This design comes from an exercise in tuning for small area, a short achievable clock period and few clock cycles per item on the open sky130 flow, not from production work.
Function was checked by simulation only, so behaviour that the tests miss may differ from the original.
Some runs may be left out. An edit can pass the tests and still lose a function that they never use.

==> design/flow/design.v <==
module reliability_LUT(
    input   [6:0]   K,
    output  [127:0] fz,
    output  [31:0]  r0_4,
    output  [15:0]  r0_8,
    output  [7:0]   r0_16,
    output  [3:0]   r0_32,
    output  [1:0]   r0_64,
    output  [15:0]  r1_8
);
    wire [128:1] lt;
    genvar c;
    generate for (c = 1; c <= 128; c = c + 1) begin: g_lt
        assign lt[c] = ({1'b0, K} < c);
    end endgenerate
    assign fz[0] = lt[128];
    assign fz[1] = lt[127];
    assign fz[2] = lt[126];
    assign fz[3] = lt[124];
    assign fz[4] = lt[120];
    assign fz[5] = lt[112];
    assign fz[6] = lt[96];
    assign fz[7] = lt[125];
    assign fz[8] = lt[123];
    assign fz[9] = lt[64];
    assign fz[10] = lt[119];
    assign fz[11] = lt[122];
    assign fz[12] = lt[111];
    assign fz[13] = lt[118];
    assign fz[14] = lt[110];
    assign fz[15] = lt[116];
    assign fz[16] = lt[95];
    assign fz[17] = lt[63];
    assign fz[18] = lt[108];
    assign fz[19] = lt[94];
    assign fz[20] = lt[104];
    assign fz[21] = lt[92];
    assign fz[22] = lt[121];
    assign fz[23] = lt[62];
    assign fz[24] = lt[117];
    assign fz[25] = lt[88];
    assign fz[26] = lt[60];
    assign fz[27] = lt[109];
    assign fz[28] = lt[115];
    assign fz[29] = lt[80];
    assign fz[30] = lt[114];
    assign fz[31] = lt[56];
    assign fz[32] = lt[107];
    assign fz[33] = lt[93];
    assign fz[34] = lt[102];
    assign fz[35] = lt[48];
    assign fz[36] = lt[91];
    assign fz[37] = lt[103];
    assign fz[38] = lt[106];
    assign fz[39] = lt[90];
    assign fz[40] = lt[32];
    assign fz[41] = lt[61];
    assign fz[42] = lt[87];
    assign fz[43] = lt[100];
    assign fz[44] = lt[59];
    assign fz[45] = lt[86];
    assign fz[46] = lt[79];
    assign fz[47] = lt[54];
    assign fz[48] = lt[58];
    assign fz[49] = lt[84];
    assign fz[50] = lt[47];
    assign fz[51] = lt[78];
    assign fz[52] = lt[55];
    assign fz[53] = lt[113];
    assign fz[54] = lt[76];
    assign fz[55] = lt[105];
    assign fz[56] = lt[52];
    assign fz[57] = lt[46];
    assign fz[58] = lt[72];
    assign fz[59] = lt[101];
    assign fz[60] = lt[31];
    assign fz[61] = lt[89];
    assign fz[62] = lt[44];
    assign fz[63] = lt[99];
    assign fz[64] = lt[85];
    assign fz[65] = lt[30];
    assign fz[66] = lt[40];
    assign fz[67] = lt[98];
    assign fz[68] = lt[57];
    assign fz[69] = lt[83];
    assign fz[70] = lt[28];
    assign fz[71] = lt[77];
    assign fz[72] = lt[82];
    assign fz[73] = lt[53];
    assign fz[74] = lt[24];
    assign fz[75] = lt[75];
    assign fz[76] = lt[51];
    assign fz[77] = lt[74];
    assign fz[78] = lt[45];
    assign fz[79] = lt[71];
    assign fz[80] = lt[16];
    assign fz[81] = lt[50];
    assign fz[82] = lt[43];
    assign fz[83] = lt[70];
    assign fz[84] = lt[29];
    assign fz[85] = lt[42];
    assign fz[86] = lt[68];
    assign fz[87] = lt[39];
    assign fz[88] = lt[27];
    assign fz[89] = lt[97];
    assign fz[90] = lt[38];
    assign fz[91] = lt[26];
    assign fz[92] = lt[23];
    assign fz[93] = lt[36];
    assign fz[94] = lt[81];
    assign fz[95] = lt[22];
    assign fz[96] = lt[73];
    assign fz[97] = lt[15];
    assign fz[98] = lt[49];
    assign fz[99] = lt[20];
    assign fz[100] = lt[69];
    assign fz[101] = lt[14];
    assign fz[102] = lt[41];
    assign fz[103] = lt[12];
    assign fz[104] = lt[67];
    assign fz[105] = lt[37];
    assign fz[106] = lt[8];
    assign fz[107] = lt[66];
    assign fz[108] = lt[25];
    assign fz[109] = lt[35];
    assign fz[110] = lt[21];
    assign fz[111] = lt[34];
    assign fz[112] = lt[19];
    assign fz[113] = lt[13];
    assign fz[114] = lt[18];
    assign fz[115] = lt[11];
    assign fz[116] = lt[10];
    assign fz[117] = lt[7];
    assign fz[118] = lt[6];
    assign fz[119] = lt[65];
    assign fz[120] = lt[4];
    assign fz[121] = lt[33];
    assign fz[122] = lt[17];
    assign fz[123] = lt[9];
    assign fz[124] = lt[5];
    assign fz[125] = lt[3];
    assign fz[126] = lt[2];
    assign fz[127] = lt[1];
    assign r0_4[0] = lt[124];
    assign r0_4[1] = lt[96];
    assign r0_4[2] = lt[64];
    assign r0_4[3] = lt[110];
    assign r0_4[4] = lt[63];
    assign r0_4[5] = lt[62];
    assign r0_4[6] = lt[60];
    assign r0_4[7] = lt[56];
    assign r0_4[8] = lt[48];
    assign r0_4[9] = lt[90];
    assign r0_4[10] = lt[32];
    assign r0_4[11] = lt[54];
    assign r0_4[12] = lt[47];
    assign r0_4[13] = lt[55];
    assign r0_4[14] = lt[46];
    assign r0_4[15] = lt[31];
    assign r0_4[16] = lt[30];
    assign r0_4[17] = lt[28];
    assign r0_4[18] = lt[24];
    assign r0_4[19] = lt[45];
    assign r0_4[20] = lt[16];
    assign r0_4[21] = lt[29];
    assign r0_4[22] = lt[26];
    assign r0_4[23] = lt[22];
    assign r0_4[24] = lt[15];
    assign r0_4[25] = lt[12];
    assign r0_4[26] = lt[8];
    assign r0_4[27] = lt[21];
    assign r0_4[28] = lt[11];
    assign r0_4[29] = lt[6];
    assign r0_4[30] = lt[4];
    assign r0_4[31] = lt[1];
    assign r0_8[0] = lt[96];
    assign r0_8[1] = lt[64];
    assign r0_8[2] = lt[62];
    assign r0_8[3] = lt[56];
    assign r0_8[4] = lt[48];
    assign r0_8[5] = lt[32];
    assign r0_8[6] = lt[47];
    assign r0_8[7] = lt[31];
    assign r0_8[8] = lt[28];
    assign r0_8[9] = lt[24];
    assign r0_8[10] = lt[16];
    assign r0_8[11] = lt[22];
    assign r0_8[12] = lt[12];
    assign r0_8[13] = lt[8];
    assign r0_8[14] = lt[6];
    assign r0_8[15] = lt[1];
    assign r0_16[0] = lt[64];
    assign r0_16[1] = lt[56];
    assign r0_16[2] = lt[32];
    assign r0_16[3] = lt[31];
    assign r0_16[4] = lt[24];
    assign r0_16[5] = lt[16];
    assign r0_16[6] = lt[8];
    assign r0_16[7] = lt[1];
    assign r0_32[0] = lt[56];
    assign r0_32[1] = lt[31];
    assign r0_32[2] = lt[16];
    assign r0_32[3] = lt[1];
    assign r0_64[0] = lt[31];
    assign r0_64[1] = lt[1];
    assign r1_8[0] = ~lt[128];
    assign r1_8[1] = ~lt[123];
    assign r1_8[2] = ~lt[121];
    assign r1_8[3] = ~lt[117];
    assign r1_8[4] = ~lt[107];
    assign r1_8[5] = ~lt[100];
    assign r1_8[6] = ~lt[113];
    assign r1_8[7] = ~lt[101];
    assign r1_8[8] = ~lt[98];
    assign r1_8[9] = ~lt[82];
    assign r1_8[10] = ~lt[70];
    assign r1_8[11] = ~lt[97];
    assign r1_8[12] = ~lt[73];
    assign r1_8[13] = ~lt[67];
    assign r1_8[14] = ~lt[65];
    assign r1_8[15] = ~lt[33];
endmodule
module pe #(parameter W = 14) (
    input  signed [W-1:0] a,
    input  signed [W-1:0] b,
    input                 g,       
    input                 u,
    output signed [W:0]   z,
    output                sS,      
    output                sD       
);
    wire signed [W:0] S = a + b;
    wire signed [W:0] D = b - a;
    wire sa = a[W-1];
    wire sb = b[W-1];
    wire sel = (sa == sb) ? (D[W] ^ ~sa) : (S[W] ^ sa);
    wire signed [W-1:0] m = sel ? a : b;
    wire neg = m[W-1] ^ sa ^ sb;
    wire signed [W:0] mx = m;
    wire signed [W:0] fz = neg ? -mx : mx;
    assign z  = g ? (u ? D : S) : fz;
    assign sS = S[W];
    assign sD = D[W];
endmodule
module polar_decoder (
    input           clk,
    input           rst_n,
    input           module_en,
    output          proc_done,
    output  [ 10:0] raddr,
    input   [191:0] rdata,
    output  [  5:0] waddr,
    output  [139:0] wdata
);
    integer i, j;
    genvar gi;
    localparam ST_IDLE = 3'd0, ST_P1 = 3'd1, ST_PZ = 3'd2, ST_TOP = 3'd3,
               ST_TREE = 3'd4, ST_CWZ = 3'd5, ST_KF = 3'd6, ST_DONE = 3'd7;
    reg [2:0]  st;
    reg [6:0]  K, Kn, P;
    reg        knv, kf2, pcap;
    reg [5:0]  p;
    reg [10:0] cwbase;       
    reg [1:0]  q;
    reg [3:0]  ts;
    reg [2:0]  lv;
    reg [2:0]  pos;
    reg        actg;
    reg [1:0]  lstep;
    reg [1:0]  blr, ul;
    reg [10:0] raddr_r;
    reg [5:0]  waddr_r;
    reg        wd_clr;
    reg        done;
    reg [126:0] wd;
    reg [6:0]  dec_idx;
    assign raddr = raddr_r;
    assign waddr = waddr_r;
    assign wdata = {13'd0, wd};
    assign proc_done = done;
    reg [191:0] hold, hold2;
    reg signed [13:0] B5 [0:31];
    reg signed [14:0] B4 [0:15];
    reg signed [15:0] B3 [0:7];
    reg signed [16:0] B2 [0:3];
    reg signed [17:0] B1 [0:1];
    reg [3:0]  PS4;
    reg [7:0]  PS8;
    reg [15:0] PS16;
    reg [31:0] PS32;
    reg [63:0] PS64;
    wire [127:0] fz;
    wire [31:0]  r0_4;
    wire [15:0]  r0_8, r1_8;
    wire [7:0]   r0_16;
    wire [3:0]   r0_32;
    wire [1:0]   r0_64;
    reliability_LUT lut (.K(K), .fz(fz), .r0_4(r0_4), .r0_8(r0_8), .r0_16(r0_16),
                         .r0_32(r0_32), .r0_64(r0_64), .r1_8(r1_8));
    wire [6:0] Kx = (st == ST_KF) ? rdata[16:10] : Kn;
    wire [127:0] fzx_unused;
    wire [31:0]  r0x_4;
    wire [15:0]  r0x_8, r1x_8;
    wire [7:0]   r0x_16;
    wire [3:0]   r0x_32;
    wire [1:0]   r0x_64;
    reliability_LUT lutx (.K(Kx), .fz(fzx_unused), .r0_4(r0x_4), .r0_8(r0x_8), .r0_16(r0x_16),
                          .r0_32(r0x_32), .r0_64(r0x_64), .r1_8(r1x_8));
    wire [1:0] firstq_x = !r0x_32[0] ? 2'd0 : !r0x_32[1] ? 2'd1 : !r0x_32[2] ? 2'd2 : 2'd3;
    wire       zero_x   = (Kx == 7'd0);
    wire [1:0] firstq   = !r0_32[0] ? 2'd0 : !r0_32[1] ? 2'd1 : !r0_32[2] ? 2'd2 : 2'd3;
    wire [4:0] Q  = {q, pos};           
    wire [3:0] fzq = fz[{Q, 2'b00} +: 4];
    wire in_top  = (st == ST_TOP);
    wire in_tree = (st == ST_TREE);
    wire m_topa  = in_top & ts[0] & (ts != 4'd1) & (ts != 4'd11);    
    wire m_topb  = in_top & ((ts == 4'd6) | (ts == 4'd10));
    wire m_l5    = in_tree & (lv == 3'd5);
    wire m_l4    = in_tree & (lv == 3'd4);
    wire m_l3    = in_tree & (lv == 3'd3);
    wire m_l2    = in_tree & (lv == 3'd2);
    reg r0left;
    always @* begin
        case (lv)
        3'd5: r0left = r0_16[{q, 1'b0}];
        3'd4: r0left = r0_8[{q, pos[2], 1'b0}];
        default: r0left = r0_4[{q, pos[2:1], 1'b0}];
        endcase
    end
    wire tree_g = actg | r0left;              
    wire tree_u_en = actg & ~r0left;
    reg [1:0] topk;
    always @* begin
        case (ts)
        4'd3: topk = 2'd2;
        4'd5: topk = 2'd0;
        4'd7: topk = 2'd3;
        default: topk = 2'd1;
        endcase
    end
    wire signed [18:0] pz [0:15];
    wire ps_S [0:15];
    wire ps_D [0:15];
    generate for (gi = 0; gi < 16; gi = gi + 1) begin: g_pe
        localparam W = (gi < 2) ? 17 : (gi < 4) ? 16 : (gi < 8) ? 15 : 14;
        localparam [3:0] GI = gi;
        reg signed [W-1:0] a, b;
        reg gg, uu;
        wire signed [W-1:0] la, lb;
        wire lg, lu;
        if (gi >= 8) begin: c5
            assign la = B5[16 + gi]; assign lb = B5[gi];
            assign lg = tree_g; assign lu = tree_u_en & PS16[gi];
        end else if (gi >= 4) begin: c4
            assign la = m_l5 ? B5[16 + gi] : B4[gi];
            assign lb = m_l5 ? B5[gi]      : B4[8 + gi];
            assign lg = tree_g;
            assign lu = tree_u_en & (m_l5 ? PS16[gi] : PS8[gi]);
        end else if (gi >= 2) begin: c3
            assign la = m_l5 ? B5[16 + gi] : m_l4 ? B4[gi]     : B3[gi];
            assign lb = m_l5 ? B5[gi]      : m_l4 ? B4[8 + gi] : B3[4 + gi];
            assign lg = tree_g;
            assign lu = tree_u_en & (m_l5 ? PS16[gi] : m_l4 ? PS8[gi] : PS4[gi]);
        end else begin: c2
            assign la = m_l5 ? B5[16 + gi] : m_l4 ? B4[gi]     : m_l3 ? B3[gi]     : B2[gi];
            assign lb = m_l5 ? B5[gi]      : m_l4 ? B4[8 + gi] : m_l3 ? B3[4 + gi] : B2[2 + gi];
            assign lg = m_l2 ? lstep[1] : tree_g;
            assign lu = m_l2 ? blr[gi] : tree_u_en & (m_l5 ? PS16[gi] : m_l4 ? PS8[gi] : PS4[gi]);
        end
        always @* begin
            if (m_topa) begin
                a = $signed(hold2[12*gi +: 12]);
                b = $signed(hold[12*gi +: 12]);
                gg = q[1];
                uu = q[1] & ~r0_64[0] & PS64[{topk, GI}];
            end else if (m_topb) begin
                a = B4[gi];
                b = B5[gi];
                gg = q[0];
                uu = q[0] & ~r0_32[{q[1], 1'b0}] & PS32[{ts[3], GI}];
            end else begin
                a = la; b = lb; gg = lg; uu = lu;
            end
        end
        wire signed [W:0] z;
        pe #(.W(W)) u_pe (.a(a), .b(b), .g(gg), .u(uu), .z(z), .sS(ps_S[gi]), .sD(ps_D[gi]));
        assign pz[gi] = z;
    end endgenerate
    wire [3:0] sgn2, nz2;
    generate for (gi = 0; gi < 4; gi = gi + 1) begin: g_l2
        assign sgn2[gi] = B2[gi][16];
        assign nz2[gi]  = |B2[gi];
    end endgenerate
    wire caseL = fzq[0] & ~fzq[1];
    wire caseR = fzq[2] & ~fzq[3];
    wire signed [18:0] b1sum = B1[0] + B1[1];
    wire sl0 = (sgn2[0] ^ sgn2[2]) & nz2[0] & nz2[2];
    wire sl1 = (sgn2[1] ^ sgn2[3]) & nz2[1] & nz2[3];
    wire lu0 = ~fzq[0] & (sl0 ^ sl1);
    wire lu1 = ~fzq[1] & (fzq[0] ? b1sum[18] : sl1);
    wire lbl0 = lu0 ^ lu1;
    wire lbl1 = lu1;
    wire sr0 = lbl0 ? ps_D[0] : ps_S[0];
    wire sr1 = lbl1 ? ps_D[1] : ps_S[1];
    wire lu2 = ~fzq[2] & (sr0 ^ sr1);
    wire lu3 = ~fzq[3] & sr1;            
    wire [7:0] sgn3;
    wire nozero3;
    reg  [7:0] nz3;
    generate for (gi = 0; gi < 8; gi = gi + 1) begin: g_l3
        assign sgn3[gi] = B3[gi][15];
        always @* nz3[gi] = |B3[gi];
    end endgenerate
    assign nozero3 = &nz3;
    wire r1ok = m_l3 & ~actg & r1_8[{q, pos[2:1]}] & nozero3;
    reg [7:0] r1u;
    always @* begin
        r1u = sgn3;
        for (i = 0; i < 8; i = i + 1) if ((i & 1) == 0) r1u[i] = r1u[i] ^ r1u[i+1];
        for (i = 0; i < 8; i = i + 1) if ((i & 2) == 0) r1u[i] = r1u[i] ^ r1u[i+2];
        for (i = 0; i < 8; i = i + 1) if ((i & 4) == 0) r1u[i] = r1u[i] ^ r1u[i+4];
    end
    reg [2:0]  st_n;
    reg [6:0]  K_n, Kn_n, P_n;
    reg        knv_n, kf2_n, pcap_n;
    reg [5:0]  p_n;
    reg [10:0] cwbase_n, raddr_n;
    reg [1:0]  q_n;
    reg [3:0]  ts_n;
    reg [2:0]  lv_n, pos_n;
    reg        actg_n;
    reg [1:0]  lstep_n, blr_n, ul_n;
    reg        wd_clr_n, done_n;
    reg        fin;           
    reg [2:0]  fs;            
    reg [3:0]  leafu;         
    reg [3:0]  b4;
    reg [7:0]  b8;
    reg [15:0] b16;
    reg [31:0] b32;
    reg [63:0] b64;
    reg        w4, w8, w16, w32, w64;
    reg        cw_done;
    reg [7:0]  outc;          
    reg [3:0]  outn;
    reg        go;
    reg [2:0]  k;
    always @* begin
        st_n = st; K_n = K; Kn_n = Kn; P_n = P; knv_n = knv; kf2_n = 1'b0; pcap_n = 1'b0;
        p_n = p; cwbase_n = cwbase; raddr_n = raddr_r; q_n = q; ts_n = ts;
        lv_n = lv; pos_n = pos; actg_n = actg; lstep_n = lstep; blr_n = blr; ul_n = ul;
        wd_clr_n = 1'b0; done_n = 1'b0;
        fin = 1'b0; fs = 3'd2; leafu = 4'd0;
        b4 = 0; b8 = 0; b16 = 0; b32 = 0; b64 = 0;
        w4 = 0; w8 = 0; w16 = 0; w32 = 0; w64 = 0;
        cw_done = 1'b0; outc = 8'd0; outn = 4'd0; go = 1'b0;
        case (st)
        ST_IDLE: begin
            raddr_n = 11'd1;
            if (module_en && !done) begin
                K_n = rdata[16:10];
                p_n = 6'd0;
                cwbase_n = 11'd2;
                knv_n = 1'b0;
                wd_clr_n = 1'b1;
                raddr_n = 11'd0;
                st_n = ST_P1;
            end
        end
        ST_P1: begin
            if (K == 7'd0) begin
                st_n = ST_PZ;
            end else begin
                st_n = ST_TOP; ts_n = 4'd0; q_n = firstq;
                raddr_n = cwbase + 11'd2;
                pcap_n = 1'b1;
            end
        end
        ST_PZ: begin
            P_n = rdata[6:0];
            st_n = ST_CWZ;
        end
        ST_CWZ: begin
            cw_done = 1'b1;
        end
        ST_KF: begin
            if (kf2) begin
                K_n = rdata[16:10];
                if (zero_x) st_n = ST_CWZ;
                else begin
                    st_n = ST_TOP; ts_n = 4'd0; q_n = firstq_x;
                    raddr_n = cwbase + 11'd2;
                end
            end else kf2_n = 1'b1;
        end
        ST_TOP: begin
            if (pcap) P_n = rdata[6:0];
            ts_n = ts + 4'd1;
            case (ts)
            4'd0: raddr_n = cwbase + 11'd6;
            4'd1: raddr_n = cwbase + 11'd0;
            4'd2: raddr_n = cwbase + 11'd4;
            4'd3: raddr_n = cwbase + 11'd3;
            4'd4: raddr_n = cwbase + 11'd7;
            4'd5: raddr_n = cwbase + 11'd1;
            4'd6: raddr_n = cwbase + 11'd5;
            4'd7: raddr_n = cwbase + 11'd32;     
            default: ;
            endcase
            if (ts == 4'd9) begin
                Kn_n = rdata[16:10];
                knv_n = 1'b1;
            end
            if (ts == 4'd10) begin
                st_n = ST_TREE; lv_n = 3'd5; pos_n = 3'd0; actg_n = 1'b0; lstep_n = 2'd0;
            end
        end
        ST_TREE: begin
            if (lv == 3'd2) begin
                case (lstep)
                2'd0, 2'd1: begin
                    if (lstep == 2'd0 && caseL) begin
                        lstep_n = 2'd1;
                    end else if (caseR) begin
                        ul_n = {lu1, lu0};
                        blr_n = {lbl1, lbl0};
                        lstep_n = 2'd2;
                    end else begin
                        fin = 1'b1; fs = 3'd2;
                        leafu = {lu3, lu2, lu1, lu0};
                    end
                end
                2'd2: lstep_n = 2'd3;
                default: begin
                    fin = 1'b1; fs = 3'd2;
                    leafu = {~fzq[3] & b1sum[18], 1'b0, ul[1], ul[0]};
                end
                endcase
            end else if (r1ok) begin
                fin = 1'b1; fs = 3'd3;
            end else begin
                lv_n = lv - 3'd1;
                actg_n = 1'b0;
                lstep_n = 2'd0;
                if (tree_g) begin
                    case (lv)
                    3'd5: pos_n = pos + 3'd4;
                    3'd4: pos_n = pos + 3'd2;
                    default: pos_n = pos + 3'd1;
                    endcase
                end
            end
        end
        ST_DONE: begin
            done_n = 1'b1;
            st_n = ST_IDLE;
            raddr_n = 11'd1;
        end
        default: st_n = ST_IDLE;
        endcase
        if (fin) begin
            lstep_n = 2'd0;
            if (fs == 3'd2) begin
                b4 = {leafu[3], leafu[2] ^ leafu[3], leafu[1] ^ leafu[3],
                      leafu[0] ^ leafu[1] ^ leafu[2] ^ leafu[3]};
                k = 3'd0;
                for (i = 0; i < 4; i = i + 1) begin
                    if (!fzq[i]) begin
                        outc[k] = leafu[i];
                        k = k + 3'd1;
                    end
                end
                outn = {1'b0, k};
            end else begin
                b8 = sgn3;
                outc = r1u;
                outn = 4'd8;
            end
        end
        go = fin & (fs == 3'd2);
        if (go) begin
            if (pos[0]) begin
                b8 = {b4, (PS4 & {4{~r0_4[{Q[4:1], 1'b0}]}}) ^ b4};
            end else if (!r0_4[{Q[4:1], 1'b1}]) begin
                w4 = 1'b1; go = 1'b0;
                lv_n = 3'd3; pos_n = {pos[2:1], 1'b0}; actg_n = 1'b1;
            end else begin
                b8 = {4'd0, b4};
            end
        end
        go = go | (fin & (fs == 3'd3));
        if (go) begin
            if (pos[1]) begin
                b16 = {b8, (PS8 & {8{~r0_8[{q, pos[2], 1'b0}]}}) ^ b8};
            end else if (!r0_8[{q, pos[2], 1'b1}]) begin
                w8 = 1'b1; go = 1'b0;
                lv_n = 3'd4; pos_n = {pos[2], 2'b00}; actg_n = 1'b1;
            end else begin
                b16 = {8'd0, b8};
            end
        end
        if (go) begin
            if (pos[2]) begin
                b32 = {b16, (PS16 & {16{~r0_16[{q, 1'b0}]}}) ^ b16};
            end else if (!r0_16[{q, 1'b1}]) begin
                w16 = 1'b1; go = 1'b0;
                lv_n = 3'd5; pos_n = 3'd0; actg_n = 1'b1;
            end else begin
                b32 = {16'd0, b16};
            end
        end
        if (go) begin
            if (q[0]) begin
                b64 = {b32, (PS32 & {32{~r0_32[{q[1], 1'b0}]}}) ^ b32};
            end else if (!r0_32[{q[1], 1'b1}]) begin
                w32 = 1'b1; go = 1'b0;
                st_n = ST_TOP; ts_n = 4'd0; q_n = {q[1], 1'b1};
                raddr_n = cwbase + 11'd2;
            end else begin
                b64 = {32'd0, b32};
            end
        end
        if (go) begin
            if (!q[1] && !r0_64[1]) begin
                w64 = 1'b1; go = 1'b0;
                st_n = ST_TOP; ts_n = 4'd0; q_n = r0_32[2] ? 2'd3 : 2'd2;
                raddr_n = cwbase + 11'd2;
            end else begin
                cw_done = 1'b1;
            end
        end
        if (cw_done) begin
            if (p == P - 7'd1) begin
                st_n = ST_DONE;
            end else begin
                p_n = p + 6'd1;
                cwbase_n = cwbase + 11'd33;
                wd_clr_n = 1'b1;
                knv_n = 1'b0;
                if (knv) begin
                    K_n = Kn;
                    if (zero_x) st_n = ST_CWZ;
                    else begin
                        st_n = ST_TOP; ts_n = 4'd0; q_n = firstq_x;
                        raddr_n = cwbase + 11'd35;
                    end
                end else begin
                    st_n = ST_KF;
                    raddr_n = cwbase + 11'd32;
                end
            end
        end
    end
    always @(posedge clk or negedge rst_n) begin
        if (!rst_n) begin
            st <= ST_IDLE; K <= 0; Kn <= 0; P <= 0; knv <= 0; kf2 <= 0; pcap <= 0;
            p <= 0; cwbase <= 0; raddr_r <= 11'd1; q <= 0; ts <= 0;
            lv <= 0; pos <= 0; actg <= 0; lstep <= 0; blr <= 0; ul <= 0;
            wd_clr <= 0; done <= 0; waddr_r <= 0;
        end else begin
            st <= st_n; K <= K_n; Kn <= Kn_n; P <= P_n; knv <= knv_n; kf2 <= kf2_n; pcap <= pcap_n;
            p <= p_n; cwbase <= cwbase_n; raddr_r <= raddr_n; q <= q_n; ts <= ts_n;
            lv <= lv_n; pos <= pos_n; actg <= actg_n; lstep <= lstep_n; blr <= blr_n; ul <= ul_n;
            wd_clr <= wd_clr_n; done <= done_n; waddr_r <= p;
        end
    end
    wire [127:0] onehot = 128'd1 << dec_idx;
    reg  [126:0] wd_n;
    always @* begin
        for (i = 0; i < 127; i = i + 1) begin
            wd_n[i] = wd[i];
            for (j = 0; j < 8; j = j + 1)
                if (i >= j) wd_n[i] = wd_n[i] | (onehot[i-j] & outc[j]);
        end
    end
    always @(posedge clk) begin
        if (wd_clr) begin
            wd <= 0;
            dec_idx <= 0;
        end else if (fin) begin
            wd <= wd_n;
            dec_idx <= dec_idx + outn;
        end
    end
    always @(posedge clk) begin
        hold  <= rdata;
        hold2 <= hold;
        if (w4)  PS4  <= b4;
        if (w8)  PS8  <= b8;
        if (w16) PS16 <= b16;
        if (w32) PS32 <= b32;
        if (w64) PS64 <= b64;
        for (i = 0; i < 16; i = i + 1) begin
            if ((m_topa && (ts == 4'd3 || ts == 4'd7)) || (m_topb && ts == 4'd10))
                B5[i] <= pz[i][13:0];
            if (m_topb && ts == 4'd6)
                B5[16+i] <= pz[i][13:0];
            if ((m_topa && (ts == 4'd5 || ts == 4'd9)) || m_l5)
                B4[i] <= pz[i][14:0];
        end
        for (i = 0; i < 8; i = i + 1)
            if (m_l4) B3[i] <= pz[i][15:0];
        for (i = 0; i < 4; i = i + 1)
            if (m_l3) B2[i] <= pz[i][16:0];
        for (i = 0; i < 2; i = i + 1)
            if (m_l2 && (lstep == 2'd0 || lstep == 2'd2)) B1[i] <= pz[i][17:0];
    end
endmodule
==> design/flow/run.sh <==
#!/bin/bash
# synth_recipe.tcl (not shown) runs the flow's synth.tcl, then flattens the netlist and writes it again
# the make line also repeats each setting of config.mk as NAME=value (left out here)
make -C /OpenROAD-flow-scripts/flow DESIGN_CONFIG=/design/flow/config.mk WORK_HOME=/design/flow/orfs CLKGATE_MAP_FILE= SYNTH_SCRIPT=/design/flow/synth_recipe.tcl finish
==> design/flow/config.mk <==
export PLATFORM = sky130hd
export DESIGN_NAME = polar_decoder
export DESIGN_NICKNAME = polar_decoder
export VERILOG_FILES = /design/flow/design.v
export SDC_FILE = /design/flow/constraint.sdc
export NUM_CORES = 8
export LEC_CHECK = 0
export CAP_MARGIN = 20
export CORE_MARGIN = 2
export CORE_UTILIZATION = 40
export SLEW_MARGIN = 20
==> design/flow/constraint.sdc <==
create_clock -name core_clock -period 12.0 [get_ports {clk}]
set_input_delay 2.4000 -clock core_clock [delete_from_list [all_inputs] [get_ports {clk}]]
set_output_delay 2.4000 -clock core_clock [all_outputs]
set_load 0.01 [all_outputs]
==> out/results.ini, run 1 <==
[finish]
multi_input_area_share_pct = 48.46
bufAreaShareNonClock_pct = 3.994
clk_share_pct = 5.432
inverters = 653
finalNetCount = 12940
antenna_cells = 13
clkbuf_count = 252
buffers = 510
register_area_mm2 = 0.04375

[sta]
fin_hold_ws_ns = 0.2959
setup_violations = 0
finalCritPeriodShare_pct = 77.48
final.setup.tns_ns = 0
fin_ws_ns = 2.703
clock.fmax_mhz = 107.6
rsz0062_at_grt = false

[global_routing]
antenna_found_initial = 21
grt_pass1_vias = 92740

[worst_setup_path]
endpoint = wd[57]$_SDFFE_PP0P_
path_max_fanout = 84
cp_num_buf_inv = 8
timing.rr.start = st[1]$_DFF_PN0_
critical-path-top-delay-family = buffers and inverters
cpPeakStageDelay_ns = 0.83
crit_start = st[1]$_DFF_PN0_
critPathKind = reg2reg
required_ns = 12.82
critPathMostFrequentCell = buf_4

[clock_network]
root_buffer = clkbuf_16
htreeDepth = 4
clk_pin_slew_ns = 0.06
post_cts_buffers = 0

[job]
cap_violations = 0

[logic_synthesis]
synth_top_area_cell = edfxtp_1
synth_xor_area_share_pct = 4.063
syn_area_mm2 = 0.1071

[drt]
first_iter_violations = 10540
met2RoutedLength_mm = 177.1
vias = 96620
wl_met3_mm = 31.36
ant_nets = 0

[placement]
placed_cell_area_mm2 = 0.1137

[worst_hold_path]
hold_depth = 0
hold_class = reg2reg

[status]
outcome = finished clean

Testbench counts for the RTL of run 1, summed over its fixed seeds: cycles 79,943, packets 864.
## run 1: layer usage
layer	track usage [%]	vias up
met3	4.356	745
met5	0	-
met1	36.51	46940
met4	13.48	16
met2	44.49	4691
li1	-	44230
## run 1: Yosys cell counts, drive strengths merged (53+ instances only)
cell type  instances
and3              53
a211o             79
mux2i            348
mux2              66
dfxtp            518
xor2             106
xnor2            388
a221oi           114
buf              246
o21bai           123
nor2b             78
nand4             83
a31oi            286
a22oi            289
nor2            1388
nand2b            64
nand2           1501
o21ai            675
nor4             108
or3               55
dfrtp             80
o31ai             73
o211ai            89
a21oi           1058
a21o             157
inv              646
a211oi           190
and2              72
nor3             249
edfxtp          1044
nand3            227
clkbuf           511
ha               548
## run 1: metrics by stage
stage	std cells	util, %
after floorplan	12210	-
after global placement	15490	42.80
final	15870	45.30
after detailed placement	15500	42.81
after global routing	15860	45.29
after CTS	15860	45.27
Figure 1. Metal 1 (run 1).
Bar = 200 um. Supply wires on this layer in grey. Cells faint in the background.
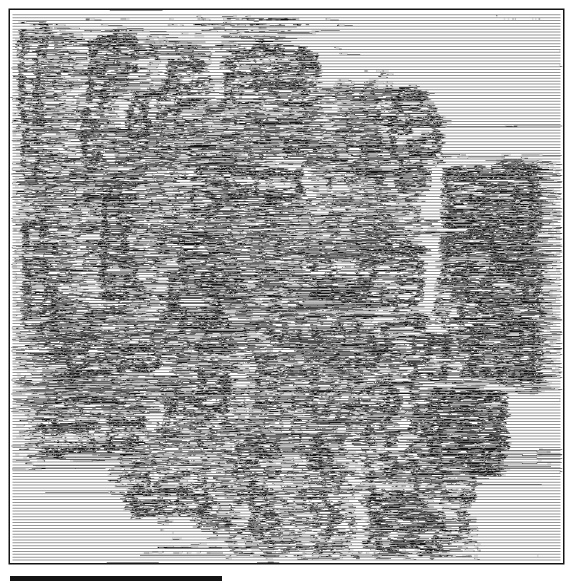
- share of all routed wire: 41%
- wire length on this layer: 162 mm
- nets with wire on the layer: 12046

Figure 2. Signal wires on met2 (run 1).
Bar = 200 um. Cells faint in the background.
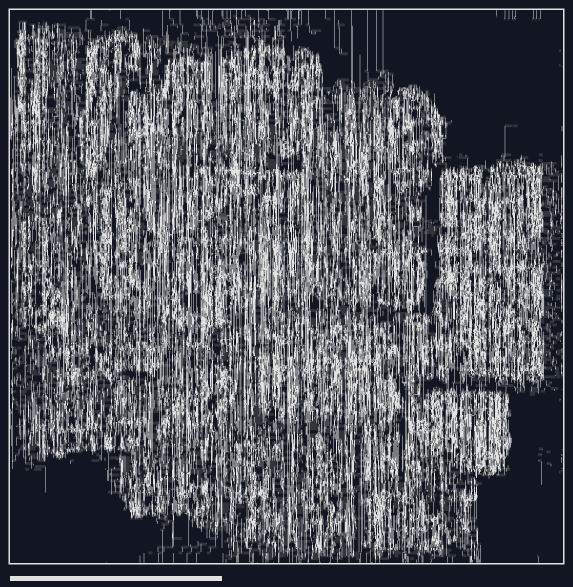
- longest straight run: 332 um
- wire length on this layer: 177 mm
- main direction: vertical
- nets with wire on the layer: 10538
- share of all routed wire: 45%

Figure 3. The metal 3 layer (run 1).
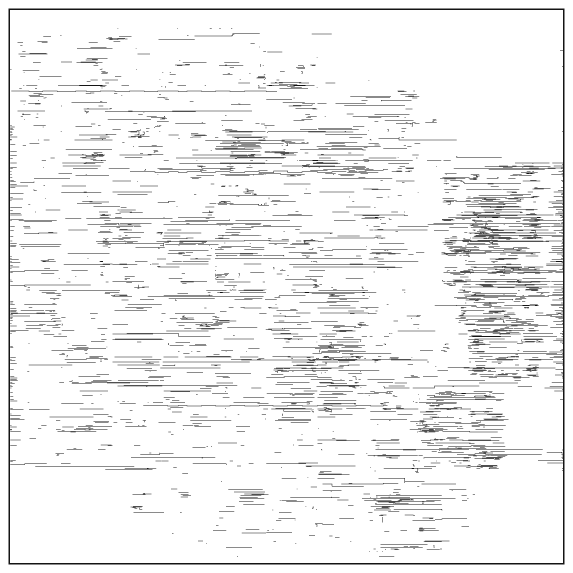
- wire length on this layer: 31.4 mm
- share of all routed wire: 8.0%
- main direction: horizontal
- nets with wire on the layer: 1516

Figure 4. M4 wires (run 1).
Bar = 200 um. Supply wires on this layer in grey.
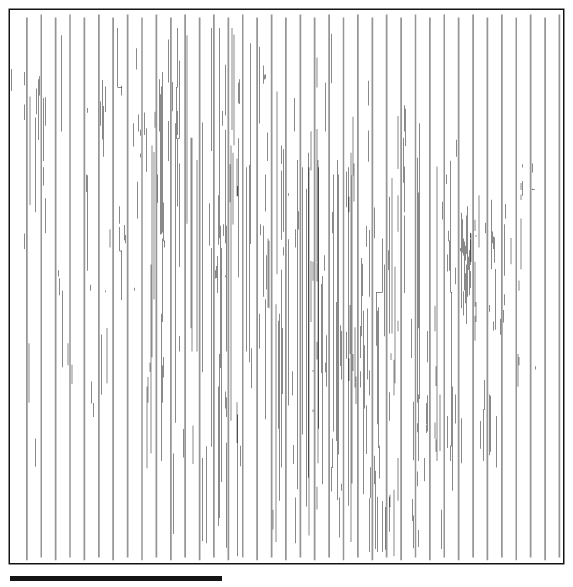

==> run 2: a larger rewrite; changed files in full <==
==> design/flow/design.v <==
module reliability_LUT(
    input   [6:0]   K,
    output  [127:0] fz,
    output  [31:0]  r0_4,
    output  [15:0]  r0_8,
    output  [7:0]   r0_16,
    output  [3:0]   r0_32,
    output  [1:0]   r0_64,
    output  [15:0]  r1_8
);
    wire [128:1] lt;
    genvar c;
    generate for (c = 1; c <= 128; c = c + 1) begin: g_lt
        assign lt[c] = ({1'b0, K} < c);
    end endgenerate
    assign fz[0] = lt[128];
    assign fz[1] = lt[127];
    assign fz[2] = lt[126];
    assign fz[3] = lt[124];
    assign fz[4] = lt[120];
    assign fz[5] = lt[112];
    assign fz[6] = lt[96];
    assign fz[7] = lt[125];
    assign fz[8] = lt[123];
    assign fz[9] = lt[64];
    assign fz[10] = lt[119];
    assign fz[11] = lt[122];
    assign fz[12] = lt[111];
    assign fz[13] = lt[118];
    assign fz[14] = lt[110];
    assign fz[15] = lt[116];
    assign fz[16] = lt[95];
    assign fz[17] = lt[63];
    assign fz[18] = lt[108];
    assign fz[19] = lt[94];
    assign fz[20] = lt[104];
    assign fz[21] = lt[92];
    assign fz[22] = lt[121];
    assign fz[23] = lt[62];
    assign fz[24] = lt[117];
    assign fz[25] = lt[88];
    assign fz[26] = lt[60];
    assign fz[27] = lt[109];
    assign fz[28] = lt[115];
    assign fz[29] = lt[80];
    assign fz[30] = lt[114];
    assign fz[31] = lt[56];
    assign fz[32] = lt[107];
    assign fz[33] = lt[93];
    assign fz[34] = lt[102];
    assign fz[35] = lt[48];
    assign fz[36] = lt[91];
    assign fz[37] = lt[103];
    assign fz[38] = lt[106];
    assign fz[39] = lt[90];
    assign fz[40] = lt[32];
    assign fz[41] = lt[61];
    assign fz[42] = lt[87];
    assign fz[43] = lt[100];
    assign fz[44] = lt[59];
    assign fz[45] = lt[86];
    assign fz[46] = lt[79];
    assign fz[47] = lt[54];
    assign fz[48] = lt[58];
    assign fz[49] = lt[84];
    assign fz[50] = lt[47];
    assign fz[51] = lt[78];
    assign fz[52] = lt[55];
    assign fz[53] = lt[113];
    assign fz[54] = lt[76];
    assign fz[55] = lt[105];
    assign fz[56] = lt[52];
    assign fz[57] = lt[46];
    assign fz[58] = lt[72];
    assign fz[59] = lt[101];
    assign fz[60] = lt[31];
    assign fz[61] = lt[89];
    assign fz[62] = lt[44];
    assign fz[63] = lt[99];
    assign fz[64] = lt[85];
    assign fz[65] = lt[30];
    assign fz[66] = lt[40];
    assign fz[67] = lt[98];
    assign fz[68] = lt[57];
    assign fz[69] = lt[83];
    assign fz[70] = lt[28];
    assign fz[71] = lt[77];
    assign fz[72] = lt[82];
    assign fz[73] = lt[53];
    assign fz[74] = lt[24];
    assign fz[75] = lt[75];
    assign fz[76] = lt[51];
    assign fz[77] = lt[74];
    assign fz[78] = lt[45];
    assign fz[79] = lt[71];
    assign fz[80] = lt[16];
    assign fz[81] = lt[50];
    assign fz[82] = lt[43];
    assign fz[83] = lt[70];
    assign fz[84] = lt[29];
    assign fz[85] = lt[42];
    assign fz[86] = lt[68];
    assign fz[87] = lt[39];
    assign fz[88] = lt[27];
    assign fz[89] = lt[97];
    assign fz[90] = lt[38];
    assign fz[91] = lt[26];
    assign fz[92] = lt[23];
    assign fz[93] = lt[36];
    assign fz[94] = lt[81];
    assign fz[95] = lt[22];
    assign fz[96] = lt[73];
    assign fz[97] = lt[15];
    assign fz[98] = lt[49];
    assign fz[99] = lt[20];
    assign fz[100] = lt[69];
    assign fz[101] = lt[14];
    assign fz[102] = lt[41];
    assign fz[103] = lt[12];
    assign fz[104] = lt[67];
    assign fz[105] = lt[37];
    assign fz[106] = lt[8];
    assign fz[107] = lt[66];
    assign fz[108] = lt[25];
    assign fz[109] = lt[35];
    assign fz[110] = lt[21];
    assign fz[111] = lt[34];
    assign fz[112] = lt[19];
    assign fz[113] = lt[13];
    assign fz[114] = lt[18];
    assign fz[115] = lt[11];
    assign fz[116] = lt[10];
    assign fz[117] = lt[7];
    assign fz[118] = lt[6];
    assign fz[119] = lt[65];
    assign fz[120] = lt[4];
    assign fz[121] = lt[33];
    assign fz[122] = lt[17];
    assign fz[123] = lt[9];
    assign fz[124] = lt[5];
    assign fz[125] = lt[3];
    assign fz[126] = lt[2];
    assign fz[127] = lt[1];
    assign r0_4[0] = lt[124];
    assign r0_4[1] = lt[96];
    assign r0_4[2] = lt[64];
    assign r0_4[3] = lt[110];
    assign r0_4[4] = lt[63];
    assign r0_4[5] = lt[62];
    assign r0_4[6] = lt[60];
    assign r0_4[7] = lt[56];
    assign r0_4[8] = lt[48];
    assign r0_4[9] = lt[90];
    assign r0_4[10] = lt[32];
    assign r0_4[11] = lt[54];
    assign r0_4[12] = lt[47];
    assign r0_4[13] = lt[55];
    assign r0_4[14] = lt[46];
    assign r0_4[15] = lt[31];
    assign r0_4[16] = lt[30];
    assign r0_4[17] = lt[28];
    assign r0_4[18] = lt[24];
    assign r0_4[19] = lt[45];
    assign r0_4[20] = lt[16];
    assign r0_4[21] = lt[29];
    assign r0_4[22] = lt[26];
    assign r0_4[23] = lt[22];
    assign r0_4[24] = lt[15];
    assign r0_4[25] = lt[12];
    assign r0_4[26] = lt[8];
    assign r0_4[27] = lt[21];
    assign r0_4[28] = lt[11];
    assign r0_4[29] = lt[6];
    assign r0_4[30] = lt[4];
    assign r0_4[31] = lt[1];
    assign r0_8[0] = lt[96];
    assign r0_8[1] = lt[64];
    assign r0_8[2] = lt[62];
    assign r0_8[3] = lt[56];
    assign r0_8[4] = lt[48];
    assign r0_8[5] = lt[32];
    assign r0_8[6] = lt[47];
    assign r0_8[7] = lt[31];
    assign r0_8[8] = lt[28];
    assign r0_8[9] = lt[24];
    assign r0_8[10] = lt[16];
    assign r0_8[11] = lt[22];
    assign r0_8[12] = lt[12];
    assign r0_8[13] = lt[8];
    assign r0_8[14] = lt[6];
    assign r0_8[15] = lt[1];
    assign r0_16[0] = lt[64];
    assign r0_16[1] = lt[56];
    assign r0_16[2] = lt[32];
    assign r0_16[3] = lt[31];
    assign r0_16[4] = lt[24];
    assign r0_16[5] = lt[16];
    assign r0_16[6] = lt[8];
    assign r0_16[7] = lt[1];
    assign r0_32[0] = lt[56];
    assign r0_32[1] = lt[31];
    assign r0_32[2] = lt[16];
    assign r0_32[3] = lt[1];
    assign r0_64[0] = lt[31];
    assign r0_64[1] = lt[1];
    assign r1_8[0] = ~lt[128];
    assign r1_8[1] = ~lt[123];
    assign r1_8[2] = ~lt[121];
    assign r1_8[3] = ~lt[117];
    assign r1_8[4] = ~lt[107];
    assign r1_8[5] = ~lt[100];
    assign r1_8[6] = ~lt[113];
    assign r1_8[7] = ~lt[101];
    assign r1_8[8] = ~lt[98];
    assign r1_8[9] = ~lt[82];
    assign r1_8[10] = ~lt[70];
    assign r1_8[11] = ~lt[97];
    assign r1_8[12] = ~lt[73];
    assign r1_8[13] = ~lt[67];
    assign r1_8[14] = ~lt[65];
    assign r1_8[15] = ~lt[33];
endmodule
module pe #(parameter W = 14) (
    input  signed [W-1:0] a,
    input  signed [W-1:0] b,
    input                 g,       
    input                 u,
    output signed [W:0]   z,
    output                sS,      
    output                sD       
);
    wire signed [W:0] S = a + b;
    wire signed [W:0] D = b - a;
    wire sa = a[W-1];
    wire sb = b[W-1];
    wire sel = (sa == sb) ? (D[W] ^ ~sa) : (S[W] ^ sa);
    wire signed [W:0] ax = a;
    wire signed [W:0] bx = b;
    wire signed [W:0] na = sb ? -ax : ax;
    wire signed [W:0] nb = sa ? -bx : bx;
    wire signed [W:0] fz = sel ? na : nb;
    assign z  = g ? (u ? D : S) : fz;
    assign sS = S[W];
    assign sD = D[W];
endmodule
module polar_decoder (
    input           clk,
    input           rst_n,
    input           module_en,
    output          proc_done,
    output  [ 10:0] raddr,
    input   [191:0] rdata,
    output  [  5:0] waddr,
    output  [139:0] wdata
);
    integer i, j;
    genvar gi;
    localparam ST_IDLE = 3'd0, ST_P1 = 3'd1, ST_PZ = 3'd2, ST_TOP = 3'd3,
               ST_TREE = 3'd4, ST_CWZ = 3'd5, ST_KF = 3'd6, ST_DONE = 3'd7;
    reg [2:0]  st;
    reg [6:0]  K, Kn, P;
    reg        knv, kf2, pcap;
    reg [5:0]  p;
    reg [10:0] cwbase;       
    reg [1:0]  q;
    reg [3:0]  ts;
    reg [2:0]  lv;
    reg [2:0]  pos;
    reg        actg;
    reg [1:0]  lstep;
    reg [1:0]  blr, ul;
    reg [10:0] raddr_r;
    reg [5:0]  waddr_r;
    reg        wd_clr, cwd1, dn1;
    reg [5:0]  p_d;
    reg        done;
    reg [126:0] wd;
    reg [6:0]  dec_idx;
    assign raddr = raddr_r;
    assign waddr = waddr_r;
    assign wdata = {13'd0, wd};
    assign proc_done = done;
    reg [191:0] hold, hold2;
    reg signed [13:0] B5 [0:31];
    reg signed [14:0] B4 [0:15];
    reg signed [15:0] B3 [0:7];
    reg signed [16:0] B2 [0:3];
    reg [3:0] nz2r;
    reg signed [17:0] B1 [0:1];
    reg [3:0]  PS4;
    reg [7:0]  PS8;
    reg [15:0] PS16;
    reg [31:0] PS32;
    reg [63:0] PS64;
    reg        pv, pfs3;
    reg [7:0]  praw;
    reg [3:0]  pfz, pcomb, pmask;
    reg [4:0]  pw;
    wire [3:0]  PS4e;
    wire [7:0]  PS8e;
    wire [15:0] PS16e;
    wire [127:0] fz;
    wire [31:0]  r0_4;
    wire [15:0]  r0_8, r1_8;
    wire [7:0]   r0_16;
    wire [3:0]   r0_32;
    wire [1:0]   r0_64;
    reliability_LUT lut (.K(K), .fz(fz), .r0_4(r0_4), .r0_8(r0_8), .r0_16(r0_16),
                         .r0_32(r0_32), .r0_64(r0_64), .r1_8(r1_8));
    wire [6:0] Kx = (st == ST_KF) ? rdata[16:10] : Kn;
    wire [127:0] fzx_unused;
    wire [31:0]  r0x_4;
    wire [15:0]  r0x_8, r1x_8;
    wire [7:0]   r0x_16;
    wire [3:0]   r0x_32;
    wire [1:0]   r0x_64;
    reliability_LUT lutx (.K(Kx), .fz(fzx_unused), .r0_4(r0x_4), .r0_8(r0x_8), .r0_16(r0x_16),
                          .r0_32(r0x_32), .r0_64(r0x_64), .r1_8(r1x_8));
    wire [1:0] firstq_x = !r0x_32[0] ? 2'd0 : !r0x_32[1] ? 2'd1 : !r0x_32[2] ? 2'd2 : 2'd3;
    wire       zero_x   = (Kx == 7'd0);
    wire [1:0] firstq   = !r0_32[0] ? 2'd0 : !r0_32[1] ? 2'd1 : !r0_32[2] ? 2'd2 : 2'd3;
    wire [4:0] Q  = {q, pos};           
    wire [3:0] fzq = fz[{Q, 2'b00} +: 4];
    wire in_top  = (st == ST_TOP);
    wire in_tree = (st == ST_TREE);
    reg m_topa, m_topb, m_l5, m_l4, m_l3, m_l2;
    reg we5a, we5b, we4;
    reg r0left;
    always @* begin
        case (lv)
        3'd5: r0left = r0_16[{q, 1'b0}];
        3'd4: r0left = r0_8[{q, pos[2], 1'b0}];
        default: r0left = r0_4[{q, pos[2:1], 1'b0}];
        endcase
    end
    wire tree_g = actg | r0left;              
    wire tree_u_en = actg & ~r0left;
    reg [1:0] topk;
    always @* begin
        case (ts)
        4'd3: topk = 2'd2;
        4'd5: topk = 2'd0;
        4'd7: topk = 2'd3;
        default: topk = 2'd1;
        endcase
    end
    wire signed [18:0] pz [0:15];
    wire ps_S [0:15];
    wire ps_D [0:15];
    generate for (gi = 0; gi < 16; gi = gi + 1) begin: g_pe
        localparam W = (gi < 2) ? 17 : (gi < 4) ? 16 : (gi < 8) ? 15 : 14;
        localparam [3:0] GI = gi;
        reg signed [W-1:0] a, b;
        reg gg, uu;
        wire signed [W-1:0] h2 = $signed(hold2[12*gi +: 12]);
        wire signed [W-1:0] h1 = $signed(hold[12*gi +: 12]);
        wire [W-1:0] b5hi = B5[16 + gi];
        wire [W-1:0] b5lo = B5[gi];
        wire [W-1:0] b4lo = B4[gi];
        wire tg = m_topa ? q[1] : m_topb ? q[0] : (tree_g & ~m_l2);
        wire tu = (m_topa & q[1] & ~r0_64[0] & PS64[{topk, GI}]) |
                  (m_topb & q[0] & ~r0_32[{q[1], 1'b0}] & PS32[{ts[3], GI}]) |
                  (tree_u_en & ((m_l5 & PS16e[gi]) | (m_l4 & PS8e[gi & 7]) | (m_l3 & PS4e[gi & 3])));
        if (gi >= 8) begin: c5
            always @* begin
                a = ({W{m_topa}} & h2) | ({W{m_topb}} & b4lo) | ({W{m_l5}} & b5hi);
                b = ({W{m_topa}} & h1) | ({W{m_topb | m_l5}} & b5lo);
            end
        end else if (gi >= 4) begin: c4
            wire [W-1:0] b4hi = B4[8 + gi];
            always @* begin
                a = ({W{m_topa}} & h2) | ({W{m_topb | m_l4}} & b4lo) | ({W{m_l5}} & b5hi);
                b = ({W{m_topa}} & h1) | ({W{m_topb | m_l5}} & b5lo) | ({W{m_l4}} & b4hi);
            end
        end else if (gi >= 2) begin: c3
            wire [W-1:0] b4hi = B4[8 + gi];
            wire [W-1:0] b3lo = B3[gi];
            wire [W-1:0] b3hi = B3[4 + gi];
            always @* begin
                a = ({W{m_topa}} & h2) | ({W{m_topb | m_l4}} & b4lo) | ({W{m_l5}} & b5hi) | ({W{m_l3}} & b3lo);
                b = ({W{m_topa}} & h1) | ({W{m_topb | m_l5}} & b5lo) | ({W{m_l4}} & b4hi) | ({W{m_l3}} & b3hi);
            end
        end else begin: c2
            wire [W-1:0] b4hi = B4[8 + gi];
            wire [W-1:0] b3lo = B3[gi];
            wire [W-1:0] b3hi = B3[4 + gi];
            wire [W-1:0] b2lo = B2[gi];
            wire [W-1:0] b2hi = B2[2 + gi];
            always @* begin
                a = ({W{m_topa}} & h2) | ({W{m_topb | m_l4}} & b4lo) | ({W{m_l5}} & b5hi) | ({W{m_l3}} & b3lo) | ({W{m_l2}} & b2lo);
                b = ({W{m_topa}} & h1) | ({W{m_topb | m_l5}} & b5lo) | ({W{m_l4}} & b4hi) | ({W{m_l3}} & b3hi) | ({W{m_l2}} & b2hi);
            end
        end
        always @* begin
            gg = tg; uu = tu;
        end
        wire signed [W:0] z;
        pe #(.W(W)) u_pe (.a(a), .b(b), .g(gg), .u(uu), .z(z), .sS(ps_S[gi]), .sD(ps_D[gi]));
        assign pz[gi] = z;
    end endgenerate
    wire [3:0] sgn2, nz2;
    generate for (gi = 0; gi < 4; gi = gi + 1) begin: g_l2
        assign sgn2[gi] = B2[gi][16];
        assign nz2[gi]  = nz2r[gi];
    end endgenerate
    wire caseL = fzq[0] & ~fzq[1];
    wire caseR = fzq[2] & ~fzq[3];
    wire signed [18:0] b1sum = B1[0] + B1[1];
    wire sl0 = (sgn2[0] ^ sgn2[2]) & nz2[0] & nz2[2];
    wire sl1 = (sgn2[1] ^ sgn2[3]) & nz2[1] & nz2[3];
    wire lu0 = ~fzq[0] & (sl0 ^ sl1);
    wire lu1 = ~fzq[1] & (fzq[0] ? b1sum[18] : sl1);
    wire lbl0 = lu0 ^ lu1;
    wire lbl1 = lu1;
    wire signed [17:0] S02 = B2[0] + B2[2];
    wire signed [17:0] D02 = B2[2] - B2[0];
    wire signed [17:0] S13 = B2[1] + B2[3];
    wire signed [17:0] D13 = B2[3] - B2[1];
    wire sr0 = lbl0 ? D02[17] : S02[17];
    wire sr1 = lbl1 ? D13[17] : S13[17];
    wire lu2 = ~fzq[2] & (sr0 ^ sr1);
    wire n0 = (lstep == 2'd2) ? blr[0] : lbl0;
    wire n1 = (lstep == 2'd2) ? blr[1] : lbl1;
    wire [18:0] x0 = {{2{B2[0][16]}}, B2[0]} ^ {19{n0}};
    wire [18:0] x1 = {{2{B2[1][16]}}, B2[1]} ^ {19{n1}};
    wire [18:0] x2 = {{2{B2[2][16]}}, B2[2]};
    wire [18:0] x3 = {{2{B2[3][16]}}, B2[3]};
    wire [18:0] cs1s = x0 ^ x2 ^ x3;
    wire [18:0] cs1c = {(x0[17:0] & x2[17:0]) | (x0[17:0] & x3[17:0]) | (x2[17:0] & x3[17:0]), n0};
    wire [18:0] cs2s = cs1s ^ cs1c ^ x1;
    wire [18:0] cs2c = {(cs1s[17:0] & cs1c[17:0]) | (cs1s[17:0] & x1[17:0]) | (cs1c[17:0] & x1[17:0]), n1};
    wire [18:0] sum4 = cs2s + cs2c;
    wire lu3 = ~fzq[3] & (fzq[2] ? sum4[18] : sr1);
    wire [7:0] sgn3;
    wire nozero3;
    reg  [7:0] nz3;
    generate for (gi = 0; gi < 8; gi = gi + 1) begin: g_l3
        assign sgn3[gi] = B3[gi][15];
        always @* nz3[gi] = |B3[gi];
    end endgenerate
    assign nozero3 = &nz3;
    wire r1ok = m_l3 & ~actg & r1_8[{q, pos[2:1]}] & nozero3;
    reg [2:0]  st_n;
    reg [6:0]  K_n, Kn_n, P_n;
    reg        knv_n, kf2_n, pcap_n;
    reg [5:0]  p_n;
    reg [10:0] cwbase_n, raddr_n;
    reg [1:0]  q_n;
    reg [3:0]  ts_n;
    reg [2:0]  lv_n, pos_n;
    reg        actg_n;
    reg [1:0]  lstep_n, blr_n, ul_n;
    reg        wd_clr_n, done_n, cwd1_n, dn1_n;
    reg        fin;           
    reg [2:0]  fs;            
    reg [3:0]  leafu;         
    reg [7:0]  nb;            
    reg [3:0]  ccomb, cmask;  
    reg [4:0]  cw;            
    reg        cw_done;
    reg        go;
    reg [2:0]  k;
    always @* begin
        st_n = st; K_n = K; Kn_n = Kn; P_n = P; knv_n = knv; kf2_n = 1'b0; pcap_n = 1'b0;
        p_n = p; cwbase_n = cwbase; raddr_n = raddr_r; q_n = q; ts_n = ts;
        lv_n = lv; pos_n = pos; actg_n = actg; lstep_n = lstep; blr_n = blr; ul_n = ul;
        wd_clr_n = cwd1; cwd1_n = 1'b0; dn1_n = dn1; done_n = 1'b0;
        fin = 1'b0; fs = 3'd2; leafu = 4'd0;
        nb = 0; ccomb = 0; cmask = 0; cw = 0;
        cw_done = 1'b0; go = 1'b0;
        case (st)
        ST_IDLE: begin
            raddr_n = 11'd1;
            if (module_en && !done) begin
                K_n = rdata[16:10];
                p_n = 6'd0;
                cwbase_n = 11'd2;
                knv_n = 1'b0;
                wd_clr_n = 1'b1;
                raddr_n = 11'd0;
                st_n = ST_P1;
            end
        end
        ST_P1: begin
            if (K == 7'd0) begin
                st_n = ST_PZ;
            end else begin
                st_n = ST_TOP; ts_n = 4'd0; q_n = firstq;
                raddr_n = cwbase + 11'd2;
                pcap_n = 1'b1;
            end
        end
        ST_PZ: begin
            P_n = rdata[6:0];
            st_n = ST_CWZ;
        end
        ST_CWZ: begin
            cw_done = 1'b1;
        end
        ST_KF: begin
            if (kf2) begin
                K_n = rdata[16:10];
                if (zero_x) st_n = ST_CWZ;
                else begin
                    st_n = ST_TOP; ts_n = 4'd0; q_n = firstq_x;
                    raddr_n = cwbase + 11'd2;
                end
            end else kf2_n = 1'b1;
        end
        ST_TOP: begin
            if (pcap) P_n = rdata[6:0];
            ts_n = ts + 4'd1;
            case (ts)
            4'd0: raddr_n = cwbase + 11'd6;
            4'd1: raddr_n = cwbase + 11'd0;
            4'd2: raddr_n = cwbase + 11'd4;
            4'd3: raddr_n = cwbase + 11'd3;
            4'd4: raddr_n = cwbase + 11'd7;
            4'd5: raddr_n = cwbase + 11'd1;
            4'd6: raddr_n = cwbase + 11'd5;
            4'd7: raddr_n = cwbase + 11'd32;     
            default: ;
            endcase
            if (ts == 4'd9) begin
                Kn_n = rdata[16:10];
                knv_n = 1'b1;
            end
            if (ts == 4'd10) begin
                st_n = ST_TREE; lv_n = 3'd5; pos_n = 3'd0; actg_n = 1'b0; lstep_n = 2'd0;
            end
        end
        ST_TREE: begin
            if (lv == 3'd2) begin
                case (lstep)
                2'd0: begin
                    if (caseL) begin
                        lstep_n = 2'd1;
                    end else begin
                        fin = 1'b1; fs = 3'd2;
                        leafu = {lu3, lu2, lu1, lu0};
                    end
                end
                2'd1: begin
                    if (caseR) begin
                        ul_n = {lu1, lu0};
                        blr_n = {lbl1, lbl0};
                        lstep_n = 2'd2;
                    end else begin
                        fin = 1'b1; fs = 3'd2;
                        leafu = {lu3, lu2, lu1, lu0};
                    end
                end
                default: begin
                    fin = 1'b1; fs = 3'd2;
                    leafu = {lu3, 1'b0, ul[1], ul[0]};
                end
                endcase
            end else if (r1ok) begin
                fin = 1'b1; fs = 3'd3;
            end else begin
                lv_n = lv - 3'd1;
                actg_n = 1'b0;
                lstep_n = 2'd0;
                if (tree_g) begin
                    case (lv)
                    3'd5: pos_n = pos + 3'd4;
                    3'd4: pos_n = pos + 3'd2;
                    default: pos_n = pos + 3'd1;
                    endcase
                end
            end
        end
        ST_DONE: begin
            dn1_n = 1'b1;
            if (dn1) begin
                done_n = 1'b1;
                st_n = ST_IDLE;
                dn1_n = 1'b0;
            end
            raddr_n = 11'd1;
        end
        default: st_n = ST_IDLE;
        endcase
        if (fin) begin
            lstep_n = 2'd0;
            nb = (fs == 3'd2) ? {4'd0, leafu} : sgn3;
        end
        cmask = {~r0_32[{q[1], 1'b0}], ~r0_16[{q, 1'b0}], ~r0_8[{q, pos[2], 1'b0}], ~r0_4[{Q[4:1], 1'b0}]};
        go = fin & (fs == 3'd2);
        if (go) begin
            if (pos[0]) begin
                ccomb[0] = 1'b1;
            end else if (!r0_4[{Q[4:1], 1'b1}]) begin
                cw[0] = 1'b1; go = 1'b0;
                lv_n = 3'd3; pos_n = {pos[2:1], 1'b0}; actg_n = 1'b1;
            end
        end
        go = go | (fin & (fs == 3'd3));
        if (go) begin
            if (pos[1]) begin
                ccomb[1] = 1'b1;
            end else if (!r0_8[{q, pos[2], 1'b1}]) begin
                cw[1] = 1'b1; go = 1'b0;
                lv_n = 3'd4; pos_n = {pos[2], 2'b00}; actg_n = 1'b1;
            end
        end
        if (go) begin
            if (pos[2]) begin
                ccomb[2] = 1'b1;
            end else if (!r0_16[{q, 1'b1}]) begin
                cw[2] = 1'b1; go = 1'b0;
                lv_n = 3'd5; pos_n = 3'd0; actg_n = 1'b1;
            end
        end
        if (go) begin
            if (q[0]) begin
                ccomb[3] = 1'b1;
            end else if (!r0_32[{q[1], 1'b1}]) begin
                cw[3] = 1'b1; go = 1'b0;
                st_n = ST_TOP; ts_n = 4'd0; q_n = {q[1], 1'b1};
                raddr_n = cwbase + 11'd2;
            end
        end
        if (go) begin
            if (!q[1] && !r0_64[1]) begin
                cw[4] = 1'b1; go = 1'b0;
                st_n = ST_TOP; ts_n = 4'd0; q_n = r0_32[2] ? 2'd3 : 2'd2;
                raddr_n = cwbase + 11'd2;
            end else begin
                cw_done = 1'b1;
            end
        end
        if (cw_done) begin
            if (p == P - 7'd1) begin
                st_n = ST_DONE;
            end else begin
                p_n = p + 6'd1;
                cwbase_n = cwbase + 11'd33;
                cwd1_n = 1'b1;
                knv_n = 1'b0;
                if (knv) begin
                    K_n = Kn;
                    if (zero_x) st_n = ST_CWZ;
                    else begin
                        st_n = ST_TOP; ts_n = 4'd0; q_n = firstq_x;
                        raddr_n = cwbase + 11'd35;
                    end
                end else begin
                    st_n = ST_KF;
                    raddr_n = cwbase + 11'd32;
                end
            end
        end
    end
    always @(posedge clk or negedge rst_n) begin
        if (!rst_n) begin
            st <= ST_IDLE; K <= 0; Kn <= 0; P <= 0; knv <= 0; kf2 <= 0; pcap <= 0;
            p <= 0; cwbase <= 0; raddr_r <= 11'd1; q <= 0; ts <= 0;
            lv <= 0; pos <= 0; actg <= 0; lstep <= 0; blr <= 0; ul <= 0;
            wd_clr <= 0; done <= 0; waddr_r <= 0; cwd1 <= 0; dn1 <= 0; p_d <= 0;
            pv <= 0;
        end else begin
            st <= st_n; K <= K_n; Kn <= Kn_n; P <= P_n; knv <= knv_n; kf2 <= kf2_n; pcap <= pcap_n;
            p <= p_n; cwbase <= cwbase_n; raddr_r <= raddr_n; q <= q_n; ts <= ts_n;
            lv <= lv_n; pos <= pos_n; actg <= actg_n; lstep <= lstep_n; blr <= blr_n; ul <= ul_n;
            wd_clr <= wd_clr_n; done <= done_n; cwd1 <= cwd1_n; dn1 <= dn1_n;
            p_d <= p; waddr_r <= p_d;
            pv <= fin;
        end
    end
    wire tn = (st_n == ST_TOP);
    wire rn = (st_n == ST_TREE);
    always @(posedge clk or negedge rst_n) begin
        if (!rst_n) begin
            m_topa <= 0; m_topb <= 0; m_l5 <= 0; m_l4 <= 0; m_l3 <= 0; m_l2 <= 0;
            we5a <= 0; we5b <= 0; we4 <= 0;
        end else begin
            m_topa <= tn & ((ts_n == 4'd3) | (ts_n == 4'd5) | (ts_n == 4'd7) | (ts_n == 4'd9));
            m_topb <= tn & ((ts_n == 4'd6) | (ts_n == 4'd10));
            m_l5   <= rn & (lv_n == 3'd5);
            m_l4   <= rn & (lv_n == 3'd4);
            m_l3   <= rn & (lv_n == 3'd3);
            m_l2   <= rn & (lv_n == 3'd2);
            we5a   <= tn & ((ts_n == 4'd3) | (ts_n == 4'd7) | (ts_n == 4'd10));
            we5b   <= tn & (ts_n == 4'd6);
            we4    <= (tn & ((ts_n == 4'd5) | (ts_n == 4'd9))) | (rn & (lv_n == 3'd5));
        end
    end
    always @(posedge clk) begin
        pfs3 <= (fs == 3'd3);
        praw <= nb; pfz <= fzq;
        pcomb <= ccomb; pmask <= cmask; pw <= cw & {5{fin}};
    end
    wire        pwv = pv;
    reg  [7:0] pbt;
    reg  [7:0] poutc;
    reg  [3:0] poutn;
    reg  [2:0] kk;
    always @* begin
        pbt = praw;
        for (i = 0; i < 8; i = i + 1) if ((i & 1) == 0) pbt[i] = pbt[i] ^ pbt[i+1];
        for (i = 0; i < 8; i = i + 1) if ((i & 2) == 0) pbt[i] = pbt[i] ^ pbt[i+2];
        for (i = 0; i < 8; i = i + 1) if ((i & 4) == 0 && pfs3) pbt[i] = pbt[i] ^ pbt[i+4];
        poutc = 8'd0;
        if (pfs3) begin
            poutc = pbt;
            poutn = 4'd8;
        end else begin
            kk = 3'd0;
            for (i = 0; i < 4; i = i + 1) begin
                if (!pfz[i]) begin
                    poutc[kk] = praw[i];
                    kk = kk + 3'd1;
                end
            end
            poutn = {1'b0, kk};
        end
    end
    wire [7:0]  pb = pfs3 ? praw : {4'd0, pbt[3:0]};
    wire [3:0]  pb4  = pb[3:0];
    wire [7:0]  pb8  = pfs3 ? pb : pcomb[0] ? {pb4, (PS4 & {4{pmask[0]}}) ^ pb4} : {4'd0, pb4};
    wire [15:0] pb16 = pcomb[1] ? {pb8, (PS8 & {8{pmask[1]}}) ^ pb8} : {8'd0, pb8};
    wire [31:0] pb32 = pcomb[2] ? {pb16, (PS16 & {16{pmask[2]}}) ^ pb16} : {16'd0, pb16};
    wire [63:0] pb64 = pcomb[3] ? {pb32, (PS32 & {32{pmask[3]}}) ^ pb32} : {32'd0, pb32};
    wire w4  = pwv & pw[0];
    wire w8  = pwv & pw[1];
    wire w16 = pwv & pw[2];
    wire w32 = pwv & pw[3];
    wire w64 = pwv & pw[4];
    assign PS4e  = w4  ? pb4  : PS4;
    assign PS8e  = w8  ? pb8  : PS8;
    assign PS16e = w16 ? pb16 : PS16;
    wire [127:0] onehot = 128'd1 << dec_idx;
    reg  [126:0] wd_n;
    always @* begin
        for (i = 0; i < 127; i = i + 1) begin
            wd_n[i] = wd[i];
            for (j = 0; j < 8; j = j + 1)
                if (i >= j) wd_n[i] = wd_n[i] | (onehot[i-j] & poutc[j]);
        end
    end
    always @(posedge clk) begin
        if (wd_clr) begin
            wd <= 0;
            dec_idx <= 0;
        end else if (pwv) begin
            wd <= wd_n;
            dec_idx <= dec_idx + poutn;
        end
    end
    always @(posedge clk) begin
        hold  <= rdata;
        hold2 <= hold;
        if (w4)  PS4  <= pb4;
        if (w8)  PS8  <= pb8;
        if (w16) PS16 <= pb16;
        if (w32) PS32 <= pb32;
        if (w64) PS64 <= pb64;
        for (i = 0; i < 16; i = i + 1) begin
            if (we5a) B5[i] <= pz[i][13:0];
            if (we5b) B5[16+i] <= pz[i][13:0];
            if (we4)  B4[i] <= pz[i][14:0];
        end
        for (i = 0; i < 8; i = i + 1)
            if (m_l4) B3[i] <= pz[i][15:0];
        for (i = 0; i < 4; i = i + 1)
            if (m_l3) begin
                B2[i] <= pz[i][16:0];
                nz2r[i] <= |pz[i][16:0];
            end
        for (i = 0; i < 2; i = i + 1)
            if (m_l2 && lstep == 2'd0) B1[i] <= pz[i][17:0];
    end
endmodule
==> design/flow/config.mk <==
export PLATFORM = sky130hd
export DESIGN_NAME = polar_decoder
export DESIGN_NICKNAME = polar_decoder
export VERILOG_FILES = /design/flow/design.v
export SDC_FILE = /design/flow/constraint.sdc
export NUM_CORES = 8
export LEC_CHECK = 0
export CAP_MARGIN = 20
export CORE_MARGIN = 2
export CORE_UTILIZATION = 40
export SETUP_SLACK_MARGIN = 4
export SLEW_MARGIN = 20
Figure 5. M4 wires (run 2).
Bar = 200 um. Supply wires on this layer in grey.
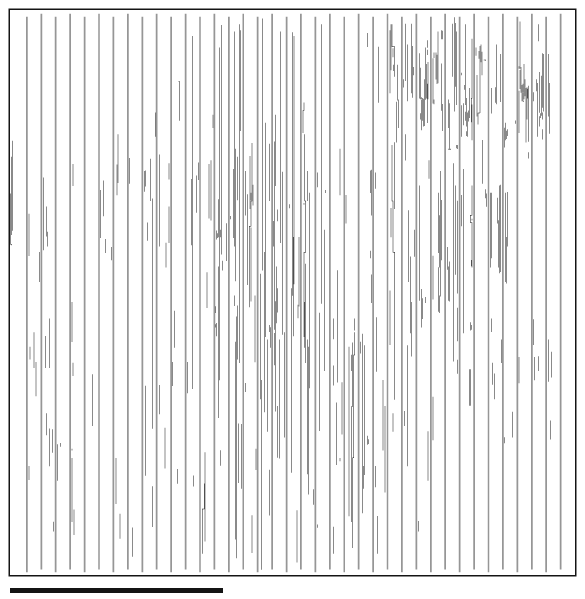
- longest straight run: 332 um
- nets with wire on the layer: 260
- share of all routed wire: 4.3%
DR vias: 100500
aggregate routed wire length: 410.5 mm

Figure 6. Signal wires on met2 (run 2).
Bar = 200 um. Cells faint in the background.
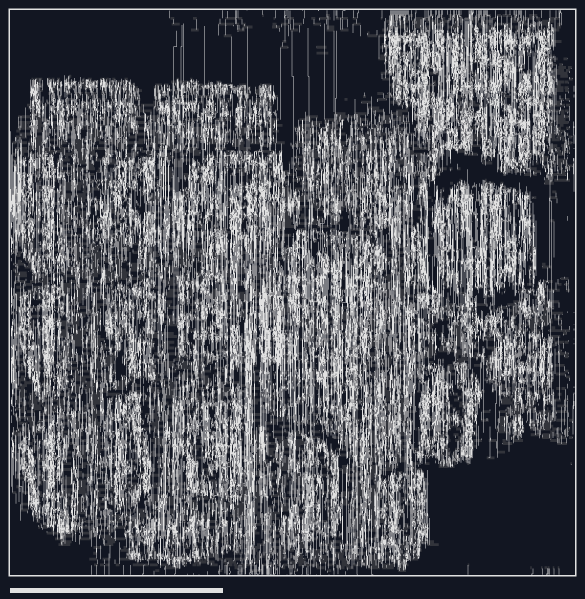
- share of all routed wire: 45%
- wire length on this layer: 183 mm
- longest straight run: 177 um
- main direction: vertical
- nets with wire on the layer: 10813

Figure 7. The metal 3 layer (run 2).
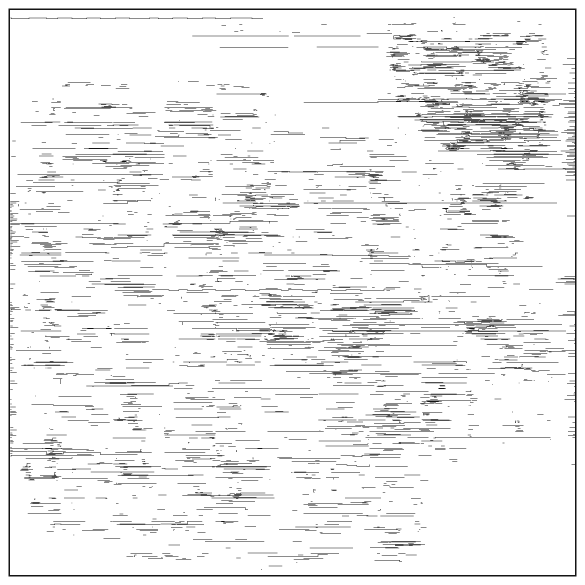
- share of all routed wire: 8.7%
- main direction: horizontal
- wire length on this layer: 35.7 mm
- longest straight run: 238 um
- nets with wire on the layer: 1627

==> out/results.ini, run 2 <==
[floorplanning]
start_util_pct = 40.22
die_width_um = 531.5
core_mm2 = 0.2767
std_cell_rows = 193
die_y_um = 531.5

[finish]
layout_commonest_cell = nor2_1
largest_reg_flops = 448
largestRegisters = B5 x448, B4 x240
area_growth_pct = 12.01
top_register = B5
layout_common_cells = 1146 x nor2_1, 1020 x edfxtp_1, 1008 x nand2_1
drive_gt1_share_pct = 6.009
finalNetCount = 12960  ; +0.13%

[logic_synthesis]
synth_enable_flop_cells = 1020
synth_top_area_cell = edfxtp_1
syn_area_mm2 = 0.1113  ; +4.0%
synthCells = 12140
synth_common_cells = 1148 x nor2_1, 1020 x edfxtp_1, 1008 x nand2_1, 762 x inv_1, 742 x a21oi_1
synthMostInstantiatedCell = nor2_1
ys_ff_latch = 1691
synth_top_area_share_pct = 27.52
ys_top_cells_by_area = edfxtp_1 28%, dfxtp_1 10%, ha_1 6.9%, xnor2_1 4.9%, nor2_1 3.9%
synth.avg_cell_area_um2 = 9.168

[worst_setup_path]
path_max_fanout = 112  ; +33%
required_ns = 12.63  ; -0.19 ns
critPathKind = reg2reg
timing.rr.start = m_topb$_DFF_PN0_
critical-path-top-delay-family = compound AO/OA/AOI/OAI gates
cpPeakStageDelay_ns = 1.02  ; +0.19 ns
endpoint = nz2r[1]$_DFFE_PP_
crit_start = m_topb$_DFF_PN0_
cp_num_buf_inv = 3  ; -5
critPathCaptureType = register
cp_cell_sequence = buf_4, or2_4, buf_12, a211oi_1, inv_1, ha_1, nor2_1, o311ai_0, a211oi_1, o2111ai_1, a211o_1, and3_1, xnor2_1, nand2b_1, o21ai_0, a221o_1, or4_1, or4_1

[clock_network]
clk_pin_slew_ns = 0.07  ; about the same
root_buffer = clkbuf_16
clock_latency_ns = 0.92
post_cts_buffers = 0  ; unchanged
cts_buffer_depth = 4
htreeDepth = 4  ; unchanged
numCtsBuffers = 197
cts_resized = 0

[worst_hold_path]
hold_class = reg2reg
min_to = hold2[64]$_DFF_P_
hold_depth = 0  ; unchanged

[sta]
fin_hold_ws_ns = 0.3425  ; +0.04665 ns
layout_min_cycle_time_ns = 7.671
max-slew-margin-rel_pct = 9.421
rsz0062_at_grt = false
final.setup.tns_ns = 0  ; unchanged
finalClockSkew_ns = 0.08255
setup_violations = 0  ; unchanged
finalCritPeriodShare_pct = 63.93  ; -14 points
clock.fmax_mhz = 130.4  ; +21%

[global_routing]
grt_pass1_vias = 95190  ; +2.6%
grt_usage_pct = 27.67
grt_max_degree = 139
grt.overflow.total = 0
grt_first_pass_wirelength_mm = 612.8
antenna_found_initial = 25  ; +19%

[drt]
vias_per_cell = 6.290
first_iter_violations = 13810  ; +31%
ant_nets = 0  ; unchanged

[status]
outcome = finished clean

[job]
cap_violations = 0  ; unchanged

[placement]
hpwl_mm = 292.2
port-buffer-count = 339

Testbench counts for the RTL of run 2, summed over its fixed seeds: cycles 75,350, packets 864.
==> run 2: per-stage QoR <==
step | instance area (um2) | util [%] | std cells | setup slack (ns)
floorplan | 111300 | - | 12150 | 4.802
global placement | 117800 | 42.58 | 15580 | 4.608
detailed placement | 117900 | 42.59 | 15580 | 4.486
CTS | 124600 | 45.01 | 15950 | 4.492
global route | 124600 | 45.03 | 15970 | 3.969
finish | 124700 | 45.05 | 15980 | 4.329
==> run 2: cell type report <==
type                       instances  area, um2
fill                           26290     152100
multi-input combinational       8909      60970
sequential                      1691      44600
clock buffer                     247       5364
timing repair buffer             507       4762
tap                             3705       4636
inverter                         776       2913
clock inverter                   119       1345
antenna                           26      65.06
==> run 2: per-layer routing <==
layer / wire length, um / GRT usage (%) / vias up
met3: 35680 / 4.336 / 795
met4: 17700 / 11.00 / 10
li1: - / - / 45310
met5: 80 / 0 / -
met2: 182900 / 43.32 / 5255
met1: 174100 / 38.14 / 49150
==> run 2: cells by family after synthesis <==
group	count (synthesis)	synth area share (%)
simple gates	3423	14.01
compound gates	3783	23.70
mux	253	2.650
other cells	1	0.003369
xor+xnor	754	5.947
fa+ha+maj	683	8.151
buf+inv	1551	5.501
flops	1691	40.04
Figure 8. Metal 1 (run 2).
Bar = 200 um. Supply wires on this layer in grey. Cells faint in the background.
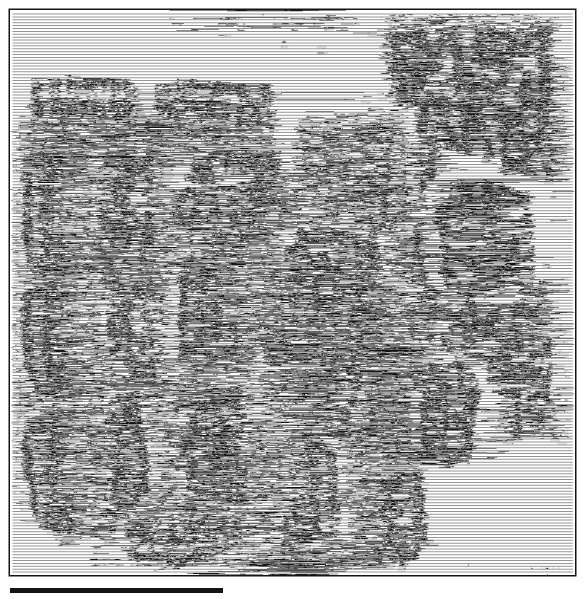

==> run 2 -> run 3 <==
--- a/design/flow/config.mk
+++ b/design/flow/config.mk
@@ -8,5 +8,4 @@
 export CAP_MARGIN = 20
 export CORE_MARGIN = 2
 export CORE_UTILIZATION = 40
-export SETUP_SLACK_MARGIN = 4
 export SLEW_MARGIN = 20
Figure 9. Metal 1 (run 3).
Bar = 200 um. Supply wires on this layer in grey. Cells faint in the background.
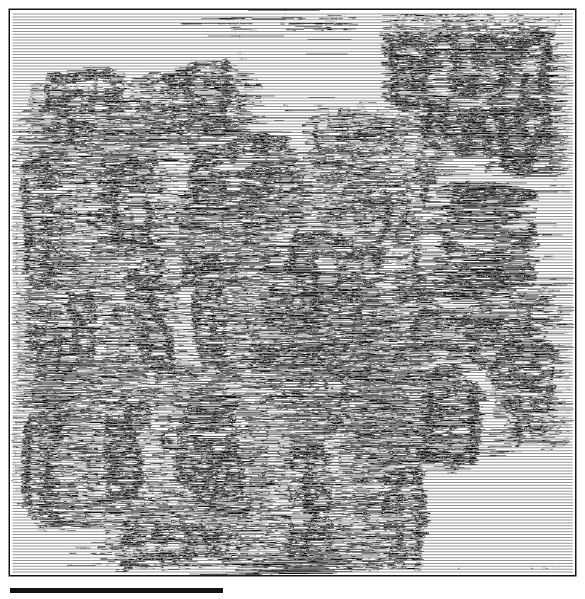
- wire length on this layer: 176 mm
- main direction: horizontal

Figure 10. The metal 3 layer (run 3).
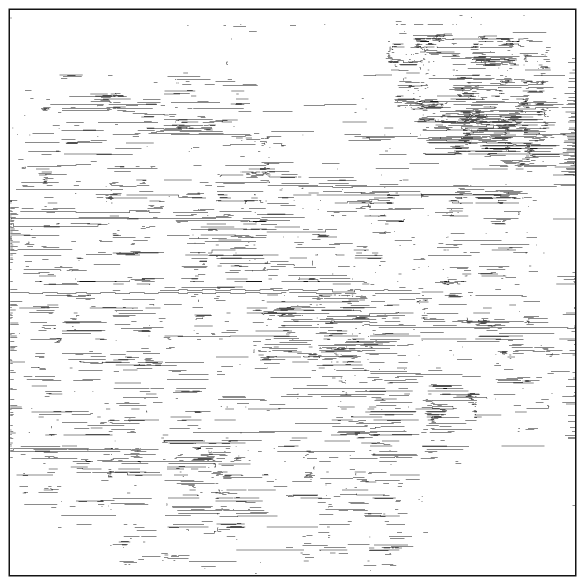
- longest straight run: 192 um
- wire length on this layer: 33.9 mm
- share of all routed wire: 8.2%

==> out/results.ini, run 3 <==
[finish]
multi_input_area_mm2 = 0.06096  ; about the same
layout_commonest_cell = nor2_1
top_register = B5
layout_common_cells = 1146 x nor2_1, 1020 x edfxtp_1, 1008 x nand2_1
finalNetCount = 12970  ; +0.046%
register_area_mm2 = 0.04460  ; unchanged
largestRegisters = B5 x448, B4 x240
area_growth_pct = 11.91  ; about the same
stdcell_count = 15990  ; +0.069%
drive_gt1_share_pct = 5.950  ; -0.059 points

[clock_network]
root_buffer = clkbuf_16
cts_resized = 0  ; unchanged
cts_buffer_depth = 4  ; unchanged
htreeDepth = 4  ; unchanged

[worst_setup_path]
critPathCaptureType = register
cp_cell_sequence = buf_12, or2_4, buf_12, a222oi_1, inv_1, ha_1, inv_1, o21bai_1, a21o_1, a2111oi_0, nor3_1, a2111oi_0, a21oi_1, a311oi_4, buf_4, xnor2_1, nor2_1, a21oi_1, o21ai_0
critPathKind = reg2reg
path_max_fanout = 89  ; -21%
endpoint = B4[6][7]$_DFFE_PP_
critical-path-top-delay-family = compound AO/OA/AOI/OAI gates
timing.rr.start = m_topb$_DFF_PN0_
required_ns = 12.65  ; +0.02 ns
crit_start = m_topb$_DFF_PN0_

[worst_hold_path]
hold_class = reg2reg
min_to = hold2[62]$_DFF_P_

[drt]
vias_per_cell = 6.295  ; about the same
topRoutingLayerUsed = met5
met1Wirelength_mm = 175.9  ; +1.0%
vias = 100700  ; +0.15%
wl_met3_mm = 33.95  ; -4.8%
first_iter_violations = 13670  ; -1.0%

[sta]
fin_hold_ws_ns = 0.3290  ; -0.01356 ns
rsz0062_at_grt = false
finalCritPeriodShare_pct = 64.25  ; +0.32 points
final.setup.tns_ns = 0  ; unchanged
max-slew-margin-rel_pct = 18.16  ; +8.7 points
clock.fmax_mhz = 129.7  ; -0.50%
layout_min_cycle_time_ns = 7.710  ; +0.03862 ns
setup_violations = 0  ; unchanged

[global_routing]
grt_usage_pct = 28.00  ; +0.32 points
grt.overflow.total = 0  ; unchanged
antenna_found_initial = 34  ; +36%
grt_pass1_vias = 96140  ; +1.0%
grt_first_pass_wirelength_mm = 618.1  ; +0.86%

[job]
cap_violations = 0  ; unchanged

[status]
outcome = finished clean

[floorplanning]
start_util_pct = 40.22  ; unchanged
die_y_um = 531.5  ; unchanged
std_cell_rows = 193  ; unchanged
core_mm2 = 0.2767  ; unchanged

[logic_synthesis]
ys_ff_latch = 1691  ; unchanged
synth_top_area_cell = edfxtp_1
synthMostInstantiatedCell = nor2_1
synth.avg_cell_area_um2 = 9.168  ; unchanged
synthCells = 12140  ; unchanged
synth_enable_flop_cells = 1020  ; unchanged
synth_common_cells = 1148 x nor2_1, 1020 x edfxtp_1, 1008 x nand2_1, 762 x inv_1, 742 x a21oi_1
synth_top_area_share_pct = 27.52  ; unchanged
ys_top_cells_by_area = edfxtp_1 28%, dfxtp_1 10%, ha_1 6.9%, xnor2_1 4.9%, nor2_1 3.9%
syn_area_mm2 = 0.1113  ; unchanged

[placement]
dp.cells = 15590  ; +0.058%
port-buffer-count = 339  ; unchanged
placed_cell_area_mm2 = 0.1179  ; about the same

Figure 11. Clock tree branches (run 3).
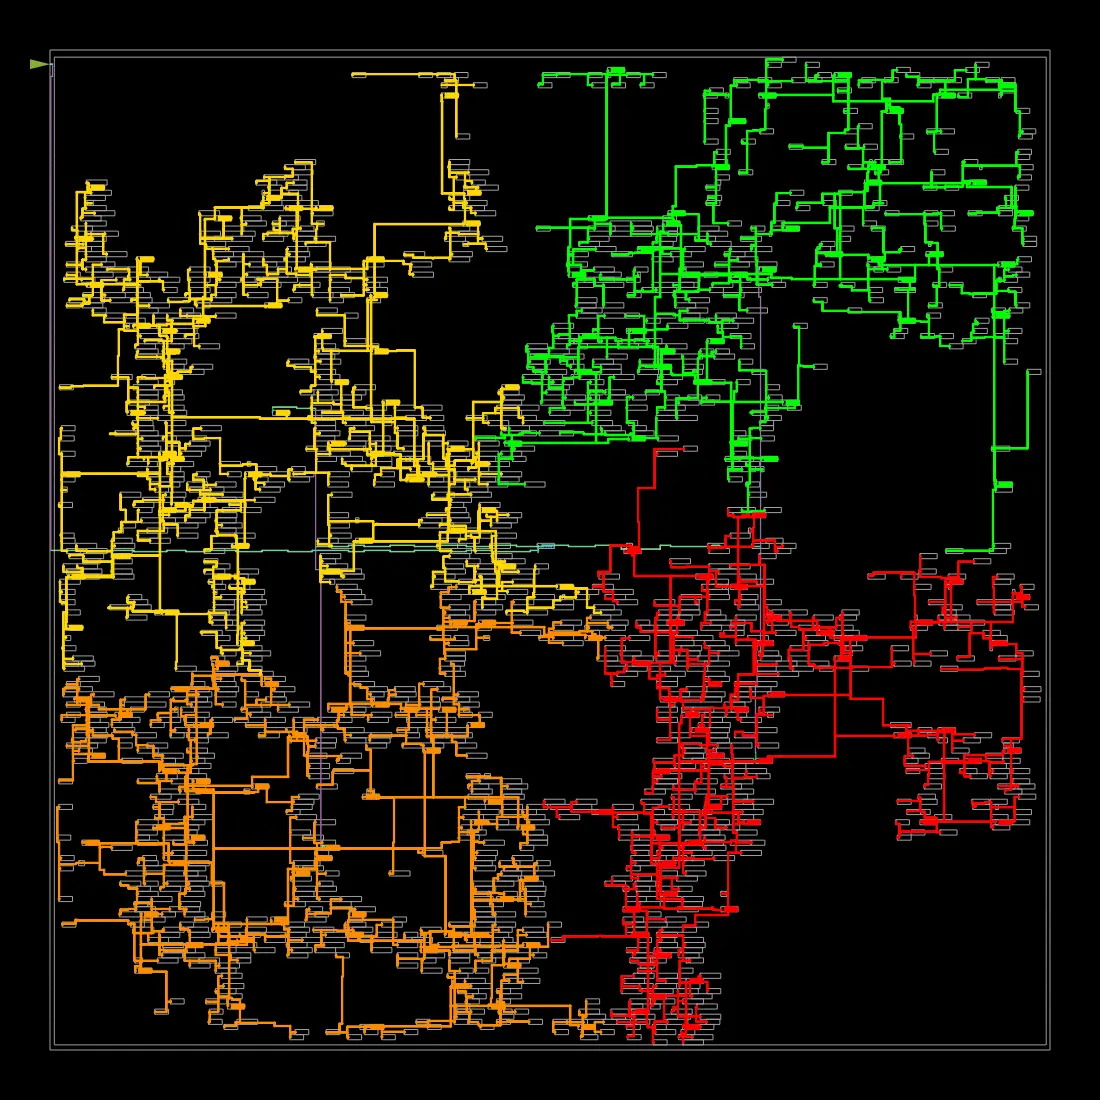
Clock Sinks: 1691
Seq Cell Count: 1691
Num CTS Buffers: 197

-- run 3: cell counts after synthesis --
No cell type changed its count.
-- run 3: layout make-up --
cell class	count	share of cell area, %
Multi-Input combinational cell	8909	48.95
Sequential cell	1691	35.81
Clock buffer	277	4.545
Timing Repair Buffer	513	3.890
Tap cell	3705	3.722
Inverter	776	2.339
Clock inverter	86	0.6821
Antenna cell	34	0.06831
-- run 3: cell families after synthesis --
kind of cell    after synthesis  synth area share (%)
other cells                   1              0.003369
xor+xnor                    754                 5.947
fa+ha+maj                   683                 8.151
mux                         253                 2.650
buf+inv                    1551                 5.501
compound gates             3783                 23.70
simple gates               3423                 14.01
flops                      1691                 40.04
-- run 3: per-layer routing --
metal | GRT usage (%) | up-vias
met2 | 44.98 | 5172
met1 | 38.25 | 49350
met3 | 3.713 | 835
met4 | 10.59 | 18
met5 | 0 | -
li1 | - | 45300
-- run 3: worst reg2reg max path, delay by kind of cell, from the launching register on --
family / cells / cell delay [ns]
AOI/OAI and AO/OA: 9 / 3.93
buffers and inverters: 5 / 1.44
DFF: 1 / 0.69
xor gates and xnor gates: 1 / 0.31
and+or+nand+nor: 3 / 0.73
adders and majority gates: 1 / 0.36
Figure 12. M4 wires (run 3).
Bar = 200 um. Supply wires on this layer in grey.
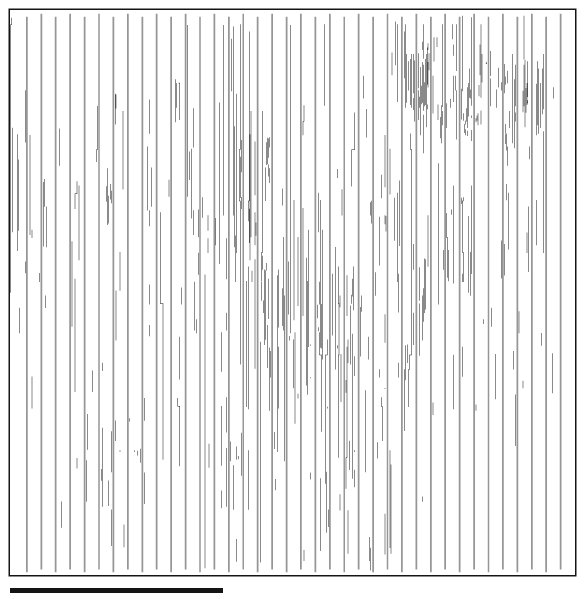

==> run 4: too many edits to list; what changed since run 3 <==
design/flow/design.v: 774 -> 869 lines; modules unchanged: 0
  reliability_LUT: edited, 222 -> 236 lines
  pe: edited, 23 -> 28 lines
  polar_decoder: edited, 529 -> 605 lines
==> module reliability_LUT as of run 4 <==
module reliability_LUT(
    input   [6:0]   K,
    output  [127:0] fz,
    output  [31:0]  r0_4,
    output  [15:0]  r0_8,
    output  [7:0]   r0_16,
    output  [3:0]   r0_32,
    output  [1:0]   r0_64,
    output  [15:0]  r1_8,
    output  [7:0]   r1_16,
    output  [3:0]   r1_32
);
    wire [128:1] lt;
    genvar c;
    generate for (c = 1; c <= 128; c = c + 1) begin: g_lt
        assign lt[c] = ({1'b0, K} < c);
    end endgenerate
    assign fz[0] = lt[128];
    assign fz[1] = lt[127];
    assign fz[2] = lt[126];
    assign fz[3] = lt[124];
    assign fz[4] = lt[120];
    assign fz[5] = lt[112];
    assign fz[6] = lt[96];
    assign fz[7] = lt[125];
    assign fz[8] = lt[123];
    assign fz[9] = lt[64];
    assign fz[10] = lt[119];
    assign fz[11] = lt[122];
    assign fz[12] = lt[111];
    assign fz[13] = lt[118];
    assign fz[14] = lt[110];
    assign fz[15] = lt[116];
    assign fz[16] = lt[95];
    assign fz[17] = lt[63];
    assign fz[18] = lt[108];
    assign fz[19] = lt[94];
    assign fz[20] = lt[104];
    assign fz[21] = lt[92];
    assign fz[22] = lt[121];
    assign fz[23] = lt[62];
    assign fz[24] = lt[117];
    assign fz[25] = lt[88];
    assign fz[26] = lt[60];
    assign fz[27] = lt[109];
    assign fz[28] = lt[115];
    assign fz[29] = lt[80];
    assign fz[30] = lt[114];
    assign fz[31] = lt[56];
    assign fz[32] = lt[107];
    assign fz[33] = lt[93];
    assign fz[34] = lt[102];
    assign fz[35] = lt[48];
    assign fz[36] = lt[91];
    assign fz[37] = lt[103];
    assign fz[38] = lt[106];
    assign fz[39] = lt[90];
    assign fz[40] = lt[32];
    assign fz[41] = lt[61];
    assign fz[42] = lt[87];
    assign fz[43] = lt[100];
    assign fz[44] = lt[59];
    assign fz[45] = lt[86];
    assign fz[46] = lt[79];
    assign fz[47] = lt[54];
    assign fz[48] = lt[58];
    assign fz[49] = lt[84];
    assign fz[50] = lt[47];
    assign fz[51] = lt[78];
    assign fz[52] = lt[55];
    assign fz[53] = lt[113];
    assign fz[54] = lt[76];
    assign fz[55] = lt[105];
    assign fz[56] = lt[52];
    assign fz[57] = lt[46];
    assign fz[58] = lt[72];
    assign fz[59] = lt[101];
    assign fz[60] = lt[31];
    assign fz[61] = lt[89];
    assign fz[62] = lt[44];
    assign fz[63] = lt[99];
    assign fz[64] = lt[85];
    assign fz[65] = lt[30];
    assign fz[66] = lt[40];
    assign fz[67] = lt[98];
    assign fz[68] = lt[57];
    assign fz[69] = lt[83];
    assign fz[70] = lt[28];
    assign fz[71] = lt[77];
    assign fz[72] = lt[82];
    assign fz[73] = lt[53];
    assign fz[74] = lt[24];
    assign fz[75] = lt[75];
    assign fz[76] = lt[51];
    assign fz[77] = lt[74];
    assign fz[78] = lt[45];
    assign fz[79] = lt[71];
    assign fz[80] = lt[16];
    assign fz[81] = lt[50];
    assign fz[82] = lt[43];
    assign fz[83] = lt[70];
    assign fz[84] = lt[29];
    assign fz[85] = lt[42];
    assign fz[86] = lt[68];
    assign fz[87] = lt[39];
    assign fz[88] = lt[27];
    assign fz[89] = lt[97];
    assign fz[90] = lt[38];
    assign fz[91] = lt[26];
    assign fz[92] = lt[23];
    assign fz[93] = lt[36];
    assign fz[94] = lt[81];
    assign fz[95] = lt[22];
    assign fz[96] = lt[73];
    assign fz[97] = lt[15];
    assign fz[98] = lt[49];
    assign fz[99] = lt[20];
    assign fz[100] = lt[69];
    assign fz[101] = lt[14];
    assign fz[102] = lt[41];
    assign fz[103] = lt[12];
    assign fz[104] = lt[67];
    assign fz[105] = lt[37];
    assign fz[106] = lt[8];
    assign fz[107] = lt[66];
    assign fz[108] = lt[25];
    assign fz[109] = lt[35];
    assign fz[110] = lt[21];
    assign fz[111] = lt[34];
    assign fz[112] = lt[19];
    assign fz[113] = lt[13];
    assign fz[114] = lt[18];
    assign fz[115] = lt[11];
    assign fz[116] = lt[10];
    assign fz[117] = lt[7];
    assign fz[118] = lt[6];
    assign fz[119] = lt[65];
    assign fz[120] = lt[4];
    assign fz[121] = lt[33];
    assign fz[122] = lt[17];
    assign fz[123] = lt[9];
    assign fz[124] = lt[5];
    assign fz[125] = lt[3];
    assign fz[126] = lt[2];
    assign fz[127] = lt[1];
    assign r0_4[0] = lt[124];
    assign r0_4[1] = lt[96];
    assign r0_4[2] = lt[64];
    assign r0_4[3] = lt[110];
    assign r0_4[4] = lt[63];
    assign r0_4[5] = lt[62];
    assign r0_4[6] = lt[60];
    assign r0_4[7] = lt[56];
    assign r0_4[8] = lt[48];
    assign r0_4[9] = lt[90];
    assign r0_4[10] = lt[32];
    assign r0_4[11] = lt[54];
    assign r0_4[12] = lt[47];
    assign r0_4[13] = lt[55];
    assign r0_4[14] = lt[46];
    assign r0_4[15] = lt[31];
    assign r0_4[16] = lt[30];
    assign r0_4[17] = lt[28];
    assign r0_4[18] = lt[24];
    assign r0_4[19] = lt[45];
    assign r0_4[20] = lt[16];
    assign r0_4[21] = lt[29];
    assign r0_4[22] = lt[26];
    assign r0_4[23] = lt[22];
    assign r0_4[24] = lt[15];
    assign r0_4[25] = lt[12];
    assign r0_4[26] = lt[8];
    assign r0_4[27] = lt[21];
    assign r0_4[28] = lt[11];
    assign r0_4[29] = lt[6];
    assign r0_4[30] = lt[4];
    assign r0_4[31] = lt[1];
    assign r0_8[0] = lt[96];
    assign r0_8[1] = lt[64];
    assign r0_8[2] = lt[62];
    assign r0_8[3] = lt[56];
    assign r0_8[4] = lt[48];
    assign r0_8[5] = lt[32];
    assign r0_8[6] = lt[47];
    assign r0_8[7] = lt[31];
    assign r0_8[8] = lt[28];
    assign r0_8[9] = lt[24];
    assign r0_8[10] = lt[16];
    assign r0_8[11] = lt[22];
    assign r0_8[12] = lt[12];
    assign r0_8[13] = lt[8];
    assign r0_8[14] = lt[6];
    assign r0_8[15] = lt[1];
    assign r0_16[0] = lt[64];
    assign r0_16[1] = lt[56];
    assign r0_16[2] = lt[32];
    assign r0_16[3] = lt[31];
    assign r0_16[4] = lt[24];
    assign r0_16[5] = lt[16];
    assign r0_16[6] = lt[8];
    assign r0_16[7] = lt[1];
    assign r0_32[0] = lt[56];
    assign r0_32[1] = lt[31];
    assign r0_32[2] = lt[16];
    assign r0_32[3] = lt[1];
    assign r0_64[0] = lt[31];
    assign r0_64[1] = lt[1];
    assign r1_8[0] = ~lt[128];
    assign r1_8[1] = ~lt[123];
    assign r1_8[2] = ~lt[121];
    assign r1_8[3] = ~lt[117];
    assign r1_8[4] = ~lt[107];
    assign r1_8[5] = ~lt[100];
    assign r1_8[6] = ~lt[113];
    assign r1_8[7] = ~lt[101];
    assign r1_8[8] = ~lt[98];
    assign r1_8[9] = ~lt[82];
    assign r1_8[10] = ~lt[70];
    assign r1_8[11] = ~lt[97];
    assign r1_8[12] = ~lt[73];
    assign r1_8[13] = ~lt[67];
    assign r1_8[14] = ~lt[65];
    assign r1_8[15] = ~lt[33];
    assign r1_16[0] = ~lt[128];
    assign r1_16[1] = ~lt[121];
    assign r1_16[2] = ~lt[107];
    assign r1_16[3] = ~lt[113];
    assign r1_16[4] = ~lt[98];
    assign r1_16[5] = ~lt[97];
    assign r1_16[6] = ~lt[73];
    assign r1_16[7] = ~lt[65];
    assign r1_32[0] = ~lt[128];
    assign r1_32[1] = ~lt[113];
    assign r1_32[2] = ~lt[98];
    assign r1_32[3] = ~lt[73];
endmodule
==> module pe as of run 4 <==
module pe #(parameter W = 14) (
    input  signed [W-1:0] a,
    input  signed [W-1:0] b,
    input                 g,       
    input                 u,
    output signed [W:0]   z,
    output                sS,      
    output                sD,      
    output                nzo      
);
    wire signed [W:0] S = a + b;
    wire signed [W:0] D = b - a;
    wire sa = a[W-1];
    wire sb = b[W-1];
    wire sel = (sa == sb) ? (D[W] ^ ~sa) : (S[W] ^ sa);
    wire signed [W:0] ax = a;
    wire signed [W:0] bx = b;
    wire signed [W:0] na = sb ? -ax : ax;
    wire signed [W:0] nb = sa ? -bx : bx;
    wire signed [W:0] fz = sel ? na : nb;
    assign z  = g ? (u ? D : S) : fz;
    assign sS = S[W];
    assign sD = D[W];
    wire [W:0] ax1 = ax, bx1 = bx;
    wire sz = ((ax1 ^ bx1) == {(ax1[W-1:0] | bx1[W-1:0]), 1'b0});
    wire dz = (a == b);
    assign nzo = g ? ~(u ? dz : sz) : (|a & |b);
endmodule
Figure 13. M4 wires (run 4).
Bar = 200 um. Supply wires on this layer in grey.
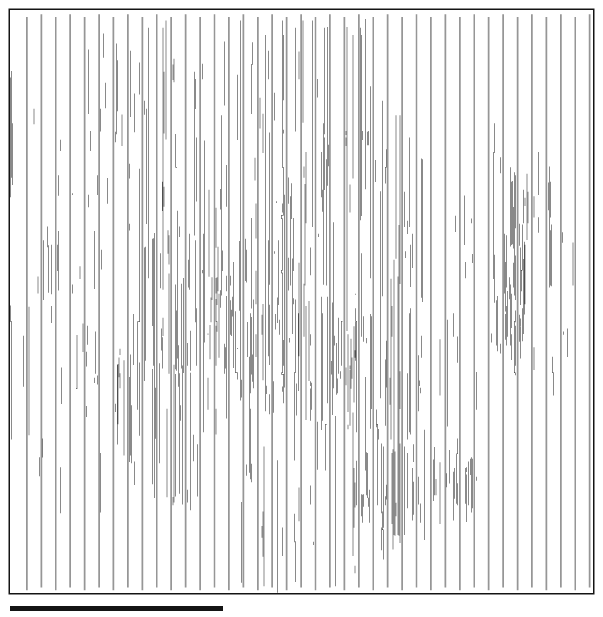
- longest straight run: 357 um
- wire length on this layer: 24.4 mm
- share of all routed wire: 5.2%
- nets with wire on the layer: 318
- main direction: vertical
aggregate routed wire length: 470.7 mm
DR vias: 109600

Figure 14. Clock tree branches (run 4).
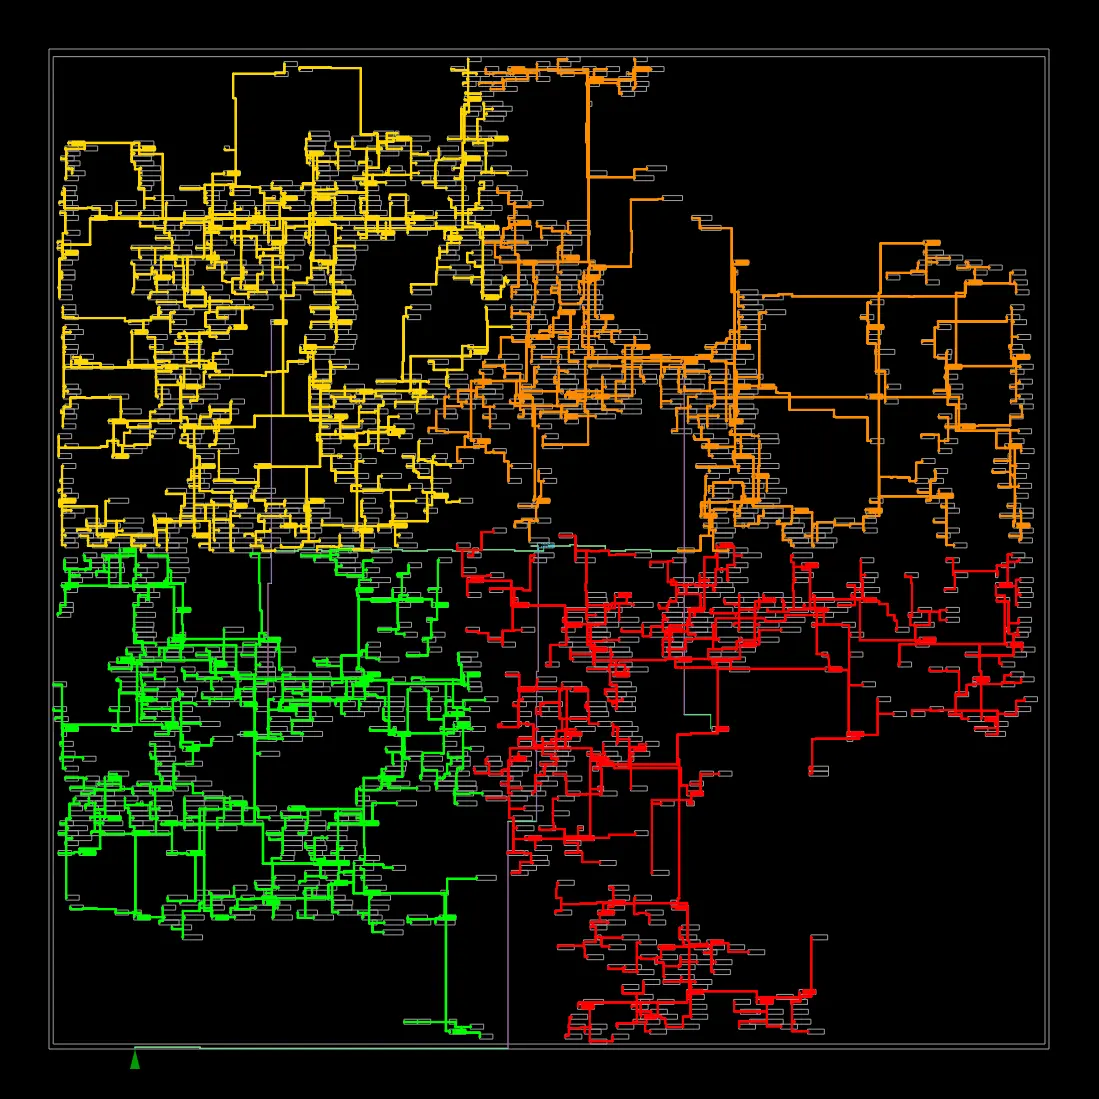
Num CTS Buffers: 195
Clock Sinks: 1697

Figure 15. Signal wires on met2 (run 4).
Bar = 200 um. Cells faint in the background.
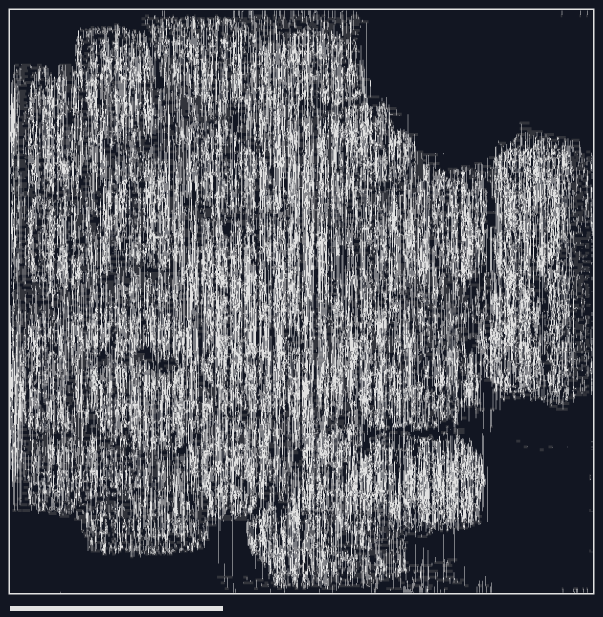
- share of all routed wire: 43%
- nets with wire on the layer: 11313

==> out/results.ini, run 4 <==
[job]
cap_violations = 0  ; unchanged

[finish]
area_growth_pct = 11.56
largestRegisters = B5 x448, B4 x240
bufAreaShareNonClock_pct = 3.997  ; +0.11 points
clkbuf_count = 254  ; -8.3%
inverters = 809  ; +4.3%
top_area_cell_class = multi-input combinational cells
buffers = 569  ; +11%
multi_input_area_mm2 = 0.06824  ; +12%
register_area_mm2 = 0.04412  ; -1.1%
drive_gt1_share_pct = 5.694  ; -0.26 points
sh_seq_area_pct = 33.38  ; -2.4 points
final_util_pct = 44.91
clk_share_pct = 4.894  ; -0.33 points
stdcell_count = 17300  ; +8.2%
finalNetCount = 14130  ; +9.0%
nFlopsAndLatches = 1697  ; +0.35%
layout_common_cells = 1202 x nor2_1, 1149 x nand2_1, 956 x edfxtp_1
layout_commonest_cell = nor2_1
antenna_cells = 47  ; +38%
top_register = B5
num-multi-input-gates = 9893  ; +11%

[worst_setup_path]
critical-path-top-delay-family = compound AO/OA/AOI/OAI gates
critPathKind = reg2reg
required_ns = 12.78  ; +0.13 ns
critPathCaptureType = register
timing.rr.start = K[1]$_DFF_PN0_
cpPeakStageDelay_ns = 0.89
path_max_fanout = 26  ; -71%

[logic_synthesis]
ys_top_cells_by_area = edfxtp_1 24%, dfxtp_1 11%, ha_1 7.3%, xnor2_1 4.5%, nor2_1 3.8%
synth_top_area_share_pct = 24.23  ; -3.3 points
synth_top_family_by_area = compound AO/OA/AOI/OAI gates
yosys.area_share.simple_pct = 15.37  ; +1.4 points
synth_enable_flop_cells = 956  ; -6.3%
synth_mux_area_share_pct = 2.887  ; +0.24 points
synth.avg_cell_area_um2 = 8.927  ; -2.6%
ys_ff_latch = 1697  ; +0.35%
synth-compound-area-share_pct = 24.25  ; +0.54 points
synthCells = 13270  ; +9.3%
syn_area_mm2 = 0.1185  ; +6.4%
synth_xor_area_share_pct = 6.205  ; +0.26 points
synth_top_area_cell = edfxtp_1
synthMostInstantiatedCell = nor2_1
synthAdderAreaFrac_pct = 8.566  ; +0.42 points
synth_common_cells = 1209 x nor2_1, 1151 x nand2_1, 956 x edfxtp_1, 828 x a21oi_1, 798 x inv_1

[clock_network]
cts_resized = 0  ; unchanged
cts_buffer_depth = 4  ; unchanged
root_buffer = clkbuf_16
htreeDepth = 4  ; unchanged

[placement]
placed_cell_area_mm2 = 0.1255  ; +6.4%
port-buffer-count = 339  ; unchanged
pre_cts_ws_ns = 3.887
dp.cells = 16880  ; +8.3%

[drt]
topRoutingLayerUsed = met5
first_iter_violations = 16810  ; +23%
wl_met3_mm = 47.11  ; +39%
met1Wirelength_mm = 195.7  ; +11%
vias_per_cell = 6.338  ; +0.67%

[global_routing]
antenna_found_initial = 26  ; -24%
top_usage_layer = met2
grt_first_pass_wirelength_mm = 687.2  ; +11%
grt_usage_pct = 29.99  ; +2.0 points
grt_pass1_vias = 100800  ; +4.8%
grt.overflow.total = 0  ; unchanged
use_met1_pct = 41.50  ; +3.3 points
met2_usage_pct = 45.64  ; +0.66 points
use_met3_pct = 5.026  ; +1.3 points

[sta]
final.setup.tns_ns = 0  ; unchanged
max-slew-margin-rel_pct = 16.12  ; -2.0 points
layout_min_cycle_time_ns = 8.279  ; +0.5695 ns
fin_hold_ws_ns = 0.3391  ; +0.01006 ns
clock.fmax_mhz = 120.8  ; -6.9%
rsz0062_at_grt = false
setup_violations = 0  ; unchanged
finalCritPeriodShare_pct = 68.99  ; +4.7 points

[floorplanning]
start_util_pct = 40.25  ; about the same
std_cell_rows = 199  ; +3.1%
core_mm2 = 0.2943  ; +6.3%
tapCellCount = 3919  ; +5.8%
die_y_um = 548.2  ; +3.1%

[worst_hold_path]
min_to = hold2[174]$_DFF_P_
hold_class = reg2reg

[status]
outcome = finished clean

Testbench counts for the RTL of run 4, summed over its fixed seeds: cycles 65,847, packets 864.
run 4: cell types whose count changed in the layout (fill, tap and decap cells not counted), moves of 91 or more:
cell | before | now
a2111oi_0 | 149 | 36
nand2_1 | 1008 | 1149
mux2i_1 | 170 | 261
nand4_1 | 81 | 186
nor3_1 | 290 | 407
nor4_1 | 80 | 259
o21bai_1 | 84 | 233
o22ai_1 | 287 | 49
a221o_1 | 31 | 251
o221ai_1 | 26 | 131
run 4: how the worst max path moves through the flow:
stage	depth (start not counted)	startpoint	end	slack, ns
6_report	33	K[1]$_DFF_PN0_	praw[3]$_SDFF_PP0_	3.72
5_1_grt	33	K[1]$_DFF_PN0_	praw[3]$_SDFF_PP0_	3.20
4_1_cts	33	K[1]$_DFF_PN0_	praw[3]$_SDFF_PP0_	3.86
3_5_place_dp	33	K[1]$_DFF_PN0_	praw[3]$_SDFF_PP0_	3.89
3_3_place_gp	33	K[1]$_DFF_PN0_	praw[3]$_SDFF_PP0_	3.94
2_1_floorplan	24	m_l4$_DFF_PN0_	B1[0][1]$_DFFE_PP_	3.82
Figure 16. The metal 3 layer (run 4).
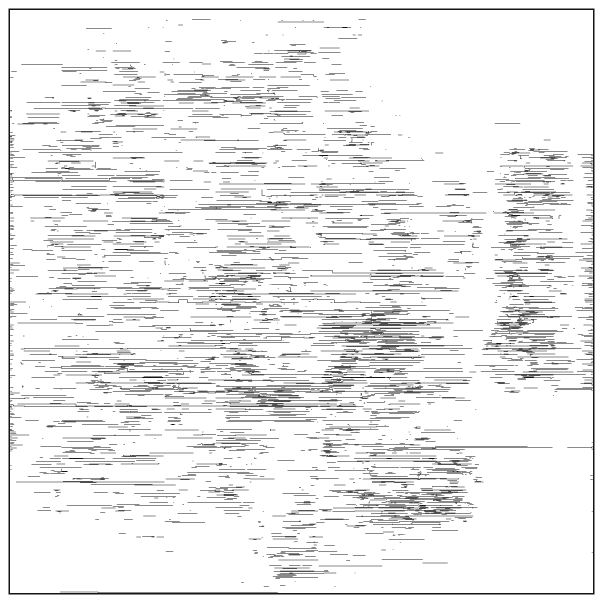

==> run 4 -> run 5 <==
--- a/design/flow/config.mk
+++ b/design/flow/config.mk
@@ -8,4 +8,5 @@
 export CAP_MARGIN = 20
 export CORE_MARGIN = 2
 export CORE_UTILIZATION = 40
+export SETUP_SLACK_MARGIN = 5
 export SLEW_MARGIN = 20
Figure 17. The metal 3 layer (run 5).
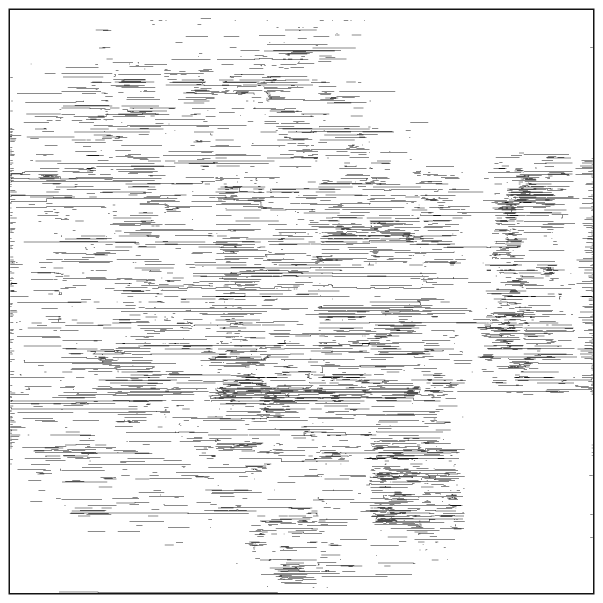
- nets with wire on the layer: 1972
- share of all routed wire: 11%
- main direction: horizontal
- wire length on this layer: 49.7 mm

Figure 18. Metal 1 (run 5).
Bar = 200 um. Supply wires on this layer in grey. Cells faint in the background.
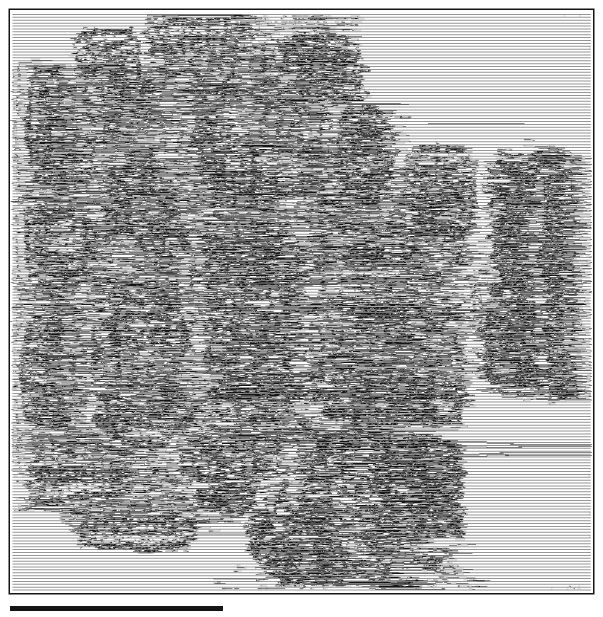
- wire length on this layer: 194 mm
- share of all routed wire: 41%
- nets with wire on the layer: 13281
- main direction: horizontal
- longest straight run: 181 um

==> out/results.ini, run 5 <==
[status]
outcome = finished clean

[placement]
port-buffer-count = 339  ; unchanged
dp.cells = 16890  ; +0.047%
pre_cts_ws_ns = 3.593  ; -0.2937 ns

[drt]
vias_per_cell = 6.334  ; about the same
met1Wirelength_mm = 193.7  ; -1.0%
routed_wl_mm = 472.8  ; +0.45%
first_iter_violations = 15700  ; -6.6%
wl_met3_mm = 49.65  ; +5.4%

[finish]
finalNetCount = 14170  ; +0.33%
area_growth_pct = 12.68
layout_commonest_cell = nor2_1
multi_input_area_mm2 = 0.06888  ; +0.94%
stdcell_count = 17340  ; +0.27%
num-multi-input-gates = 9894  ; +0.010%
clkbuf_count = 254  ; unchanged
bufAreaShareNonClock_pct = 4.299  ; +0.30 points
buffers = 614  ; +7.9%
register_area_mm2 = 0.04412  ; about the same
inverters = 809  ; unchanged
sh_seq_area_pct = 33.06  ; -0.32 points
drive_gt1_share_pct = 6.857  ; +1.2 points
largestRegisters = B5 x448, B4 x240
top_register = B5

[logic_synthesis]
synth_mux_area_share_pct = 2.887  ; unchanged
ys_ff_latch = 1697  ; unchanged
synthMostInstantiatedCell = nor2_1
synthAdderAreaFrac_pct = 8.566  ; unchanged
ys_top_cells_by_area = edfxtp_1 24%, dfxtp_1 11%, ha_1 7.3%, xnor2_1 4.5%, nor2_1 3.8%
synth-compound-area-share_pct = 24.25  ; unchanged
synthCells = 13270  ; unchanged
synth_top_area_cell = edfxtp_1
synth_top_family_by_area = compound AO/OA/AOI/OAI gates
syn_area_mm2 = 0.1185  ; unchanged
yosys.area_share.simple_pct = 15.37  ; unchanged
synth_common_cells = 1209 x nor2_1, 1151 x nand2_1, 956 x edfxtp_1, 828 x a21oi_1, 798 x inv_1
synth.avg_cell_area_um2 = 8.927  ; unchanged

[global_routing]
top_usage_layer = met2
grt_usage_pct = 29.92  ; -0.067 points
met2_usage_pct = 45.60  ; about the same
use_met1_pct = 41.05  ; -0.45 points
grt.overflow.total = 0  ; unchanged
use_met3_pct = 5.252  ; +0.23 points
grt_first_pass_wirelength_mm = 685.0  ; -0.33%
grt_pass1_vias = 100600  ; -0.17%

[worst_setup_path]
timing.rr.start = K[6]$_DFF_PN0_
required_ns = 12.73  ; -0.05 ns
cpPeakStageDelay_ns = 0.60  ; -0.29 ns
critPathCaptureType = register
critPathKind = reg2reg

[clock_network]
cts_resized = 77  ; +77
cts_buffer_depth = 4  ; unchanged
numCtsBuffers = 195  ; unchanged

[worst_hold_path]
hold_class = reg2reg

[floorplanning]
std_cell_rows = 199  ; unchanged
start_util_pct = 40.25  ; unchanged
tapCellCount = 3919  ; unchanged
die_y_um = 548.2  ; unchanged

[sta]
rsz0062_at_grt = true
setup_violations = 0  ; unchanged
max-slew-margin-rel_pct = 21.21  ; +5.1 points

[job]
cap_violations = 0  ; unchanged

Figure 19. Clock tree branches (run 5).
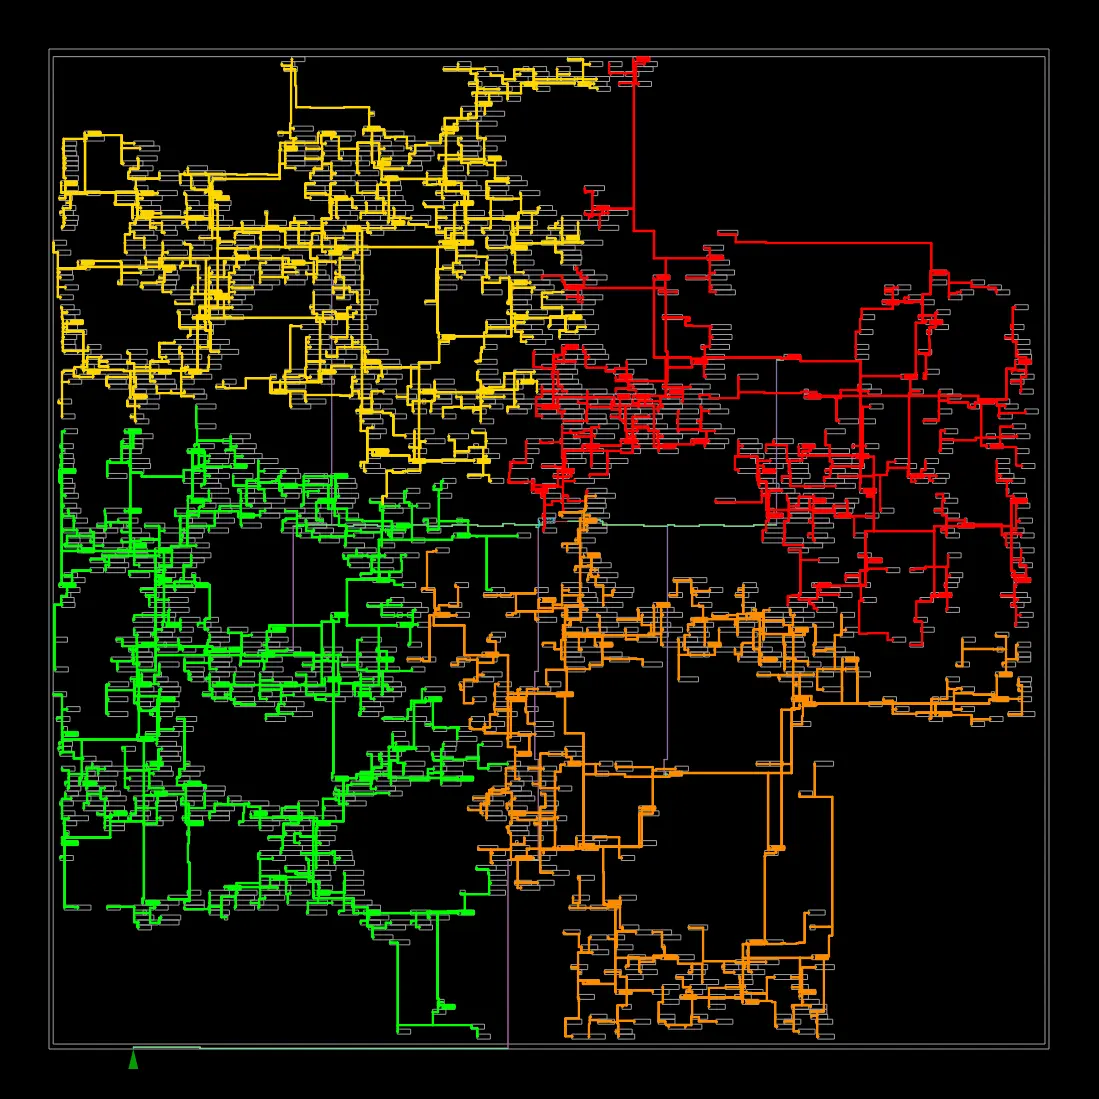
Max H-tree Level: 4
Root Buffer: clkbuf_16
Seq Cell Count: 1697

==> run 5: how the worst max path moves through the flow <==
| stage | start | endpoint | slack [ns] | cells after the start |
|---|---|---|---|---|
| 5_1_grt | K[5]$_DFF_PN0_ | praw[3]$_SDFF_PP0_ | 4.79 | 31 |
| 2_1_floorplan | m_l4$_DFF_PN0_ | B1[0][1]$_DFFE_PP_ | 5.04 | 24 |
| 3_3_place_gp | K[5]$_DFF_PN0_ | praw[3]$_SDFF_PP0_ | 3.91 | 31 |
| 4_1_cts | K[3]$_DFF_PN0_ | praw[3]$_SDFF_PP0_ | 5.01 | 31 |
| 6_report | K[6]$_DFF_PN0_ | praw[2]$_SDFF_PP0_ | 5.07 | 30 |
| 3_5_place_dp | pchunk[0]$_DFF_P_ | B1[0][12]$_DFFE_PP_ | 3.59 | 19 |
==> run 5: worst max-delay path, delay by kind of cell (launching register included) <==
family / cells / cell delay (ns)
AND/OR/NAND/NOR: 6 / 1.00
XOR/XNOR: 2 / 0.63
buffers and inverters: 4 / 0.99
multiplexers: 1 / 0.33
adder cells (fa/ha/maj): 1 / 0.27
AO/OA/AOI/OAI: 16 / 2.95
flip-flops: 1 / 0.60
Figure 20. M4 wires (run 5).
Bar = 200 um. Supply wires on this layer in grey.
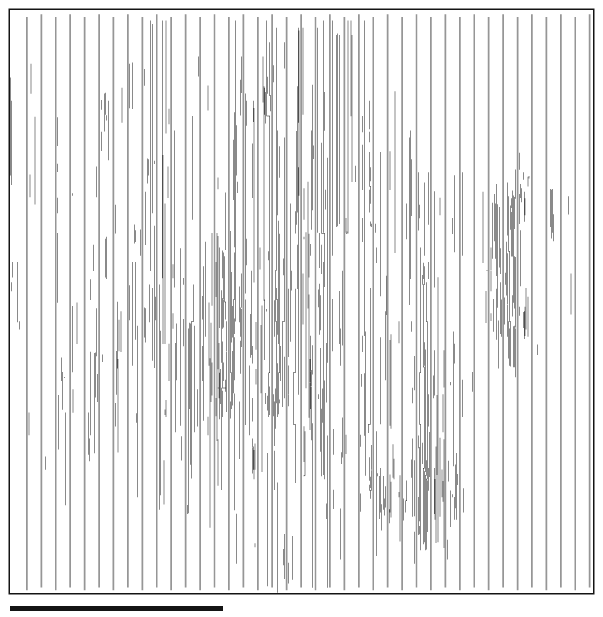

--- run 6: outline of the changes from run 5 ---
design/flow/design.v: 869 -> 871 lines; modules unchanged: 1
  pe: edited, 28 -> 32 lines
  polar_decoder: edited, 605 -> 603 lines
==> module pe as of run 6 <==
module pe #(parameter W = 14) (
    input  signed [W-1:0] a,
    input  signed [W-1:0] b,
    input                 g,       
    input                 u,
    output signed [W:0]   z,
    output                sS,      
    output                sD,      
    output                nzo,     
    output                zS,      
    output                zD       
);
    wire signed [W:0] S = a + b;
    wire signed [W:0] D = b - a;
    wire sa = a[W-1];
    wire sb = b[W-1];
    wire sel = (sa == sb) ? (D[W] ^ ~sa) : (S[W] ^ sa);
    wire signed [W:0] ax = a;
    wire signed [W:0] bx = b;
    wire signed [W:0] na = sb ? -ax : ax;
    wire signed [W:0] nb = sa ? -bx : bx;
    wire signed [W:0] fz = sel ? na : nb;
    assign z  = g ? (u ? D : S) : fz;
    assign sS = S[W];
    assign sD = D[W];
    wire [W:0] ax1 = ax, bx1 = bx;
    wire sz = ((ax1 ^ bx1) == {(ax1[W-1:0] | bx1[W-1:0]), 1'b0});
    wire dz = (a == b);
    assign nzo = g ? ~(u ? dz : sz) : (|a & |b);
    assign zS = sz;
    assign zD = dz;
endmodule
Figure 21. M4 wires (run 6).
Bar = 200 um. Supply wires on this layer in grey.
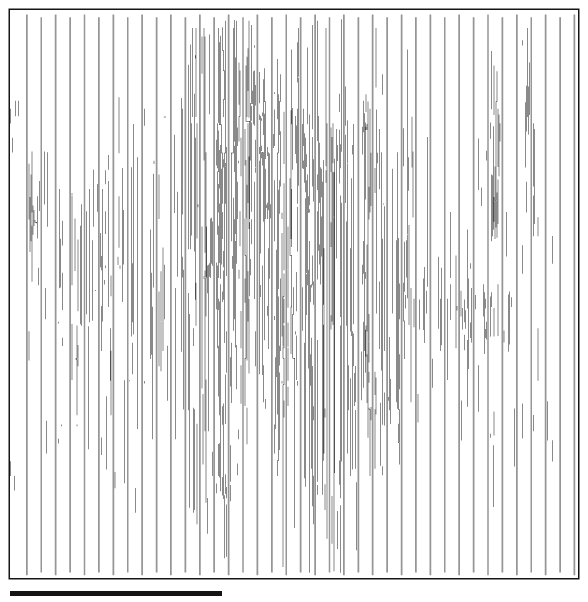
- nets with wire on the layer: 387
- wire length on this layer: 34.0 mm
aggregate routed wire length: 491.8 mm
DR vias: 108000

Figure 22. Routing congestion map (run 6).
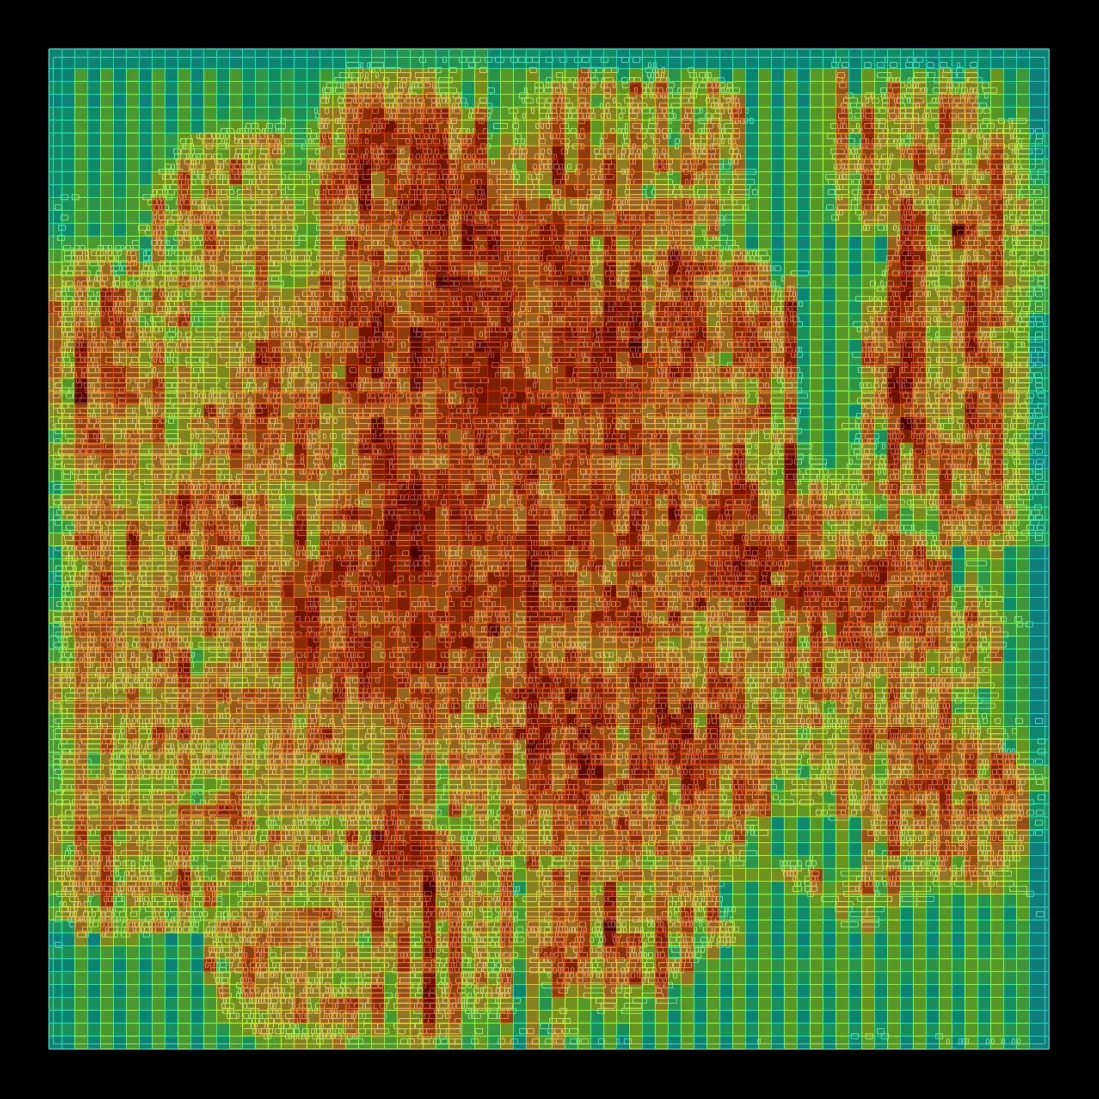
grt met1 use: 44.34%
Avg WL per Cell: 29.05 um
total track usage: 32.93%

==> out/results.ini, run 6 <==
[drt]
topRoutingLayerUsed = met5
met1Wirelength_mm = 198.6  ; +2.5%
first_iter_violations = 14720  ; -6.2%
vias_per_cell = 6.377  ; +0.68%
drc = 0
met2RoutedLength_mm = 208.5
wl_met3_mm = 50.44  ; +1.6%
ant_nets = 0

[sta]
finalHoldViolCount = 0
final.setup.tns_ns = 0
rsz0062_at_grt = false
finalCritPeriodShare_pct = 58.24
fin_ws_ns = 5.011
setup_violations = 0  ; unchanged
max-slew-margin-rel_pct = 15.76  ; -5.5 points
maxSlewViolCount = 0

[worst_setup_path]
endpoint = B5[2][8]$_DFFE_PP_
regToRegSetupSlack_ns = 5.01
cp_cell_sequence = inv_1, ha_4, and2b_1, a222oi_1, o21ai_0, a31o_1, buf_4, xnor2_2, xor3_2, xnor2_1, a221o_1, o31ai_4, a22o_1, nor2_1, o31ai_4, a21o_4, mux2i_1, xor2_1, o21ai_1
path_max_fanout = 24
reg2reg_to = B5[2][8]$_DFFE_PP_
crit_start = pchunk[0]$_DFF_P_
cpPeakStageDelay_ns = 0.69  ; +0.09 ns
critPathKind = reg2reg
critPathCaptureType = register
timing.rr.start = pchunk[0]$_DFF_P_
required_ns = 12.53  ; -0.20 ns
critPathSlowestCell = o21ai_1

[placement]
port-buffer-count = 339  ; unchanged
hpwl_mm = 370.5
gp_congestion = 1.027
pre_cts_ws_ns = 3.133  ; -0.4599 ns
dp.cells = 16540  ; -2.1%

[logic_synthesis]
synth_top_family_by_area = compound AO/OA/AOI/OAI gates
yosys_warnings = 9
synth-compound-area-share_pct = 23.08  ; -1.2 points
synth_xor_area_share_pct = 6.745
post_synth_num_cell_types = 117
synthAdderAreaFrac_pct = 9.078  ; +0.51 points
yosys.area_share.simple_pct = 17.87  ; +2.5 points
synthArstFlopShare_pct = 7.269
synth.avg_cell_area_um2 = 8.620  ; -3.4%
ys_ff_latch = 1472  ; -13%
synth_enable_flop_cells = 920
syn_area_mm2 = 0.1127  ; -4.8%
synth_common_cells = 1340 x nand2_1, 1099 x nor2_1, 920 x edfxtp_1, 832 x a21oi_1, 832 x inv_1
ys_top_cells_by_area = edfxtp_1 25%, dfxtp_1 7.9%, ha_1 7.8%, xnor2_1 4.8%, nand2_1 4.5%
synthCells = 13080  ; -1.5%
synth_top_area_cell = edfxtp_1
synthMostInstantiatedCell = nand2_1
synth_mux_area_share_pct = 2.664  ; -0.22 points

[floorplanning]
die_y_um = 534.9  ; -2.4%
io_pins = 353
std_cell_rows = 194  ; -2.5%
die_width_um = 534.9
start_util_pct = 40.28  ; about the same
dieArea_mm2 = 0.2861
core_mm2 = 0.2799

[clock_network]
clock-sinks = 1472
root_buffer = clkbuf_16
clk_pin_slew_ns = 0.06
cts_hold_buf = 0
numCtsBuffers = 178  ; -8.7%
htreeDepth = 4  ; unchanged
cts_buffer_depth = 4  ; unchanged

[finish]
layout_commonest_cell = nand2_1
largestRegisters = B5 x448, B4 x240, hold x192
drive_gt1_share_pct = 6.925  ; +0.068 points
final_util_pct = 45.47
area_growth_pct = 12.90
top_register = B5
finalNetCount = 14010  ; -1.2%
stdcell_count = 16930  ; -2.4%
design_area_mm2 = 0.1273
largest_reg_flops = 448

[job]
cap_violations = 0  ; unchanged

[worst_hold_path]
min_to = waddr_r[4]$_DFF_PN0_
hold_depth = 0
hold_class = reg2reg

[global_routing]
use_met3_pct = 6.328  ; +1.1 points
antenna_found_initial = 43
grt_first_pass_wirelength_mm = 705.7  ; +3.0%
grt.overflow.total = 0  ; unchanged
met2_usage_pct = 49.30  ; +3.7 points
top_usage_layer = met2
grt_pass1_vias = 99140  ; -1.4%

[status]
outcome = finished clean

Testbench counts for the RTL of run 6, summed over its fixed seeds: cycles 60,770, packets 864.
Figure 23. Metal 1 (run 6).
Bar = 200 um. Supply wires on this layer in grey. Cells faint in the background.
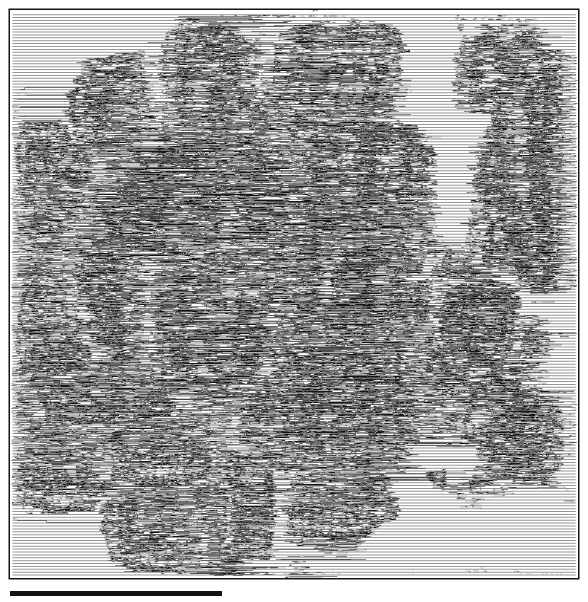
- wire length on this layer: 199 mm
- share of all routed wire: 40%
- longest straight run: 116 um
- nets with wire on the layer: 12973
- main direction: horizontal

-- run 6: cell count changes in the layout (fill, tap and decap cells not counted), sizes merged, moves of 65 or more --
cell / previous run / this run
nand4b: 3 / 118
a222oi: 247 / 182
a211oi: 291 / 191
nand2: 1151 / 1340
nor2: 1209 / 1100
nand3: 258 / 356
dfxtp: 637 / 445
o221ai: 131 / 23
-- run 6: repair_timing --
item / 4_1_cts / 5_1_grt
endpoints found under the hold margin: 0 / 0
pin swaps: 8 / 22
setup endpoints to repair: 462 / 703
setup buffers: 10 / 32
resized for setup: 111 / 153
-- run 6: cell type report --
class                   instances  area [um2]
well taps                    3724        4659
repair buffers                625        5797
clock buffers                 230        4852
multi-input cells            9915       68300
diodes                         23       57.56
fillers                     27370      152600
flip-flops and latches       1472       39260
clock inverters                97        1157
inverters                     845        3177
-- run 6: critical path: cells and delay by family (launching register included) --
kind / cells / cell delay (ns)
compound gates: 9 / 3.39
xor+xnor: 4 / 1.31
flops: 1 / 0.47
fa+ha+maj: 1 / 0.45
simple gates: 2 / 0.40
buf+inv: 2 / 0.32
mux: 1 / 0.26

[static timing again, ports no longer ideal]
In the flow no input, the clock included, has a driving cell. The finished layouts below were timed again as built, in two steps. Step 1 sets driving cells, clkbuf_16 on the clock port and buf_2 on the other inputs (assumed; they add their load-dependent delay and slew). Step 2 also shifts input and output timing later by t, the mid clock arrival at the registers, as if the neighbouring blocks saw the same clock. Slacks: ideal / step 1 / step 2; pairs: ideal / step 1.
| run | t (ns) | setup slack, ns | hold slack, ns |
|---|---|---|---|
| run 1 | 0.984 | 2.703 / 2.703 / 2.703 | 0.296 / 0.296 / 0.296 |
| run 2 | 0.978 | 4.329 / 4.329 / 4.329 | 0.343 / 0.343 / 0.343 |
| run 3 | 0.986 | 4.290 / 4.290 / 4.290 | 0.329 / 0.329 / 0.329 |
| run 4 | 0.970 | 3.721 / 3.721 / 3.721 | 0.339 / 0.339 / 0.339 |
| run 5 | 0.985 | 5.074 / 5.074 / 4.825 | 0.332 / 0.332 / 0.332 |
| run 6 | 0.988 | 5.011 / 5.011 / 4.229 | 0.343 / 0.343 / 0.343 |
After both steps every run listed still meets setup and hold. For run 6, which loses most, drivers alone change the setup slack by 0.000 ns; drivers and shift together by -0.782 ns.
